This design comes from an exercise in tuning for small area on the open sky130 flow, not from production work.
Only simulation tests tie the RTL to the original design; equivalence was not proved.
Some runs may be left out. An edit can pass the tests and still lose a function that they never use.

Fig. 1: run 1, signal wires by layer
Scale: 1 px per µm.
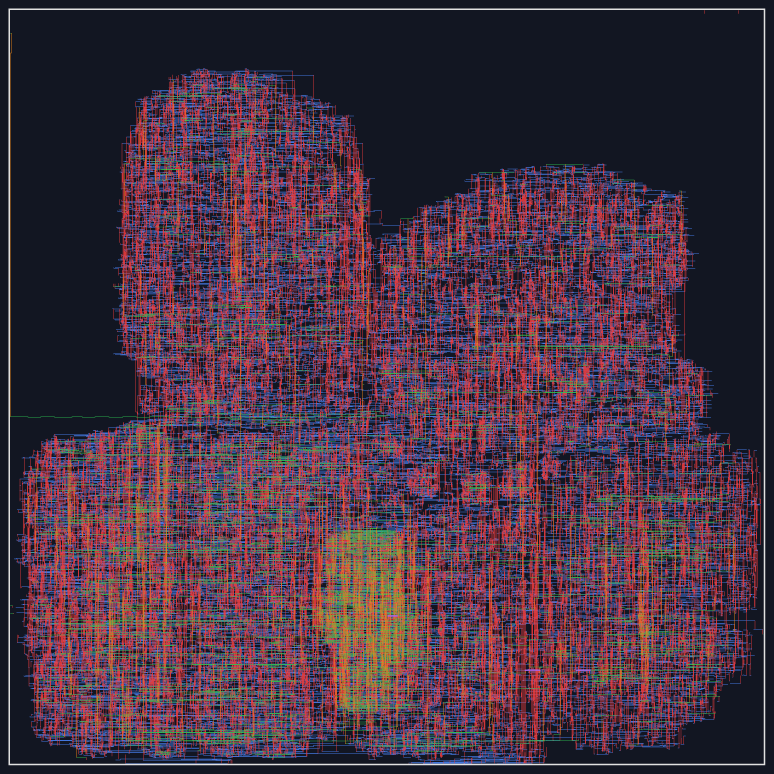
Fig. 2: run 1, local utilization
Scale: 0.5 px per µm. The die is cut into 38 by 38 equal tiles; dark blue is low, red is high, 0 to 100% covered.
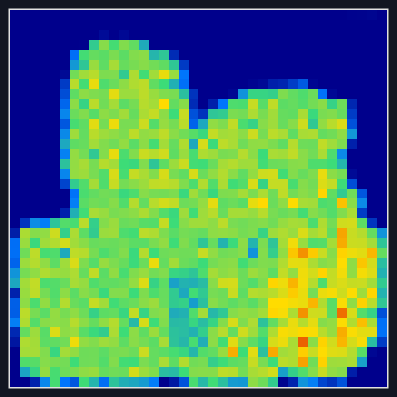
Fig. 3: run 1, met1 routing
Scale: 1 px per µm.
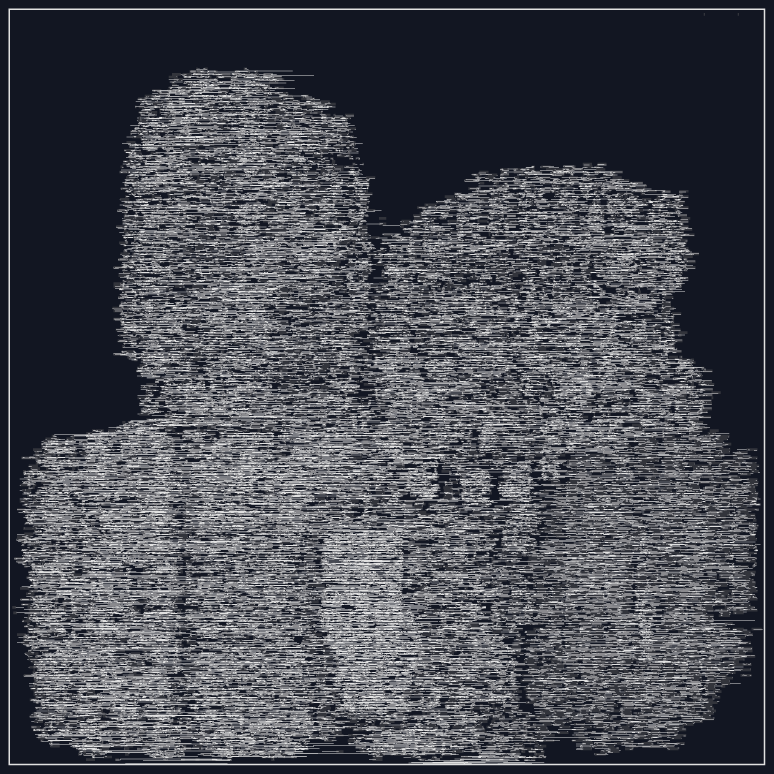
## flow/design.v in outline (module list and top-level ports)
// module RsDecodeMult: 27 lines
// module RsDecodeInv: 204 lines
// module RsDecodeDegree: 84 lines
// module RsDecodeDpRam: 35 lines
// module RsDecodeDelay: 52 lines
// module RsDecodeSyndrome: 331 lines
// module RsDecodeErasure: 327 lines
// module RsDecodePolymul: 504 lines
// module RsDecodeEuclide: 991 lines
// module RsDecodeShiftOmega: 591 lines
// module RsDecodeChien: 1420 lines
// module RsDecodeTop: 1285 lines
module RsDecodeTop(
   CLK,             
   RESET,           
   enable,          
   startPls,        
   erasureIn,       
   dataIn,          
   outEnable,       
   outStartPls,     
   outDone,         
   errorNum,        
   erasureNum,      
   fail,            
   delayedData,     
   outData          
);
  // ...
==> flow/run.sh <==
#!/bin/bash
# synth_recipe.tcl (not shown) runs the flow's synth.tcl, then flattens the netlist and writes it again
# the make line also repeats each setting of config.mk as NAME=value (left out here)
make -C /OpenROAD-flow-scripts/flow DESIGN_CONFIG=/design/flow/config.mk WORK_HOME=/design/flow/orfs CLKGATE_MAP_FILE= SYNTH_SCRIPT=/design/flow/synth_recipe.tcl finish
==> flow/config.mk <==
export PLATFORM = sky130hd
export DESIGN_NAME = RsDecodeTop
export DESIGN_NICKNAME = RsDecodeTop
export VERILOG_FILES = /design/flow/design.v
export SDC_FILE = /design/flow/constraint.sdc
export NUM_CORES = 4
export LEC_CHECK = 0
export CAP_MARGIN = 20
export CORE_MARGIN = 2
export CORE_UTILIZATION = 40
export SLEW_MARGIN = 20
==> flow/constraint.sdc <==
create_clock -name core_clock -period 10.0 [get_ports {CLK}]
set_input_delay 2.0000 -clock core_clock [delete_from_list [all_inputs] [get_ports {CLK}]]
set_output_delay 2.0000 -clock core_clock [all_outputs]
set_load 0.01 [all_outputs]
==> impl_metrics.csv, run 1 <==
group,metric,value,unit
timing,timing.final.ws_setup,4.83,ns
yosys,synth_common_cells,"nand2_1 (5643), xnor2_1 (3747), dfrtp_1 (2718), clkbuf_1 (1661), xor2_1 (1311)",
global_routing,grt_first_pass_wirelength,1010,mm
timing,fmax,0.193,GHz
cts,numCtsBuffers,409,
die,std_cell_rows,275,
route,ant_nets,0,
global_routing,grt_usage,22.3,%
yosys,synth_most_common_cell,"nand2_1",
placed_design,port_buffers,36,
route,drc,0,
yosys,syn_area,225000,µm²
yosys,synth-seq-area-share,43.8,%
worst_hold_path,hold_path_depth,0,
yosys,synth_seq_cells,3739,
cells_and_area,drive_gt1_share,8.57,%
setup_path,criticalPathCategory,"reg2reg",
global_routing,antenna_found_initial,14,
cells_and_area,nNetsFinal,22291,
timing,fin_crit,5.17,ns
global_routing,top_usage_layer,"met2",
yosys,synth_cell_types,94,
cells_and_area,final_cells,29980,
setup_path,crit_arrival,6.01,ns
global_routing,gr-usage-met2,35.1,%
route,dr.pass1.iters,12,
cells_and_area,fill_cells,53119,
yosys,post_synth.cell_area_avg,9.57,µm²
global_routing,grt_use_met3,3.57,%
yosys,synth_top_area_share,30.2,%
timing,max-slew-margin-rel,16.5,%
placed_design,dp.cells,29213,
cells_and_area,area_growth,8.27,%
cts,clkLatencyLatePin,1.05,ns
cts,cts_hold_buf,0,
die,die_w,754,µm
worst_hold_path,hold_path_class,"reg2reg",
setup_path,crit_fanout,3,
setup_path,end_kind,"flop",
yosys,synth_area_leaders,"dfrtp_1 (30%), xnor2_1 (15%), edfxtp_1 (13%)",
setup_path,regToRegSetupSlack,4.83,ns
route,drt_iter0_markers,18441,
job,cap_violations,0,
cts,ctsResizeCount,0,
outcome,outcome,"no timing/DRC/antenna violations",
yosys,synthArstFlopShare,72.8,%
cts,cts_sinks,3739,
timing,whs,0.379,ns
cells_and_area,largest_register_ffs,1001,
-- Fig. 1 (at the start) --
- blue: metal 1 (wire length 288 mm)
- orange: metal 4 (wire length 21.9 mm)
- red: metal 2 (wire length 297 mm)
- purple: metal 5 (wire length 35.9 µm)
- green: metal 3 (wire length 46.3 mm)
DRT Wirelength: 653 mm
Wirelength per Cell: 21.8 µm

-- Fig. 2 (at the start) --
- fullest tile: 89%
- tiles over 75% full: 2.4%
- mean over tiles: 41%
- nearly empty tiles: 26%
final core utilization: 43.4%
core area: 561000 µm²
Starting Density: 40.1%

-- Fig. 3 (at the start) --
- nets with wire on the layer: 20665
- longest straight run: 165 µm
- main direction: horizontal
- wire length on this layer: 288 mm
Vias: 165656
M1 GR Usage: 31.6%

## run 1: critical path, stage by stage, from the launching register on
cell      delay (ns)
dfrtp_1         0.41
inv_1           0.09
ha_1            0.15
or4b_2          0.60
or3b_2          0.53
nor4_1          0.40
ha_1            0.32
a21oi_1         0.20
mux2i_1         0.34
inv_1           0.08
ha_1            0.29
o21ai_0         0.15
nand2_1         0.07
inv_1           0.08
a41o_1          0.15
mux2_2          0.36
ha_1            0.29
o31ai_1         0.08
a211oi_1        0.35
o31ai_1         0.10
## run 1: cells in the final DEF (no fill, tap or decap), types with 131 or more instances in the layout
master / netlist / routed
nand2_1: 5643 / 5634
xnor2_1: 3747 / 3747
dfrtp_1: 2718 / 2704
xor2_1: 1311 / 1310
nor2_1: 1127 / 1109
edfxtp_1: 1008 / 1008
o21ai_0: 956 / 955
a22oi_1: 600 / 600
a21oi_1: 580 / 580
mux2_2: 502 / 502
a22o_1: 502 / 502
clkbuf_16: 0 / 412
mux4_2: 340 / 340
inv_1: 302 / 298
buf_4: 10 / 242
nand3_1: 186 / 185
a31oi_1: 174 / 174
o31ai_1: 133 / 133
ha_1: 131 / 131
## run 1: cell type report
cell class / count / area (µm²) / area share, %
repair buffers: 316 / 2960 / 1.21
multi-input cells: 17373 / 117000 / 48.3
diodes: 15 / 37.5 / 0.0154
clock inverters: 184 / 2180 / 0.895
well taps: 7479 / 9360 / 3.84
clock buffers: 566 / 11600 / 4.78
flip-flops and latches: 3739 / 98600 / 40.5
inverters: 308 / 1200 / 0.492
## run 1: cells by family (layout without fill, tap and decap cells)
| kind of cell | after synthesis | after routing | share of synthesized area [%] |
|---|---|---|---|
| other cells | 1 | 17 | 0.00167 |
| flops | 3739 | 3739 | 43.8 |
| xor+xnor | 5188 | 5188 | 20.9 |
| buf+inv | 2393 | 1374 | 4.08 |
| simple gates | 7310 | 7310 | 12.7 |
| fa+ha+maj | 133 | 133 | 0.747 |
| compound gates | 3829 | 3829 | 11.4 |
| mux | 911 | 911 | 6.23 |
## run 1: per-layer routing
metal  wire length, µm  share of wire (%)
met1            288000                 44
met2            297000                 45
met4             21900                3.4
met5                35             0.0054
met3             46300                7.1
## Run 2: files that changed since run 1, shown whole
==> flow/design.v <==
module RsDecodeMult(
   A,  
   B,  
   P   
);
   input  [5:0]   A;  
   input  [5:0]   B;  
   output [5:0]   P;  
   wire [10:0]   M;
   assign M[0]  = (A[0] & B[0]);
   assign M[1]  = (A[0] & B[1]) ^ (A[1] & B[0]);
   assign M[2]  = (A[0] & B[2]) ^ (A[1] & B[1]) ^ (A[2] & B[0]);
   assign M[3]  = (A[0] & B[3]) ^ (A[1] & B[2]) ^ (A[2] & B[1]) ^ (A[3] & B[0]);
   assign M[4]  = (A[0] & B[4]) ^ (A[1] & B[3]) ^ (A[2] & B[2]) ^ (A[3] & B[1]) ^ (A[4] & B[0]);
   assign M[5]  = (A[0] & B[5]) ^ (A[1] & B[4]) ^ (A[2] & B[3]) ^ (A[3] & B[2]) ^ (A[4] & B[1]) ^ (A[5] & B[0]);
   assign M[6]  = (A[1] & B[5]) ^ (A[2] & B[4]) ^ (A[3] & B[3]) ^ (A[4] & B[2]) ^ (A[5] & B[1]);
   assign M[7]  = (A[2] & B[5]) ^ (A[3] & B[4]) ^ (A[4] & B[3]) ^ (A[5] & B[2]);
   assign M[8]  = (A[3] & B[5]) ^ (A[4] & B[4]) ^ (A[5] & B[3]);
   assign M[9]  = (A[4] & B[5]) ^ (A[5] & B[4]);
   assign M[10] = (A[5] & B[5]);
   assign P[0] =  M[0] ^ M[6] ^ M[7] ^ M[9] ^ M[10] ;
   assign P[1] =  M[1] ^ M[6] ^ M[8] ^ M[9] ;
   assign P[2] =  M[2] ^ M[7] ^ M[9] ^ M[10] ;
   assign P[3] =  M[3] ^ M[8] ^ M[10] ;
   assign P[4] =  M[4] ^ M[6] ^ M[7] ^ M[10] ;
   assign P[5] =  M[5] ^ M[6] ^ M[8] ^ M[9] ^ M[10] ;
endmodule
module RsDecodeInv(
   B,    
   R     
 );
   input  [5:0]   B;  
   output [5:0]   R;  
   reg [5:0]   R;
   always @(B) begin
      case (B)
         6'd0: begin
            R = 6'd0;
         end
         6'd1: begin
            R = 6'd1;
         end
         6'd2: begin
            R = 6'd57;
         end
         6'd3: begin
            R = 6'd46;
         end
         6'd4: begin
            R = 6'd37;
         end
         6'd5: begin
            R = 6'd26;
         end
         6'd6: begin
            R = 6'd23;
         end
         6'd7: begin
            R = 6'd33;
         end
         6'd8: begin
            R = 6'd43;
         end
         6'd9: begin
            R = 6'd31;
         end
         6'd10: begin
            R = 6'd13;
         end
         6'd11: begin
            R = 6'd51;
         end
         6'd12: begin
            R = 6'd50;
         end
         6'd13: begin
            R = 6'd10;
         end
         6'd14: begin
            R = 6'd41;
         end
         6'd15: begin
            R = 6'd39;
         end
         6'd16: begin
            R = 6'd44;
         end
         6'd17: begin
            R = 6'd29;
         end
         6'd18: begin
            R = 6'd54;
         end
         6'd19: begin
            R = 6'd35;
         end
         6'd20: begin
            R = 6'd63;
         end
         6'd21: begin
            R = 6'd60;
         end
         6'd22: begin
            R = 6'd32;
         end
         6'd23: begin
            R = 6'd6;
         end
         6'd24: begin
            R = 6'd25;
         end
         6'd25: begin
            R = 6'd24;
         end
         6'd26: begin
            R = 6'd5;
         end
         6'd27: begin
            R = 6'd36;
         end
         6'd28: begin
            R = 6'd45;
         end
         6'd29: begin
            R = 6'd17;
         end
         6'd30: begin
            R = 6'd42;
         end
         6'd31: begin
            R = 6'd9;
         end
         6'd32: begin
            R = 6'd22;
         end
         6'd33: begin
            R = 6'd7;
         end
         6'd34: begin
            R = 6'd55;
         end
         6'd35: begin
            R = 6'd19;
         end
         6'd36: begin
            R = 6'd27;
         end
         6'd37: begin
            R = 6'd4;
         end
         6'd38: begin
            R = 6'd40;
         end
         6'd39: begin
            R = 6'd15;
         end
         6'd40: begin
            R = 6'd38;
         end
         6'd41: begin
            R = 6'd14;
         end
         6'd42: begin
            R = 6'd30;
         end
         6'd43: begin
            R = 6'd8;
         end
         6'd44: begin
            R = 6'd16;
         end
         6'd45: begin
            R = 6'd28;
         end
         6'd46: begin
            R = 6'd3;
         end
         6'd47: begin
            R = 6'd56;
         end
         6'd48: begin
            R = 6'd53;
         end
         6'd49: begin
            R = 6'd58;
         end
         6'd50: begin
            R = 6'd12;
         end
         6'd51: begin
            R = 6'd11;
         end
         6'd52: begin
            R = 6'd59;
         end
         6'd53: begin
            R = 6'd48;
         end
         6'd54: begin
            R = 6'd18;
         end
         6'd55: begin
            R = 6'd34;
         end
         6'd56: begin
            R = 6'd47;
         end
         6'd57: begin
            R = 6'd2;
         end
         6'd58: begin
            R = 6'd49;
         end
         6'd59: begin
            R = 6'd52;
         end
         6'd60: begin
            R = 6'd21;
         end
         6'd61: begin
            R = 6'd62;
         end
         6'd62: begin
            R = 6'd61;
         end
         default: begin
            R = 6'd20;
         end
      endcase
   end
endmodule
module RsDecodeTop(
   CLK,
   RESET,
   enable,
   startPls,
   erasureIn,
   dataIn,
   outEnable,
   outStartPls,
   outDone,
   errorNum,
   erasureNum,
   fail,
   delayedData,
   outData
);
   input          CLK;
   input          RESET;
   input          enable;
   input          startPls;
   input          erasureIn;
   input  [5:0]   dataIn;
   output         outEnable;
   output         outStartPls;
   output         outDone;
   output [5:0]   errorNum;
   output [5:0]   erasureNum;
   output         fail;
   output [5:0]   delayedData;
   output [5:0]   outData;
   function [5:0] gm;
      input [5:0] A;
      input [5:0] B;
      reg   [10:0] M;
      begin
         M[0]  = (A[0] & B[0]);
         M[1]  = (A[0] & B[1]) ^ (A[1] & B[0]);
         M[2]  = (A[0] & B[2]) ^ (A[1] & B[1]) ^ (A[2] & B[0]);
         M[3]  = (A[0] & B[3]) ^ (A[1] & B[2]) ^ (A[2] & B[1]) ^ (A[3] & B[0]);
         M[4]  = (A[0] & B[4]) ^ (A[1] & B[3]) ^ (A[2] & B[2]) ^ (A[3] & B[1]) ^ (A[4] & B[0]);
         M[5]  = (A[0] & B[5]) ^ (A[1] & B[4]) ^ (A[2] & B[3]) ^ (A[3] & B[2]) ^ (A[4] & B[1]) ^ (A[5] & B[0]);
         M[6]  = (A[1] & B[5]) ^ (A[2] & B[4]) ^ (A[3] & B[3]) ^ (A[4] & B[2]) ^ (A[5] & B[1]);
         M[7]  = (A[2] & B[5]) ^ (A[3] & B[4]) ^ (A[4] & B[3]) ^ (A[5] & B[2]);
         M[8]  = (A[3] & B[5]) ^ (A[4] & B[4]) ^ (A[5] & B[3]);
         M[9]  = (A[4] & B[5]) ^ (A[5] & B[4]);
         M[10] = (A[5] & B[5]);
         gm[0] = M[0] ^ M[6] ^ M[7] ^ M[9] ^ M[10];
         gm[1] = M[1] ^ M[6] ^ M[8] ^ M[9];
         gm[2] = M[2] ^ M[7] ^ M[9] ^ M[10];
         gm[3] = M[3] ^ M[8] ^ M[10];
         gm[4] = M[4] ^ M[6] ^ M[7] ^ M[10];
         gm[5] = M[5] ^ M[6] ^ M[8] ^ M[9] ^ M[10];
      end
   endfunction
   function [5:0] apw;
      input integer j;
      begin
         case (j)
            0: apw = 6'd1;   1: apw = 6'd2;   2: apw = 6'd4;   3: apw = 6'd8;
            4: apw = 6'd16;  5: apw = 6'd32;  6: apw = 6'd51;  7: apw = 6'd21;
            8: apw = 6'd42;  9: apw = 6'd39;  10: apw = 6'd61; 11: apw = 6'd9;
            12: apw = 6'd18; 13: apw = 6'd36; 14: apw = 6'd59; 15: apw = 6'd5;
            16: apw = 6'd10; 17: apw = 6'd20; 18: apw = 6'd40; 19: apw = 6'd35;
            default: apw = 6'd53;
         endcase
      end
   endfunction
   function [5:0] ini;
      input integer j;
      begin
         case (j)
            0: ini = 6'd1;   1: ini = 6'd61;  2: ini = 6'd53;  3: ini = 6'd17;
            4: ini = 6'd6;   5: ini = 6'd27;  6: ini = 6'd43;  7: ini = 6'd21;
            8: ini = 6'd20;  9: ini = 6'd41;  10: ini = 6'd28; 11: ini = 6'd13;
            12: ini = 6'd11; 13: ini = 6'd16; 14: ini = 6'd59; 15: ini = 6'd46;
            16: ini = 6'd58; 17: ini = 6'd19; 18: ini = 6'd15; 19: ini = 6'd2;
            default: ini = 6'd9;
         endcase
      end
   endfunction
   genvar j;
   wire [5:0] dIn = (erasureIn == 1'b0) ? dataIn : 6'd0;
   reg [5:0] cnt1;
   always @(posedge CLK or negedge RESET) begin
      if (~RESET) cnt1 <= 6'd0;
      else if (enable) begin
         if (startPls) cnt1 <= 6'd1;
         else if ((cnt1 == 6'd0) || (cnt1 == 6'd54)) cnt1 <= 6'd0;
         else cnt1 <= cnt1 + 6'd1;
      end
   end
   wire done1 = (cnt1 == 6'd54);
   reg [119:0] S;
   generate for (j = 0; j < 20; j = j + 1) begin : g_syn
      always @(posedge CLK) begin
         if (enable) begin
            if (startPls) S[6*j +: 6] <= dIn;
            else          S[6*j +: 6] <= dIn ^ gm(S[6*j +: 6], apw(j));
         end
      end
   end endgenerate
   reg [5:0]   pw;
   reg [5:0]   eraCnt;
   reg [125:0] EPS;
   always @(posedge CLK) begin
      if (enable) begin
         if (startPls) pw <= 6'd9;
         else          pw <= gm(pw, 6'd2);
      end
   end
   always @(posedge CLK or negedge RESET) begin
      if (~RESET) eraCnt <= 6'd0;
      else if (enable) begin
         if (startPls) eraCnt <= {5'd0, erasureIn};
         else if (erasureIn) eraCnt <= eraCnt + 6'd1;
      end
   end
   generate for (j = 0; j < 21; j = j + 1) begin : g_era
      wire [5:0] prev;
      if (j == 0) begin : g0
         assign prev = 6'd0;
      end else begin : gn
         assign prev = EPS[6*j-6 +: 6];
      end
      always @(posedge CLK) begin
         if (enable) begin
            if (startPls) begin
               if (j == 0)      EPS[6*j +: 6] <= erasureIn ? 6'd61 : 6'd1;
               else if (j == 1) EPS[6*j +: 6] <= erasureIn ? 6'd1 : 6'd0;
               else             EPS[6*j +: 6] <= 6'd0;
            end
            else if (erasureIn) EPS[6*j +: 6] <= prev ^ gm(pw, EPS[6*j +: 6]);
         end
      end
   end endgenerate
   reg [125:0] H1;
   reg [125:0] H2;
   reg [4:0]   degE1, degE2, degE3, degE4, degE5;
   reg         failE1, failE2, failE3, failE4, failE5;
   always @(posedge CLK) begin
      if (enable && done1) H1 <= EPS;
   end
   reg [4:0] cntP;
   always @(posedge CLK or negedge RESET) begin
      if (~RESET) cntP <= 5'd0;
      else if (enable) begin
         if (done1) cntP <= 5'd1;
         else if ((cntP == 5'd0) || (cntP == 5'd21)) cntP <= 5'd0;
         else cntP <= cntP + 5'd1;
      end
   end
   wire done2 = (cntP == 5'd21);
   reg  [119:0] R;
   wire [119:0] pterm;
   generate for (j = 0; j < 20; j = j + 1) begin : g_pm
      wire       mk = ({1'b0, cntP} + j) <= 6'd20;
      wire [5:0] e  = mk ? H1[6*j +: 6] : 6'd0;
      wire [5:0] p  = gm(e, R[6*(19-j) +: 6]);
      if (j == 0) begin : g0
         assign pterm[5:0] = p;
      end else begin : gn
         assign pterm[6*j +: 6] = pterm[6*j-6 +: 6] ^ p;
      end
   end endgenerate
   wire [5:0] gam = pterm[119:114];
   always @(posedge CLK) begin
      if (enable) begin
         if (done1) R <= S;
         else if ((cntP != 5'd0) && (cntP <= 5'd20)) R <= {R[113:0], gam};
      end
   end
   always @(posedge CLK) begin
      if (enable && done2) H2 <= H1;
   end
   reg [1:0] phase;
   reg [5:0] cntE;
   reg [5:0] steps;
   reg [4:0] offset;
   reg [4:0] numShifted;
   always @(posedge CLK or negedge RESET) begin
      if (~RESET) phase <= 2'd0;
      else if (enable) begin
         if (done2) phase <= 2'd1;
         else if (phase == 2'd2) phase <= 2'd0;
         else phase <= phase + 2'd1;
      end
   end
   always @(posedge CLK or negedge RESET) begin
      if (~RESET) cntE <= 6'd0;
      else if (enable) begin
         if (done2) cntE <= 6'd1;
         else if ((cntE == 6'd0) || (cntE == 6'd63)) cntE <= 6'd0;
         else cntE <= cntE + 6'd1;
      end
   end
   wire done3 = (cntE == 6'd63);
   always @(posedge CLK or negedge RESET) begin
      if (~RESET) steps <= 6'd0;
      else if (done2) begin
         case (degE1)
            5'd0:           steps <= 6'd63;
            5'd1, 5'd2:     steps <= 6'd57;
            5'd3, 5'd4:     steps <= 6'd51;
            5'd5, 5'd6:     steps <= 6'd45;
            5'd7, 5'd8:     steps <= 6'd39;
            5'd9, 5'd10:    steps <= 6'd33;
            5'd11, 5'd12:   steps <= 6'd27;
            5'd13, 5'd14:   steps <= 6'd21;
            5'd15, 5'd16:   steps <= 6'd15;
            5'd17, 5'd18:   steps <= 6'd9;
            5'd19, 5'd20:   steps <= 6'd3;
            default:        steps <= 6'd0;
         endcase
      end
   end
   wire enE = (degE1 <= 5'd20) ? (cntE <= steps) : (cntE <= 6'd3);
   reg [119:0] W;     
   reg [119:0] WB;    
   reg [119:0] L;     
   reg [119:0] LB;    
   reg [113:0] X;     
   wire [5:0] w19 = W[119:114];
   wire [5:0] w19inv;
   RsDecodeInv RsDecodeInv_Q (.B(w19), .R(w19inv));
   wire [5:0] qC   = gm(WB[119:114], w19inv);
   wire       skip = (w19 == 6'd0);
   wire       offz = (offset == 5'd0);
   wire go0 = enable && !done2 && (phase == 2'd0) && (cntE != 6'd0) && (cntE <= 6'd60) && enE;
   reg       act;
   reg [5:0] qR;
   reg       cAR, cBR, cCR;
   always @(posedge CLK or negedge RESET) begin
      if (~RESET) act <= 1'b0;
      else if (enable) begin
         if (done2) act <= 1'b0;
         else if (phase == 2'd0) act <= go0;
      end
   end
   always @(posedge CLK) begin
      if (enable && (phase == 2'd0)) begin
         qR  <= qC;
         cAR <= !skip && offz;
         cBR <= !skip && !offz;
         cCR <= skip;
      end
   end
   wire       ph0 = (phase == 2'd0);
   wire [5:0] qU  = ph0 ? qC : qR;
   wire       cA  = ph0 ? (!skip && offz)  : cAR;
   wire       cB  = ph0 ? (!skip && !offz) : cBR;
   wire       cC  = ph0 ? skip : cCR;
   wire       updAny = ph0 ? go0 : (enable && act && !done2);
   wire       upd0 = updAny && (phase == 2'd0);
   wire       upd1 = updAny && (phase == 2'd1);
   wire       upd2 = updAny && (phase == 2'd2);
   always @(posedge CLK or negedge RESET) begin
      if (~RESET) begin
         offset     <= 5'd0;
         numShifted <= 5'd0;
      end
      else if (enable && done2) begin
         offset     <= 5'd1;
         numShifted <= 5'd0;
      end
      else if (go0) begin
         if (!skip && offz) begin
            offset     <= 5'd1;
            numShifted <= numShifted + 5'd1;
         end
         else if (skip) begin
            offset     <= offset + 5'd1;
            numShifted <= numShifted + 5'd1;
         end
         else begin
            offset     <= offset - 5'd1;
         end
      end
   end
   wire [41:0] mwP;   
   wire [41:0] mlP;   
   generate for (j = 0; j < 7; j = j + 1) begin : g_em
      wire [5:0] wop;
      wire [5:0] lop;
      if (j == 0) begin : g0
         assign wop = (phase == 2'd0) ? W[6*(12+j) +: 6] : (phase == 2'd1) ? W[6*(5+j) +: 6] : 6'd0;
      end else begin : gn
         assign wop = (phase == 2'd0) ? W[6*(12+j) +: 6] : (phase == 2'd1) ? W[6*(5+j) +: 6] : W[6*(j-1) +: 6];
      end
      if (j == 6) begin : g6
         assign lop = (phase == 2'd0) ? L[6*(13+j) +: 6] : L[6*(6+j) +: 6];
      end else begin : gl
         assign lop = (phase == 2'd0) ? L[6*(13+j) +: 6] : (phase == 2'd1) ? L[6*(6+j) +: 6] : L[6*j +: 6];
      end
      assign mwP[6*j +: 6] = gm(qU, wop);
      assign mlP[6*j +: 6] = gm(qU, lop);
   end endgenerate
   generate for (j = 0; j < 20; j = j + 1) begin : g_eu
      localparam integer SLOT = (j >= 13) ? (j - 13) : (j >= 6) ? (j - 6) : j;
      wire upd = (j >= 13) ? upd0 : (j >= 6) ? upd1 : upd2;
      wire [5:0] pw_ = mwP[6*SLOT +: 6];
      wire [5:0] pl_ = mlP[6*SLOT +: 6];
      wire [5:0] wPrev;
      wire [5:0] wbPrev;
      wire [5:0] xPrev;
      if (j == 0) begin : g0
         assign wPrev  = 6'd0;
         assign wbPrev = 6'd0;
         assign xPrev  = 6'd0;
      end else begin : gn
         assign wPrev  = W[6*j-6 +: 6];
         assign wbPrev = WB[6*j-6 +: 6];
         assign xPrev  = X[6*j-6 +: 6];
      end
      wire [5:0] wNew  = (j == 0) ? 6'd0 : (pw_ ^ wbPrev);
      always @(posedge CLK) begin
         if (enable && done2) begin
            W[6*j +: 6]  <= R[6*j +: 6];
            WB[6*j +: 6] <= (j == 19) ? 6'd1 : 6'd0;
            L[6*j +: 6]  <= (j == 0) ? 6'd1 : 6'd0;
            LB[6*j +: 6] <= 6'd0;
         end
         else if (upd) begin
            if (cA) begin
               WB[6*j +: 6] <= W[6*j +: 6];
               W[6*j +: 6]  <= wNew;
               LB[6*j +: 6] <= L[6*j +: 6];
               L[6*j +: 6]  <= LB[6*j +: 6] ^ pl_ ^ xPrev;
            end
            else if (cB) begin
               WB[6*j +: 6] <= wNew;
            end
            else if (cC) begin
               W[6*j +: 6]  <= wPrev;
            end
         end
      end
      if (j < 19) begin : gx
         always @(posedge CLK) begin
            if (enable && done2) X[6*j +: 6] <= 6'd0;
            else if (upd) begin
               if (cA)      X[6*j +: 6] <= 6'd0;
               else if (cB) X[6*j +: 6] <= pl_ ^ xPrev;
            end
         end
      end
   end endgenerate
   reg [119:0] Wsh;
   integer k;
   always @(*) begin
      Wsh = 120'd0;
      for (k = 0; k < 20; k = k + 1) begin
         if ({1'b0, numShifted} + k <= 6'd19) Wsh[6*k +: 6] = W[6*(k + numShifted) +: 6];
      end
   end
   reg doneShift, doneShiftReg;
   always @(posedge CLK or negedge RESET) begin
      if (~RESET) begin
         doneShift    <= 1'b0;
         doneShiftReg <= 1'b0;
      end
      else if (enable) begin
         doneShift    <= done3;
         doneShiftReg <= doneShift;
      end
   end
   reg [119:0] CL;
   reg [119:0] CW;
   reg [125:0] CE;
   wire chHold = doneShift || doneShiftReg;
   generate for (j = 0; j < 21; j = j + 1) begin : g_ch
      if (j < 20) begin : glw
         always @(posedge CLK) begin
            if (enable) begin
               if (done3) begin
                  CL[6*j +: 6] <= gm(L[6*j +: 6], ini(j));
                  CW[6*j +: 6] <= gm(Wsh[6*j +: 6], ini(j));
               end
               else if (!chHold) begin
                  CL[6*j +: 6] <= gm(CL[6*j +: 6], apw(j));
                  CW[6*j +: 6] <= gm(CW[6*j +: 6], apw(j));
               end
            end
         end
      end
      always @(posedge CLK) begin
         if (enable) begin
            if (done3) CE[6*j +: 6] <= gm(H2[6*j +: 6], ini(j));
            else if (!chHold) CE[6*j +: 6] <= gm(CE[6*j +: 6], apw(j));
         end
      end
   end endgenerate
   reg [5:0] lamEven, lamOdd, omSum, epsSum, epsOdd;
   reg [4:0] degOm, degLa;
   integer m;
   always @(*) begin
      lamEven = 6'd0; lamOdd = 6'd0; omSum = 6'd0; epsSum = 6'd0; epsOdd = 6'd0;
      degOm = 5'd0; degLa = 5'd0;
      for (m = 0; m < 20; m = m + 1) begin
         if (m % 2 == 0) lamEven = lamEven ^ CL[6*m +: 6];
         else            lamOdd  = lamOdd  ^ CL[6*m +: 6];
         omSum = omSum ^ CW[6*m +: 6];
         if (CL[6*m +: 6] != 6'd0) degLa = m;
         if (CW[6*m +: 6] != 6'd0) degOm = m;
      end
      for (m = 0; m < 21; m = m + 1) begin
         epsSum = epsSum ^ CE[6*m +: 6];
         if (m % 2 == 1) epsOdd = epsOdd ^ CE[6*m +: 6];
      end
   end
   wire lamEq = (lamEven == lamOdd);
   reg [5:0] cntC;
   always @(posedge CLK or negedge RESET) begin
      if (~RESET) cntC <= 6'd0;
      else if (enable) begin
         if (doneShiftReg) cntC <= 6'd1;
         else if ((cntC == 6'd0) || (cntC == 6'd54)) cntC <= 6'd0;
         else cntC <= cntC + 6'd1;
      end
   end
   wire doneChien = (cntC == 6'd54);
   reg [5:0] lamSumR, lamOddR, epsSumR, epsOddR, omSumR, nume1, nume2;
   reg [5:0] denE0R, denE1R, invE0R, invE1R;
   reg       eq1, eq2, eq3;
   wire [5:0] denE0Inv, denE1Inv;
   RsDecodeInv RsDecodeInv_E0 (.B(denE0R), .R(denE0Inv));
   RsDecodeInv RsDecodeInv_E1 (.B(denE1R), .R(denE1Inv));
   always @(posedge CLK) begin
      if (enable) begin
         lamSumR <= lamEven ^ lamOdd;
         lamOddR <= lamOdd;
         eq1     <= lamEq;
         eq2     <= eq1;
         eq3     <= eq2;
         epsSumR <= epsSum;
         epsOddR <= epsOdd;
         denE0R  <= gm(lamOddR, epsSumR);
         denE1R  <= gm(lamSumR, epsOddR);
         invE0R  <= denE0Inv;
         invE1R  <= denE1Inv;
         omSumR  <= omSum;
         nume1   <= omSumR;
         nume2   <= nume1;
      end
   end
   wire [5:0] errE0 = gm(nume2, invE0R);
   wire [5:0] errE1 = gm(nume2, invE1R);
   reg [4:0] numErrCnt, numErrChien;
   always @(posedge CLK or negedge RESET) begin
      if (~RESET) numErrCnt <= 5'd0;
      else if (enable) begin
         if (doneShiftReg) numErrCnt <= 5'd0;
         else if (lamEq) numErrCnt <= numErrCnt + 5'd1;
      end
   end
   always @(posedge CLK or negedge RESET) begin
      if (~RESET) numErrChien <= 5'd0;
      else if (enable && doneChien) numErrChien <= lamEq ? (numErrCnt + 5'd1) : numErrCnt;
   end
   reg [1000:0] SR;
   reg          rdEn;
   reg [6:0]    dq;
   always @(posedge CLK) begin
      if (enable) SR <= {SR[993:0], erasureIn, dIn};
   end
   always @(posedge CLK) begin
      rdEn <= enable;
      if (rdEn) dq <= SR[1000:994];
   end
   wire       delayedErasureIn = dq[6];
   wire [5:0] delayedDataIn    = dq[5:0];
   wire [5:0] error = delayedErasureIn ? errE1 : (eq3 ? errE0 : 6'd0);
   reg [3:0] startReg;
   reg [2:0] doneReg;
   always @(posedge CLK or negedge RESET) begin
      if (~RESET) begin
         startReg <= 4'd0;
         doneReg  <= 3'd0;
      end
      else if (enable) begin
         startReg <= {doneShiftReg, startReg[3:1]};
         doneReg  <= {doneChien, doneReg[2:1]};
      end
   end
   always @(posedge CLK or negedge RESET) begin
      if (~RESET) begin
         degE1 <= 5'd0; failE1 <= 1'b0;
      end
      else if (enable && done1) begin
         degE1  <= eraCnt[4:0];
         failE1 <= (eraCnt > 6'd20);
      end
   end
   always @(posedge CLK or negedge RESET) begin
      if (~RESET) begin
         degE2 <= 5'd0; failE2 <= 1'b0;
      end
      else if (enable && done2) begin
         degE2 <= degE1; failE2 <= failE1;
      end
   end
   always @(posedge CLK or negedge RESET) begin
      if (~RESET) begin
         degE3 <= 5'd0; failE3 <= 1'b0;
      end
      else if (enable && done3) begin
         degE3 <= degE2; failE3 <= failE2;
      end
   end
   always @(posedge CLK or negedge RESET) begin
      if (~RESET) begin
         degE4 <= 5'd0; failE4 <= 1'b0;
      end
      else if (enable && doneShiftReg) begin
         degE4 <= degE3; failE4 <= failE3;
      end
   end
   always @(posedge CLK or negedge RESET) begin
      if (~RESET) degE5 <= 5'd0;
      else if (enable && doneChien) degE5 <= degE4;
   end
   always @(posedge CLK or negedge RESET) begin
      if (~RESET) failE5 <= 1'b0;
      else if (enable && startReg[1]) failE5 <= failE4;
   end
   reg [4:0] numErasureReg;
   always @(posedge CLK or negedge RESET) begin
      if (~RESET) numErasureReg <= 5'd0;
      else if (enable && doneReg[0]) numErasureReg <= degE5;
   end
   reg [4:0] degreeOmegaReg, degreeLambdaReg;
   always @(posedge CLK or negedge RESET) begin
      if (~RESET) begin
         degreeOmegaReg  <= 5'd0;
         degreeLambdaReg <= 5'd0;
      end
      else if (enable && doneShiftReg) begin
         degreeOmegaReg  <= degOm;
         degreeLambdaReg <= degLa;
      end
   end
   reg OutputValidReg;
   always @(posedge CLK or negedge RESET) begin
      if (~RESET) OutputValidReg <= 1'b0;
      else if (enable) begin
         if (startReg[1]) OutputValidReg <= 1'b1;
         else if (doneReg[0]) OutputValidReg <= 1'b0;
      end
   end
   reg [4:0] numErrorLambdaReg;
   reg       degreeErrorReg;
   always @(posedge CLK or negedge RESET) begin
      if (~RESET) begin
         numErrorLambdaReg <= 5'd0;
         degreeErrorReg    <= 1'b0;
      end
      else if (enable && startReg[1]) begin
         numErrorLambdaReg <= degreeLambdaReg;
         degreeErrorReg    <= !(({1'b0, degreeOmegaReg}) <= ({1'b0, degreeLambdaReg}) + ({1'b0, degE4}));
      end
   end
   reg [4:0] numErrorReg;
   reg       failReg;
   always @(posedge CLK or negedge RESET) begin
      if (~RESET) begin
         numErrorReg <= 5'd0;
         failReg     <= 1'b0;
      end
      else if (enable && doneReg[0]) begin
         numErrorReg <= numErrChien;
         failReg     <= !((numErrorLambdaReg == numErrChien) && !degreeErrorReg && !failE5);
      end
   end
   reg [5:0] DataOutInner, DelayedDataOutInner;
   reg       enableFF;
   reg       startRegInner, doneRegInner, failRegInner, OutputValidRegInner;
   reg [4:0] numErrorRegInner, numErasureRegInner;
   always @(posedge CLK or negedge RESET) begin
      if (~RESET) begin
         DataOutInner        <= 6'd0;
         DelayedDataOutInner <= 6'd0;
         enableFF            <= 1'b0;
         startRegInner       <= 1'b0;
         doneRegInner        <= 1'b0;
         numErrorRegInner    <= 5'd0;
         numErasureRegInner  <= 5'd0;
         failRegInner        <= 1'b0;
         OutputValidRegInner <= 1'b0;
      end
      else begin
         DataOutInner        <= delayedDataIn ^ error;
         DelayedDataOutInner <= delayedDataIn;
         enableFF            <= enable;
         startRegInner       <= startReg[0];
         doneRegInner        <= doneReg[0];
         numErrorRegInner    <= numErrorReg;
         numErasureRegInner  <= numErasureReg;
         failRegInner        <= failReg;
         OutputValidRegInner <= enableFF ? OutputValidReg : 1'b0;
      end
   end
   assign outEnable   = OutputValidRegInner;
   assign outStartPls = startRegInner;
   assign outDone     = doneRegInner;
   assign outData     = DataOutInner;
   assign errorNum    = {1'b0, numErrorRegInner};
   assign erasureNum  = {1'b0, numErasureRegInner};
   assign delayedData = DelayedDataOutInner;
   assign fail        = failRegInner;
endmodule
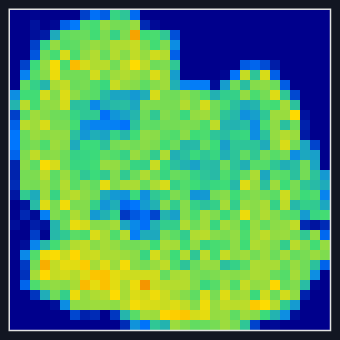
Fig. 4. Local utilization (run 2).
Scale: 0.5 px per µm. The die is cut into 32 by 32 equal tiles; dark blue is low, red is high, 0 to 100% covered.
- fullest tile: 83%
- densest ninth of the die: bottom center
- emptiest ninth of the die: upper right
core area: 403000 µm²
final core utilization: 44.0%
Starting Density: 40.1%

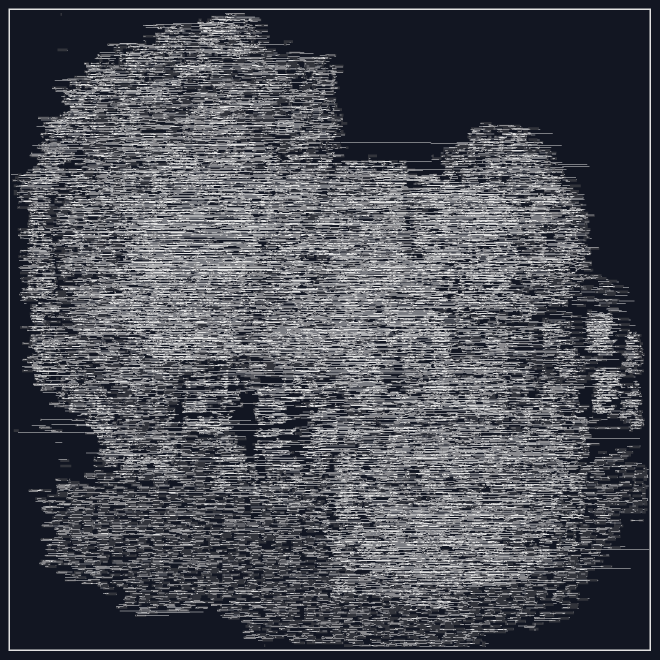
Fig. 5. Met1 routing (run 2).
Scale: 1 px per µm.
- wire length on this layer: 216 mm
- nets with wire on the layer: 14848
- share of all routed wire: 44%
M1 GR Usage: 33.4%
Vias: 113219

==> impl_metrics.csv, run 2 <==
group,metric,value,unit
setup_path,crit_arrival,7.46,ns
setup_path,cpMostUsedCell,"xnor3_2",
cells_and_area,drive_gt1_share,5.68,%
cells_and_area,final_common_cell,"nand2_1",
timing,rsz0062_at_grt,"no",
route,dr.pass1.iters,6,
yosys,syn_area,162000,µm²
setup_path,critical_path_buf_inv_count,2,
setup_path,criticalPathCategory,"reg2reg",
setup_path,start_kind,"flop",
yosys,synth_edf_count,2196,
yosys,synth_top_area_share,40.8,%
cts,clk_pin_slew_worst_paths,0.06,ns
global_routing,grt_overflow,0,
setup_path,end_kind,"flop",
cts,clockBufferDepth,4,
global_routing,grt_max_degree,212,
yosys,synth_seq_cells,2829,
timing,fmax,0.151,GHz
cts,postCtsSetupBuffers,0,
setup_path,critPathMaxStageDelay,0.86,ns
yosys,synth-seq-area-share,49.1,%
placed_design,dp_hpwl,345,mm
die,die_height,640,µm
placed_design,port_buffers,36,
timing,max-slew-margin-rel,14.5,%
setup_path,regToRegSetupSlack,3.36,ns
route,ant_nets,0,
route,viasPerCell,5.31,
setup_path,rr_worst_depth,17,
yosys,synth_most_common_cell,"nand2_1",
setup_path,slowest_stage,"o21a_1",
yosys,synthFlopType,"edfxtp_1",
cells_and_area,multiInputGateArea,77700,µm²
die,pin_count,39,
timing,fin_crit_sh,66.4,%
timing,hold_violations,0,
route,drt_iter0_markers,13438,
cts,cts_tree,"done",
yosys,yosys_warnings,2,
yosys,synth_area_leaders,"edfxtp_1 (41%), xnor2_1 (17%), nand2_1 (7.3%)",
cts,ctsResizeCount,0,
yosys,syn_inst,16181,
timing,tightest_slew,1.27,ns
yosys,synth_common_cells,"nand2_1 (3152), xnor2_1 (3121), edfxtp_1 (2196), nor2_1 (1574), xor2_1 (1198)",
cts,cts_root_buf,"clkbuf_16",
cts,cts_hold_buf,0,
die,std_cell_rows,233,
worst_hold_path,hold_path_class,"reg2reg",
cts,numCtsBuffers,320,
cells_and_area,seqCellArea,79400,µm²
yosys,post_synth.cell_area_avg,9.99,µm²
die,die_area,409000,µm²
yosys,synth.largest_area_cell,"edfxtp_1",
global_routing,grt_first_pass_wirelength,721,mm
cts,clkLatencyLatePin,0.95,ns
global_routing,antenna_found_initial,17,
cells_and_area,fill_cells,38012,
setup_path,cp.depth,17,
yosys,synthArstFlopShare,5.37,%
placed_design,gp_congestion,1.01,
timing,fin_skew,0.0730,ns
die,die_w,640,µm
worst_hold_path,hold_path_depth,0,
cells_and_area,layout_common_cells,"nand2_1 (3149), xnor2_1 (3115), edfxtp_1 (2196)",
setup_path,critical_path.cell_chain,"nand2_1 -> xnor3_2 -> xnor2_2 -> xnor3_2 -> mux2i_4 -> buf_4 -> buf_4 -> nor2_1 -> xnor3_2 -> xor2_2 -> xnor3_1 -> o21a_2 -> o21a_1 -> nand2_1 -> a311o_1 -> o21a_1 -> mux2_4",
setup_path,crit_required,10.82,ns
cts,cts_max_level,5,
setup_path,crit_family,"XOR/XNOR gates",
route,drc,0,
cells_and_area,area_growth,9.66,%
cts,cts_sinks,2829,
cells_and_area,nNetsFinal,15764,
setup_path,crit_fanout,62,
timing,setup_viol,0,
cells_and_area,largest_register_ffs,1001,
global_routing,grt_pass1_vias,105837,
timing,fin_crit,6.64,ns
outcome,outcome,"no timing/DRC/antenna violations",
timing,slew_violations,0,
job,cap_violations,0,
timing,tns,0,ns
yosys,synth_cell_types,105,
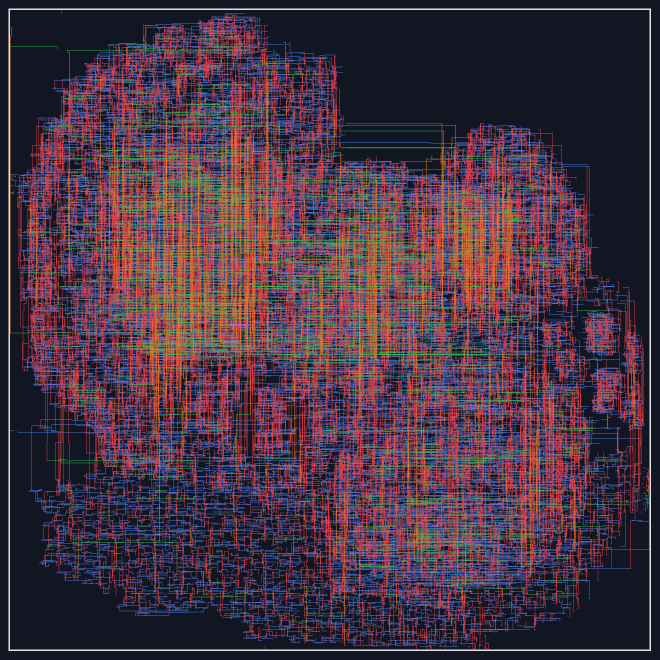
Fig. 6. Signal wires by layer (run 2).
Scale: 1 px per µm.
- green: metal 3 (wire length 40.9 mm)
- purple: metal 5 (wire length 56.1 µm)
- red: metal 2 (wire length 210 mm)
- orange: metal 4 (wire length 24.7 mm)
- blue: metal 1 (wire length 216 mm)
Wirelength per Cell: 23.1 µm
overall global routing resource usage: 23.4%
DRT Wirelength: 492 mm

## run 2: cell type report
| cell class | count | share of cell area, % |
|---|---|---|
| Inverter | 169 | 0.362 |
| Antenna cell | 7 | 0.00988 |
| Multi-Input combinational cell | 12089 | 43.8 |
| Clock inverter | 168 | 1.12 |
| Clock buffer | 419 | 4.93 |
| Timing Repair Buffer | 228 | 1.11 |
| Sequential cell | 2829 | 44.8 |
| Tap cell | 5405 | 3.82 |
## run 2: kinds of logic (layout without fill, tap and decap cells)
family,after synthesis,count (layout),synth area share (%)
other,1,9,0.00232
muxes,368,368,2.53
buffers and inverters,1264,984,3.02
adders and majority gates,116,116,0.907
AOI/OAI and AO/OA,1979,1979,7.30
DFF,2829,2829,49.1
xor gates and xnor gates,4383,4383,24.3
and+or+nand+nor,5241,5241,12.8
## run 2: worst register-to-register path, stage by stage, from the launching register on
cell and delay (ns):
dfxtp_1 0.61, nand2_1 0.14, xnor3_2 0.46, xnor2_2 0.26, xnor3_2 0.52, mux2i_4 0.18
buf_4 0.41, buf_4 0.69, nor2_1 0.22, xnor3_2 0.47, xor2_2 0.19, xnor3_1 0.31
o21a_2 0.20, o21a_1 0.86, nand2_1 0.25, a311o_1 0.41, o21a_1 0.10, mux2_4 0.25
## run 2: routing by layer
| metal | vias up | wire [µm] | global-route usage [%] |
|---|---|---|---|
| met2 | 4581 | 210000 | 34.5 |
| met3 | 935 | 40900 | 4.06 |
| met1 | 54929 | 216000 | 33.4 |
| li1 | 52766 | - | - |
| met4 | 8 | 24700 | 10.4 |
| met5 | - | 56 | 0 |
## run 2: through the flow
step / hold slack (ns) / instance area (µm²) / cells / utilization (%) / setup slack [ns]
final: 0.360 / 177000 / 21314 / 44.0 / 3.36
after detailed placement: 0.359 / 166000 / 20719 / 41.3 / 3.16
after global placement: 0.355 / 166000 / 20718 / 41.3 / 3.13
after global routing: 0.376 / 177000 / 21308 / 44.0 / 3.11
after CTS: 0.367 / 177000 / 21306 / 44.0 / 3.43
after floorplan: 0.349 / 162000 / 16182 / - / 0.943
## Run 3: what changed since run 2
--- a/flow/design.v
+++ b/flow/design.v
@@ -285,2 +285,11 @@
    endfunction
+   function [5:0] gmb;
+      input [35:0] Bb;
+      input [5:0]  A;
+      integer i;
+      begin
+         gmb = 6'd0;
+         for (i = 0; i < 6; i = i + 1) gmb = gmb ^ (Bb[6*i +: 6] & {6{A[i]}});
+      end
+   endfunction
    function [5:0] apw;
@@ -313,2 +322,3 @@
    wire [5:0] dIn = (erasureIn == 1'b0) ? dataIn : 6'd0;
+   reg [1000:0] SR;
    reg [5:0] cnt1;
@@ -323,4 +333,6 @@
    wire done1 = (cnt1 == 6'd54);
-   reg [119:0] S;
+   reg  [119:0] S;
+   wire [119:0] Sa;    
    generate for (j = 0; j < 20; j = j + 1) begin : g_syn
+      assign Sa[6*j +: 6] = gm(S[6*j +: 6], apw(j));
       always @(posedge CLK) begin
@@ -328,3 +340,3 @@
             if (startPls) S[6*j +: 6] <= dIn;
-            else          S[6*j +: 6] <= dIn ^ gm(S[6*j +: 6], apw(j));
+            else          S[6*j +: 6] <= dIn ^ Sa[6*j +: 6];
          end
@@ -334,2 +346,3 @@
    reg [5:0]   eraCnt;
+   reg [5:0]   K;
    reg [125:0] EPS;
@@ -341,2 +354,8 @@
    end
+   always @(posedge CLK) begin
+      if (enable) begin
+         if (startPls)       K <= erasureIn ? 6'd61 : 6'd1;
+         else if (erasureIn) K <= gm(K, pw);
+      end
+   end
    always @(posedge CLK or negedge RESET) begin
@@ -355,2 +374,3 @@
       end
+      wire [5:0] hn = EPS[6*j +: 6] ^ (erasureIn ? prev : 6'd0);
       always @(posedge CLK) begin
@@ -358,7 +378,7 @@
             if (startPls) begin
-               if (j == 0)      EPS[6*j +: 6] <= erasureIn ? 6'd61 : 6'd1;
-               else if (j == 1) EPS[6*j +: 6] <= erasureIn ? 6'd1 : 6'd0;
+               if (j == 0)      EPS[6*j +: 6] <= 6'd1;
+               else if (j == 1) EPS[6*j +: 6] <= erasureIn ? 6'd2 : 6'd0;
                else             EPS[6*j +: 6] <= 6'd0;
             end
-            else if (erasureIn) EPS[6*j +: 6] <= prev ^ gm(pw, EPS[6*j +: 6]);
+            else if ((cnt1 != 6'd0) && (cnt1 != 6'd54)) EPS[6*j +: 6] <= gm(hn, apw(j));
          end
@@ -367,7 +387,9 @@
    reg [125:0] H1;
-   reg [125:0] H2;
+   wire        epsLate;
    reg [4:0]   degE1, degE2, degE3, degE4, degE5;
    reg         failE1, failE2, failE3, failE4, failE5;
+   reg [5:0] K1, K2, K3;
    always @(posedge CLK) begin
-      if (enable && done1) H1 <= EPS;
+      if (enable && done1) K1 <= K;
+      if (enable && (startPls || epsLate)) H1 <= EPS;
    end
@@ -384,6 +406,13 @@
    reg  [119:0] R;
+   reg  [5:0]   KP;    
+   always @(posedge CLK) begin
+      if (enable) begin
+         if (done1) KP <= gm(K, 6'd19);
+         else       KP <= gm(KP, 6'd2);
+      end
+   end
    wire [119:0] pterm;
    generate for (j = 0; j < 20; j = j + 1) begin : g_pm
-      wire       mk = ({1'b0, cntP} + j) <= 6'd20;
-      wire [5:0] e  = mk ? H1[6*j +: 6] : 6'd0;
+      wire       mk = (cntP <= (20 - j));
+      wire [5:0] e  = mk ? ((cnt1 == 6'd0) ? EPS[6*j +: 6] : H1[6*j +: 6]) : 6'd0;
       wire [5:0] p  = gm(e, R[6*(19-j) +: 6]);
@@ -398,4 +427,4 @@
       if (enable) begin
-         if (done1) R <= S;
-         else if ((cntP != 5'd0) && (cntP <= 5'd20)) R <= {R[113:0], gam};
+         if (done1) R <= Sa;
+         else if ((cntP != 5'd0) && (cntP <= 5'd20)) R <= {R[113:0], gm(gam, KP)};
       end
@@ -403,3 +432,5 @@
    always @(posedge CLK) begin
-      if (enable && done2) H2 <= H1;
+      if (enable && done2) begin
+         K2 <= K1;
+      end
    end
@@ -479,2 +510,7 @@
    wire [5:0] qU  = ph0 ? qC : qR;
+   wire [35:0] qB;
+   assign qB[5:0] = qU;
+   generate for (j = 1; j < 6; j = j + 1) begin : g_qb
+      assign qB[6*j +: 6] = {qB[6*j-6 +: 5], qB[6*j-1]} ^ {qB[6*j-1], qB[6*j-1], 2'b00, qB[6*j-1], 1'b0};
+   end endgenerate
    wire       cA  = ph0 ? (!skip && offz)  : cAR;
@@ -524,4 +560,4 @@
       end
-      assign mwP[6*j +: 6] = gm(qU, wop);
-      assign mlP[6*j +: 6] = gm(qU, lop);
+      assign mwP[6*j +: 6] = gmb(qB, wop);
+      assign mlP[6*j +: 6] = gmb(qB, lop);
    end endgenerate
@@ -577,10 +613,32 @@
    end endgenerate
-   reg [119:0] Wsh;
-   integer k;
-   always @(*) begin
-      Wsh = 120'd0;
-      for (k = 0; k < 20; k = k + 1) begin
-         if ({1'b0, numShifted} + k <= 6'd19) Wsh[6*k +: 6] = W[6*(k + numShifted) +: 6];
+   function [5:0] ainv;
+      input [4:0] k;
+      begin
+         case (k)
+            5'd0: ainv = 6'd1;   5'd1: ainv = 6'd57;  5'd2: ainv = 6'd37;  5'd3: ainv = 6'd43;
+            5'd4: ainv = 6'd44;  5'd5: ainv = 6'd22;  5'd6: ainv = 6'd11;  5'd7: ainv = 6'd60;
+            5'd8: ainv = 6'd30;  5'd9: ainv = 6'd15;  5'd10: ainv = 6'd62; 5'd11: ainv = 6'd31;
+            5'd12: ainv = 6'd54; 5'd13: ainv = 6'd27; 5'd14: ainv = 6'd52; 5'd15: ainv = 6'd26;
+            5'd16: ainv = 6'd13; 5'd17: ainv = 6'd63; 5'd18: ainv = 6'd38; 5'd19: ainv = 6'd19;
+            5'd20: ainv = 6'd48; 5'd21: ainv = 6'd24; 5'd22: ainv = 6'd12; 5'd23: ainv = 6'd6;
+            5'd24: ainv = 6'd3;  5'd25: ainv = 6'd56; 5'd26: ainv = 6'd28; 5'd27: ainv = 6'd14;
+            5'd28: ainv = 6'd7;  5'd29: ainv = 6'd58; 5'd30: ainv = 6'd29; default: ainv = 6'd55;
+         endcase
       end
-   end
+   endfunction
+   function [5:0] ainv10;
+      input [4:0] k;
+      begin
+         case (k)
+            5'd0: ainv10 = 6'd1;   5'd1: ainv10 = 6'd62;  5'd2: ainv10 = 6'd48;  5'd3: ainv10 = 6'd29;
+            5'd4: ainv10 = 6'd23;  5'd5: ainv10 = 6'd36;  5'd6: ainv10 = 6'd8;   5'd7: ainv10 = 6'd60;
+            5'd8: ainv10 = 6'd63;  5'd9: ainv10 = 6'd14;  5'd10: ainv10 = 6'd45; 5'd11: ainv10 = 6'd10;
+            5'd12: ainv10 = 6'd51; 5'd13: ainv10 = 6'd44; 5'd14: ainv10 = 6'd52; 5'd15: ainv10 = 6'd3;
+            5'd16: ainv10 = 6'd49; 5'd17: ainv10 = 6'd35; 5'd18: ainv10 = 6'd39; 5'd19: ainv10 = 6'd57;
+            5'd20: ainv10 = 6'd31; 5'd21: ainv10 = 6'd24; 5'd22: ainv10 = 6'd55; 5'd23: ainv10 = 6'd50;
+            5'd24: ainv10 = 6'd18; 5'd25: ainv10 = 6'd4;  5'd26: ainv10 = 6'd30; 5'd27: ainv10 = 6'd38;
+            5'd28: ainv10 = 6'd7;  5'd29: ainv10 = 6'd47; 5'd30: ainv10 = 6'd5;  default: ainv10 = 6'd32;
+         endcase
+      end
+   endfunction
    reg doneShift, doneShiftReg;
@@ -600,2 +658,24 @@
    wire chHold = doneShift || doneShiftReg;
+   wire ceLoad = (cntE == 6'd53);
+   reg  epsMoved;
+   assign epsLate = (cntE == 6'd52) && !epsMoved;
+   always @(posedge CLK or negedge RESET) begin
+      if (~RESET) epsMoved <= 1'b0;
+      else if (enable) begin
+         if (done2) epsMoved <= (cnt1 != 6'd0) || startPls;
+         else if (startPls) epsMoved <= 1'b1;
+      end
+   end
+   reg [4:0] kReg;
+   reg [5:0] PK;
+   always @(posedge CLK) begin
+      if (enable) begin
+         if (done3) begin
+            kReg <= numShifted;
+            PK   <= ainv10(numShifted);
+            K3   <= K2;
+         end
+         else if (!chHold) PK <= gm(PK, ainv(kReg));
+      end
+   end
    generate for (j = 0; j < 21; j = j + 1) begin : g_ch
@@ -606,3 +686,3 @@
                   CL[6*j +: 6] <= gm(L[6*j +: 6], ini(j));
-                  CW[6*j +: 6] <= gm(Wsh[6*j +: 6], ini(j));
+                  CW[6*j +: 6] <= gm(W[6*j +: 6], ini(j));
                end
@@ -617,4 +697,4 @@
          if (enable) begin
-            if (done3) CE[6*j +: 6] <= gm(H2[6*j +: 6], ini(j));
-            else if (!chHold) CE[6*j +: 6] <= gm(CE[6*j +: 6], apw(j));
+            if (ceLoad) CE[6*j +: 6] <= H1[6*j +: 6];
+            else        CE[6*j +: 6] <= gm(CE[6*j +: 6], apw(j));
          end
@@ -623,3 +703,4 @@
    reg [5:0] lamEven, lamOdd, omSum, epsSum, epsOdd;
-   reg [4:0] degOm, degLa;
+   reg [4:0] degOmU, degLa;
+   wire [4:0] degOm = (degOmU >= kReg) ? (degOmU - kReg) : 5'd0;
    integer m;
@@ -627,3 +708,3 @@
       lamEven = 6'd0; lamOdd = 6'd0; omSum = 6'd0; epsSum = 6'd0; epsOdd = 6'd0;
-      degOm = 5'd0; degLa = 5'd0;
+      degOmU = 5'd0; degLa = 5'd0;
       for (m = 0; m < 20; m = m + 1) begin
@@ -633,3 +714,3 @@
          if (CL[6*m +: 6] != 6'd0) degLa = m;
-         if (CW[6*m +: 6] != 6'd0) degOm = m;
+         if (CW[6*m +: 6] != 6'd0) degOmU = m;
       end
@@ -651,12 +732,16 @@
    wire doneChien = (cntC == 6'd54);
-   reg [5:0] lamSumR, lamOddR, epsSumR, epsOddR, omSumR, nume1, nume2;
-   reg [5:0] denE0R, denE1R, invE0R, invE1R;
+   wire eraAhead = SR[140*7+6];
+   wire eraAhead3 = SR[137*7+6];
+   reg [5:0] eps0, eps1, eps2;
+   reg [5:0] selLamR, selEpsR, denR, invR, omSumR, nume1, nume2;
    reg       eq1, eq2, eq3;
-   wire [5:0] denE0Inv, denE1Inv;
-   RsDecodeInv RsDecodeInv_E0 (.B(denE0R), .R(denE0Inv));
-   RsDecodeInv RsDecodeInv_E1 (.B(denE1R), .R(denE1Inv));
+   wire [5:0] denInv;
+   RsDecodeInv RsDecodeInv_E (.B(denR), .R(denInv));
    always @(posedge CLK) begin
       if (enable) begin
-         lamSumR <= lamEven ^ lamOdd;
-         lamOddR <= lamOdd;
+         selLamR <= eraAhead ? (lamEven ^ lamOdd) : lamOdd;
+         eps0    <= eraAhead3 ? epsOdd : epsSum;
+         eps1    <= eps0;
+         eps2    <= eps1;
+         selEpsR <= gm(eps2, K3);
          eq1     <= lamEq;
@@ -664,9 +749,5 @@
          eq3     <= eq2;
-         epsSumR <= epsSum;
-         epsOddR <= epsOdd;
-         denE0R  <= gm(lamOddR, epsSumR);
-         denE1R  <= gm(lamSumR, epsOddR);
-         invE0R  <= denE0Inv;
-         invE1R  <= denE1Inv;
-         omSumR  <= omSum;
+         denR    <= gm(selLamR, selEpsR);
+         invR    <= denInv;
+         omSumR  <= gm(omSum, PK);
          nume1   <= omSumR;
@@ -675,4 +756,3 @@
    end
-   wire [5:0] errE0 = gm(nume2, invE0R);
-   wire [5:0] errE1 = gm(nume2, invE1R);
+   wire [5:0] errV = gm(nume2, invR);
    reg [4:0] numErrCnt, numErrChien;
@@ -689,3 +769,2 @@
    end
-   reg [1000:0] SR;
    reg          rdEn;
@@ -701,3 +780,3 @@
    wire [5:0] delayedDataIn    = dq[5:0];
-   wire [5:0] error = delayedErasureIn ? errE1 : (eq3 ? errE0 : 6'd0);
+   wire [5:0] error = (delayedErasureIn || eq3) ? errV : 6'd0;
    reg [3:0] startReg;
--- a/flow/config.mk
+++ b/flow/config.mk
@@ -10,2 +10,3 @@
 export CORE_UTILIZATION = 40
+export CTS_BUF_LIST = sky130_fd_sc_hd__clkbuf_4 sky130_fd_sc_hd__clkbuf_8
 export SLEW_MARGIN = 20
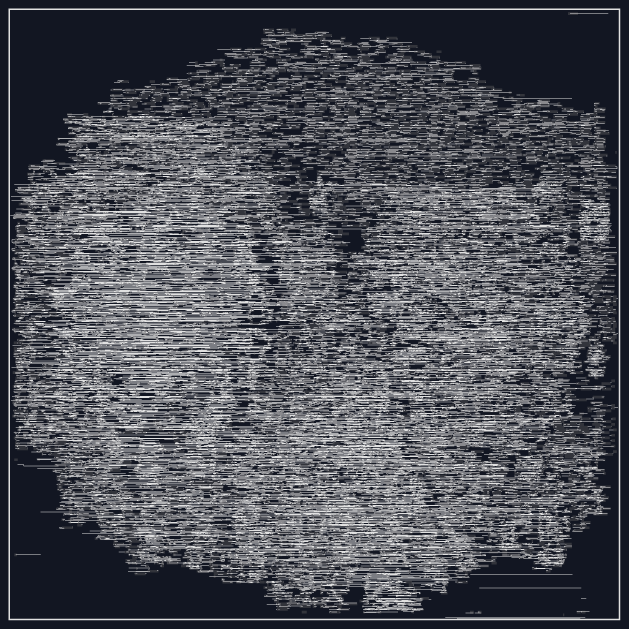
Fig. 7. Met1 routing (run 3).
Scale: 1 px per µm.
- longest straight run: 168 µm
- main direction: horizontal
M1 GR Usage: 36.2%
Vias: 103827
DRT Wirelength: 497 mm

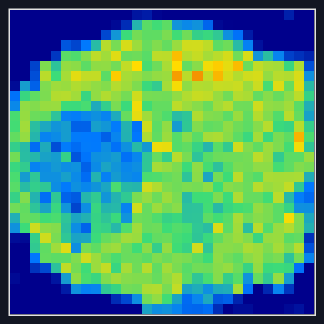
Fig. 8. Local utilization (run 3).
Scale: 0.5 px per µm. The die is cut into 30 by 30 equal tiles; dark blue is low, red is high, 0 to 100% covered.
- tiles over 75% full: 1.1%
- fullest tile: 83%
- mean over tiles: 42%
- nearly empty tiles: 15%
core area: 365000 µm²
Starting Density: 40.1%
final core utilization: 44.1%

==> impl_metrics.csv, run 3 <==
group,metric,value,unit
timing,fin_skew,0.0910,ns
route,drt_iter0_markers,12714,
yosys,synth_common_cells,"xnor2_1 (2380), edfxtp_1 (2087), nand2_1 (1778), nor2_1 (1592), a21oi_1 (1021)",
route,viasPerCell,5.45,
cts,clockBufferDepth,4,
yosys,synth_top_area_share,42.8,%
timing,fin_crit_sh,74.8,%
global_routing,grt_overflow,0,
timing,tns,0,ns
yosys,synth_area_leaders,"edfxtp_1 (43%), xnor2_1 (14%), dfxtp_1 (6.7%)",
setup_path,critPathMaxStageDelay,0.77,ns
yosys,synth_seq_cells,2727,
setup_path,crit_arrival,8.44,ns
worst_hold_path,hold_path_class,"reg2reg",
cts,cts_max_level,5,
yosys,synth_most_common_cell,"xnor2_1",
yosys,yosys_warnings,2,
timing,tightest_slew,1.33,ns
yosys,synth-xor-area-share,22.0,%
die,die_w,609,µm
cells_and_area,seqCellArea,76300,µm²
cts,postCtsSetupBuffers,0,
setup_path,cpMostUsedCell,"xnor3_1",
placed_design,dp_hpwl,360,mm
cts,numCtsBuffers,457,
cts,cts_tree,"done",
worst_hold_path,hold_path_depth,0,
yosys,synth-seq-area-share,52.1,%
yosys,post_synth.cell_area_avg,10.5,µm²
yosys,synth_mux_area_share,1.53,%
cts,ctsResizeCount,0,
yosys,synth.largest_area_cell,"edfxtp_1",
yosys,synthArstFlopShare,5.61,%
route,drc,0,
cells_and_area,layout_common_cells,"xnor2_1 (2368), edfxtp_1 (2087), nand2_1 (1769)",
cts,clkLatencyLatePin,1.17,ns
yosys,synth-compound-area-share,9.91,%
cts,cts_sinks,2727,
cells_and_area,area_growth,10.0,%
global_routing,grt_max_degree,206,
die,die_area,371000,µm²
yosys,synthFlopType,"edfxtp_1",
outcome,outcome,"no timing/DRC/antenna violations",
global_routing,grt_first_pass_wirelength,704,mm
timing,slew_violations,0,
job,cap_violations,0,
cts,cts_root_buf,"clkbuf_8",
die,die_height,609,µm
timing,setup_viol,0,
cells_and_area,drive_gt1_share,8.07,%
setup_path,rr_worst_depth,19,
cells_and_area,fill_cells,34721,
cells_and_area,largest_register_ffs,1001,
yosys,syn_inst,13940,
setup_path,crit_required,10.96,ns
cells_and_area,final_common_cell,"xnor2_1",
die,pin_count,39,
cts,clk_pin_slew_worst_paths,0.07,ns
timing,max-slew-margin-rel,10.5,%
yosys,syn_area,146000,µm²
yosys,synthAdderAreaFrac,0.964,%
setup_path,regToRegSetupSlack,2.52,ns
setup_path,start_kind,"flop",
route,dr.pass1.iters,8,
timing,hold_violations,0,
global_routing,antenna_found_initial,25,
die,std_cell_rows,222,
timing,rsz0062_at_grt,"no",
timing,fmax,0.134,GHz
setup_path,slowest_stage,"or4b_4",
cts,cts_hold_buf,0,
yosys,synth-simple-area-share,10.9,%
setup_path,crit_fanout,44,
yosys,synth_top_family_by_area,"XOR/XNOR gates",
yosys,synth_cell_types,95,
setup_path,critical_path.cell_chain,"inv_1 -> ha_1 -> or4b_4 -> buf_4 -> o21ai_0 -> a21oi_1 -> xnor2_1 -> xnor3_1 -> xnor3_1 -> xnor3_1 -> xnor3_2 -> xnor2_2 -> xnor3_1 -> nand2_1 -> xor2_1 -> xnor3_1 -> xnor2_2 -> xnor3_1 -> o21ai_1",
setup_path,end_kind,"flop",
global_routing,grt_pass1_vias,96511,
placed_design,gp_congestion,1.06,
route,ant_nets,0,
cells_and_area,multiInputGateArea,66600,µm²
setup_path,criticalPathCategory,"reg2reg",
cells_and_area,nNetsFinal,13956,
placed_design,port_buffers,36,
yosys,synth_edf_count,2087,
timing,fin_crit,7.48,ns
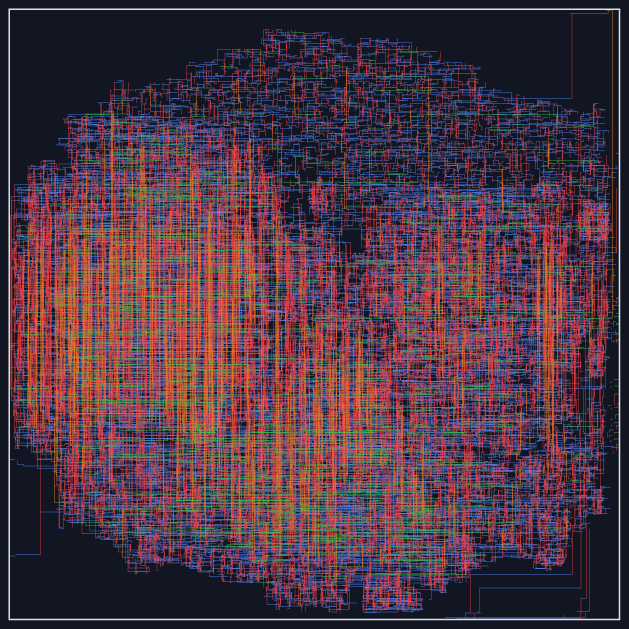
Fig. 9. Signal wires by layer (run 3).
Scale: 1 px per µm.
- purple: metal 5 (wire length 58.0 µm)
- blue: metal 1 (wire length 212 mm)
- green: metal 3 (wire length 39.3 mm)
- orange: metal 4 (wire length 30.4 mm)
- red: metal 2 (wire length 215 mm)
Wirelength per Cell: 26.1 µm
overall global routing resource usage: 26.0%

==> run 3: cell count changes after synthesis, sizes merged, moves of 46 or more <==
cell	delta
clkbuf	-253
xnor3	+83
mux2i	-117
edfxtp	-109
nand2	-1373
xnor2	-749
o21ai	+190
a21oi	+299
xor2	-253
o211ai	+46
==> run 3: logic make-up after synthesis <==
kind of cell,count (synthesis)
xor gates and xnor gates,3461
DFF,2727
muxes,210
and+or+nand+nor,3943
buffers and inverters,993
adders and majority gates,111
other,1
AOI/OAI and AO/OA,2494
==> run 3: metal layers <==
metal / track usage [%] / up-vias / wire (µm)
met2: 39.0 / 4511 / 215000
met4: 13.8 / 8 / 30400
met1: 36.2 / 50677 / 212000
li1: - / 47616 / -
met3: 4.13 / 1015 / 39300
met5: 0 / - / 57
==> run 3: area by class of cell <==
class	instances	area share [%]
inverters	185	0.437
clock inverters	199	0.852
diodes	22	0.0342
clock buffers	646	4.92
well taps	4816	3.74
multi-input cells	10221	41.4
flip-flops and latches	2727	47.4
repair buffers	242	1.27
==> run 3: per-stage QoR <==
step	instance area, µm²	setup slack (ns)	hold WS, ns	cells
6_report	161000	2.52	0.343	19058
2_1_floorplan	146000	0.551	0.349	13941
3_3_place_gp	152000	2.65	0.359	18191
4_1_cts	161000	2.76	0.311	19036
3_5_place_dp	152000	2.87	0.358	18191
5_1_grt	161000	2.41	0.297	19049
==> run 3: critical path: cells and delay by family, from the launching register on <==
family                   cells  cell delay (ns)
AO/OA/AOI/OAI                3             0.86
XOR/XNOR                    11             4.27
adder cells (fa/ha/maj)      1             0.19
buffers and inverters        2             0.57
flip-flops                   1             0.40
AND/OR/NAND/NOR              2             0.89
## Run 4: what changed since run 3
--- a/flow/config.mk
+++ b/flow/config.mk
@@ -9,4 +9,5 @@
 export CORE_MARGIN = 2
-export CORE_UTILIZATION = 40
-export CTS_BUF_LIST = sky130_fd_sc_hd__clkbuf_4 sky130_fd_sc_hd__clkbuf_8
+export CORE_UTILIZATION = 60
+export CTS_CLUSTER_DIAMETER = 70
+export CTS_CLUSTER_SIZE = 24
 export SLEW_MARGIN = 20
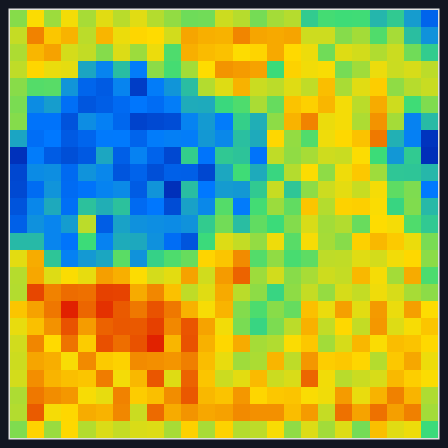
Fig. 10. Local utilization (run 4).
The die is cut into 25 by 25 equal tiles; dark blue is low, red is high, 0 to 100% covered.
- tiles over 75% full: 31%
- fullest tile: 96%
- mean over tiles: 61%
- emptiest ninth of the die: middle left
Starting Density: 60.3%
final core utilization: 63.9%
core area: 243000 µm²

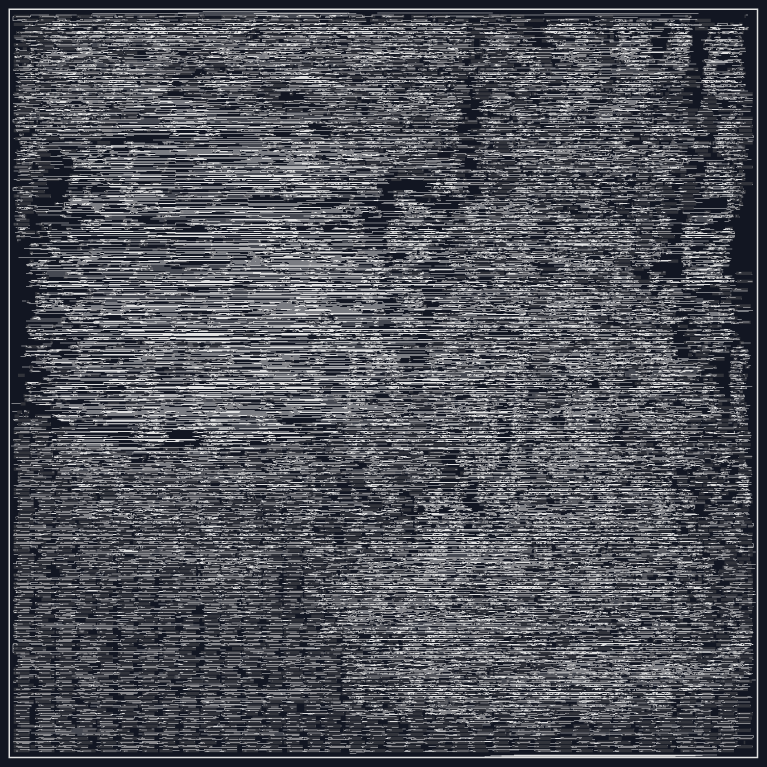
Fig. 11. Met1 routing (run 4).
Scale: 1.5 px per µm.
- nets with wire on the layer: 13131
- wire length on this layer: 193 mm
- main direction: horizontal
- share of all routed wire: 37%
DRT Wirelength: 521 mm
Vias: 107608
M1 GR Usage: 53.3%

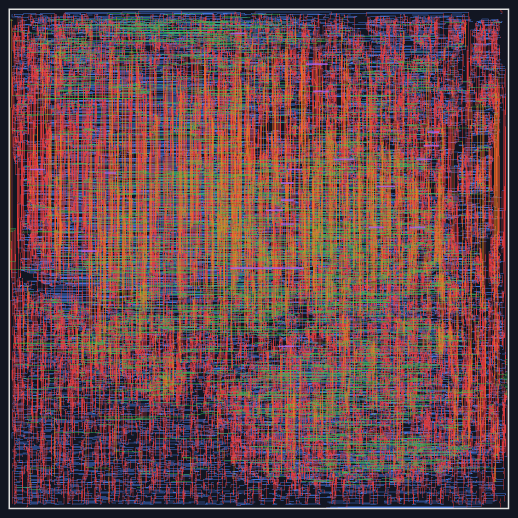
Fig. 12. Signal wires by layer (run 4).
Scale: 1 px per µm.
- red: metal 2 (wire length 232 mm)
- orange: metal 4 (wire length 38.1 mm)
- green: metal 3 (wire length 57.1 mm)
- blue: metal 1 (wire length 193 mm)
- purple: metal 5 (wire length 335 µm)
Wirelength per Cell: 30.9 µm
overall global routing resource usage: 41.0%

==> impl_metrics.csv, run 4 <==
group,metric,value,unit
outcome,outcome,"no timing/DRC/antenna violations",
job,cap_violations,0,
cts,cts_max_level,4,
cts,clkLatencyLatePin,0.93,ns
route,drc,0,
timing,hold_violations,0,
cts,numCtsBuffers,159,
cells_and_area,final_common_cell,"xnor2_1",
setup_path,critPathMaxStageDelay,0.93,ns
timing,max-slew-margin-rel,7.43,%
cells_and_area,drive_gt1_share,4.64,%
placed_design,port_buffers,36,
worst_hold_path,hold_path_class,"reg2reg",
cts,clk_pin_slew_worst_paths,0.10,ns
die,die_w,498,µm
route,viasPerCell,6.38,
setup_path,end_kind,"flop",
yosys,synth_edf_count,2087,
cts,clockBufferDepth,3,
cts,cts_tree,"done",
yosys,synth-xor-area-share,22.0,%
yosys,synth_mux_area_share,1.53,%
setup_path,crit_family,"XOR/XNOR gates",
yosys,synth-seq-area-share,52.1,%
setup_path,regToRegSetupSlack,1.94,ns
cells_and_area,largest_register_ffs,1001,
cts,cts_root_buf,"clkbuf_16",
cts,cts_sinks,2727,
yosys,synth.largest_area_cell,"edfxtp_1",
timing,rsz0062_at_grt,"no",
die,pin_count,39,
timing,fin_skew,0.0942,ns
yosys,synth_area_leaders,"edfxtp_1 (43%), xnor2_1 (14%), dfxtp_1 (6.7%)",
placed_design,gp_congestion,1.07,
timing,setup_viol,0,
route,dr.pass1.iters,8,
timing,fin_crit_sh,80.6,%
setup_path,rr_worst_depth,16,
cts,ctsResizeCount,0,
global_routing,grt_pass1_vias,101019,
setup_path,cpMostUsedCell,"xnor3_1",
cells_and_area,area_growth,5.96,%
setup_path,crit_arrival,8.81,ns
yosys,synth_top_area_share,42.8,%
route,drt_iter0_markers,17253,
cells_and_area,final_cells,16872,
timing,tns,0,ns
yosys,synth-simple-area-share,10.9,%
yosys,synth_common_cells,"xnor2_1 (2380), edfxtp_1 (2087), nand2_1 (1778), nor2_1 (1592), a21oi_1 (1021)",
cells_and_area,nNetsFinal,13653,
global_routing,antenna_found_initial,52,
cts,cts_hold_buf,0,
yosys,post_synth.cell_area_avg,10.5,µm²
setup_path,critical_path_buf_inv_count,1,
yosys,synth_seq_cells,2727,
timing,fin_crit,8.06,ns
setup_path,slowest_stage,"nand2_2",
worst_hold_path,hold_path_depth,0,
yosys,syn_inst,13940,
placed_design,dp_hpwl,382,mm
setup_path,critical_path.cell_chain,"clkinv_2 -> nand2_2 -> mux2i_1 -> nor2_1 -> xnor2_1 -> xnor3_1 -> xnor3_1 -> xnor3_2 -> xnor2_2 -> xnor3_1 -> nand2_1 -> xor2_1 -> xnor3_1 -> xnor2_2 -> xnor3_1 -> o21ai_1",
setup_path,criticalPathCategory,"reg2reg",
yosys,synth-compound-area-share,9.91,%
placed_design,dp.cells,16569,
cts,postCtsSetupBuffers,0,
setup_path,crit_fanout,42,
yosys,synthArstFlopShare,5.61,%
global_routing,grt_first_pass_wirelength,731,mm
setup_path,crit_required,10.76,ns
cells_and_area,layout_common_cells,"xnor2_1 (2375), edfxtp_1 (2087), nand2_1 (1775)",
timing,slew_violations,0,
yosys,syn_area,146000,µm²
yosys,synthFlopType,"edfxtp_1",
yosys,synthAdderAreaFrac,0.964,%
setup_path,start_kind,"flop",
global_routing,grt_max_degree,242,
yosys,yosys_warnings,2,
yosys,synth_most_common_cell,"xnor2_1",
route,ant_nets,0,
global_routing,grt_overflow,0,
timing,whs,0.377,ns
timing,tightest_slew,1.38,ns
yosys,synth_top_family_by_area,"XOR/XNOR gates",
die,die_height,498,µm
yosys,synth_cell_types,95,
timing,fmax,0.124,GHz
die,std_cell_rows,181,
die,die_area,248000,µm²
setup_path,cp.depth,16,
-- run 4: cell type report --
cell class,count,area (µm²)
diodes,26,65.1
flip-flops and latches,2727,76300
inverters,185,703
multi-input cells,10221,66600
repair buffers,237,2010
well taps,3202,4010
clock inverters,78,1270
fillers,18569,87700
clock buffers,196,4200
-- run 4: logic make-up after synthesis --
family / count (synthesis)
other: 1
AO/OA/AOI/OAI: 2494
adder cells (fa/ha/maj): 111
flip-flops: 2727
multiplexers: 210
buffers and inverters: 993
AND/OR/NAND/NOR: 3943
XOR/XNOR: 3461
-- run 4: through the flow --
| stage | worst slack [ns] | cell area [µm²] |
|---|---|---|
| 2_1_floorplan | 0.551 | 146000 |
| 3_5_place_dp | 2.20 | 149000 |
| 3_3_place_gp | 2.05 | 149000 |
| 6_report | 1.94 | 155000 |
| 5_1_grt | 1.99 | 155000 |
| 4_1_cts | 2.16 | 155000 |
-- run 4: per-layer routing --
layer	track usage, %	up-vias	wire, µm
met4	25.0	40	38100
met2	62.9	7029	232000
met1	53.3	52364	193000
met5	0.193	-	334
li1	-	46718	-
met3	9.13	1457	57100

[separate check: timing with driven ports]
In the flow no input, the clock included, has a driving cell. The finished layouts below were timed again as built, in two steps. Step 1, drivers: a clkbuf_16 drives CLK and a buf_2 each remaining input, both assumed. Step 2 moves the port delays by t, midway between the first and last clock arrival at a register: inputs arrive t later, outputs are due t later. That takes back most of the time a late clock gives input paths. Slacks: ideal ports / drivers / drivers and shift; pairs: ideal ports / drivers.
run	t (ns)	setup slack, ns	worst setup path after step 2	worst register clock-pin slew, ns	pins driven straight from the clock port
run 1	1.117	4.827 / 4.827 / 4.166	input to register	0.07 / 0.07	1
run 2	1.036	3.360 / 3.360 / 3.135	input to register	0.07 / 0.07	1
run 3	1.234	2.522 / 2.522 / 2.522	register to register	0.07 / 0.07	1
run 4	0.983	1.945 / 1.945 / 1.945	register to register	0.11 / 0.11	1
After both steps setup and hold are still met in every run listed. For run 1, which loses most, drivers alone change the setup slack by 0.000 ns; drivers and shift together by -0.661 ns.
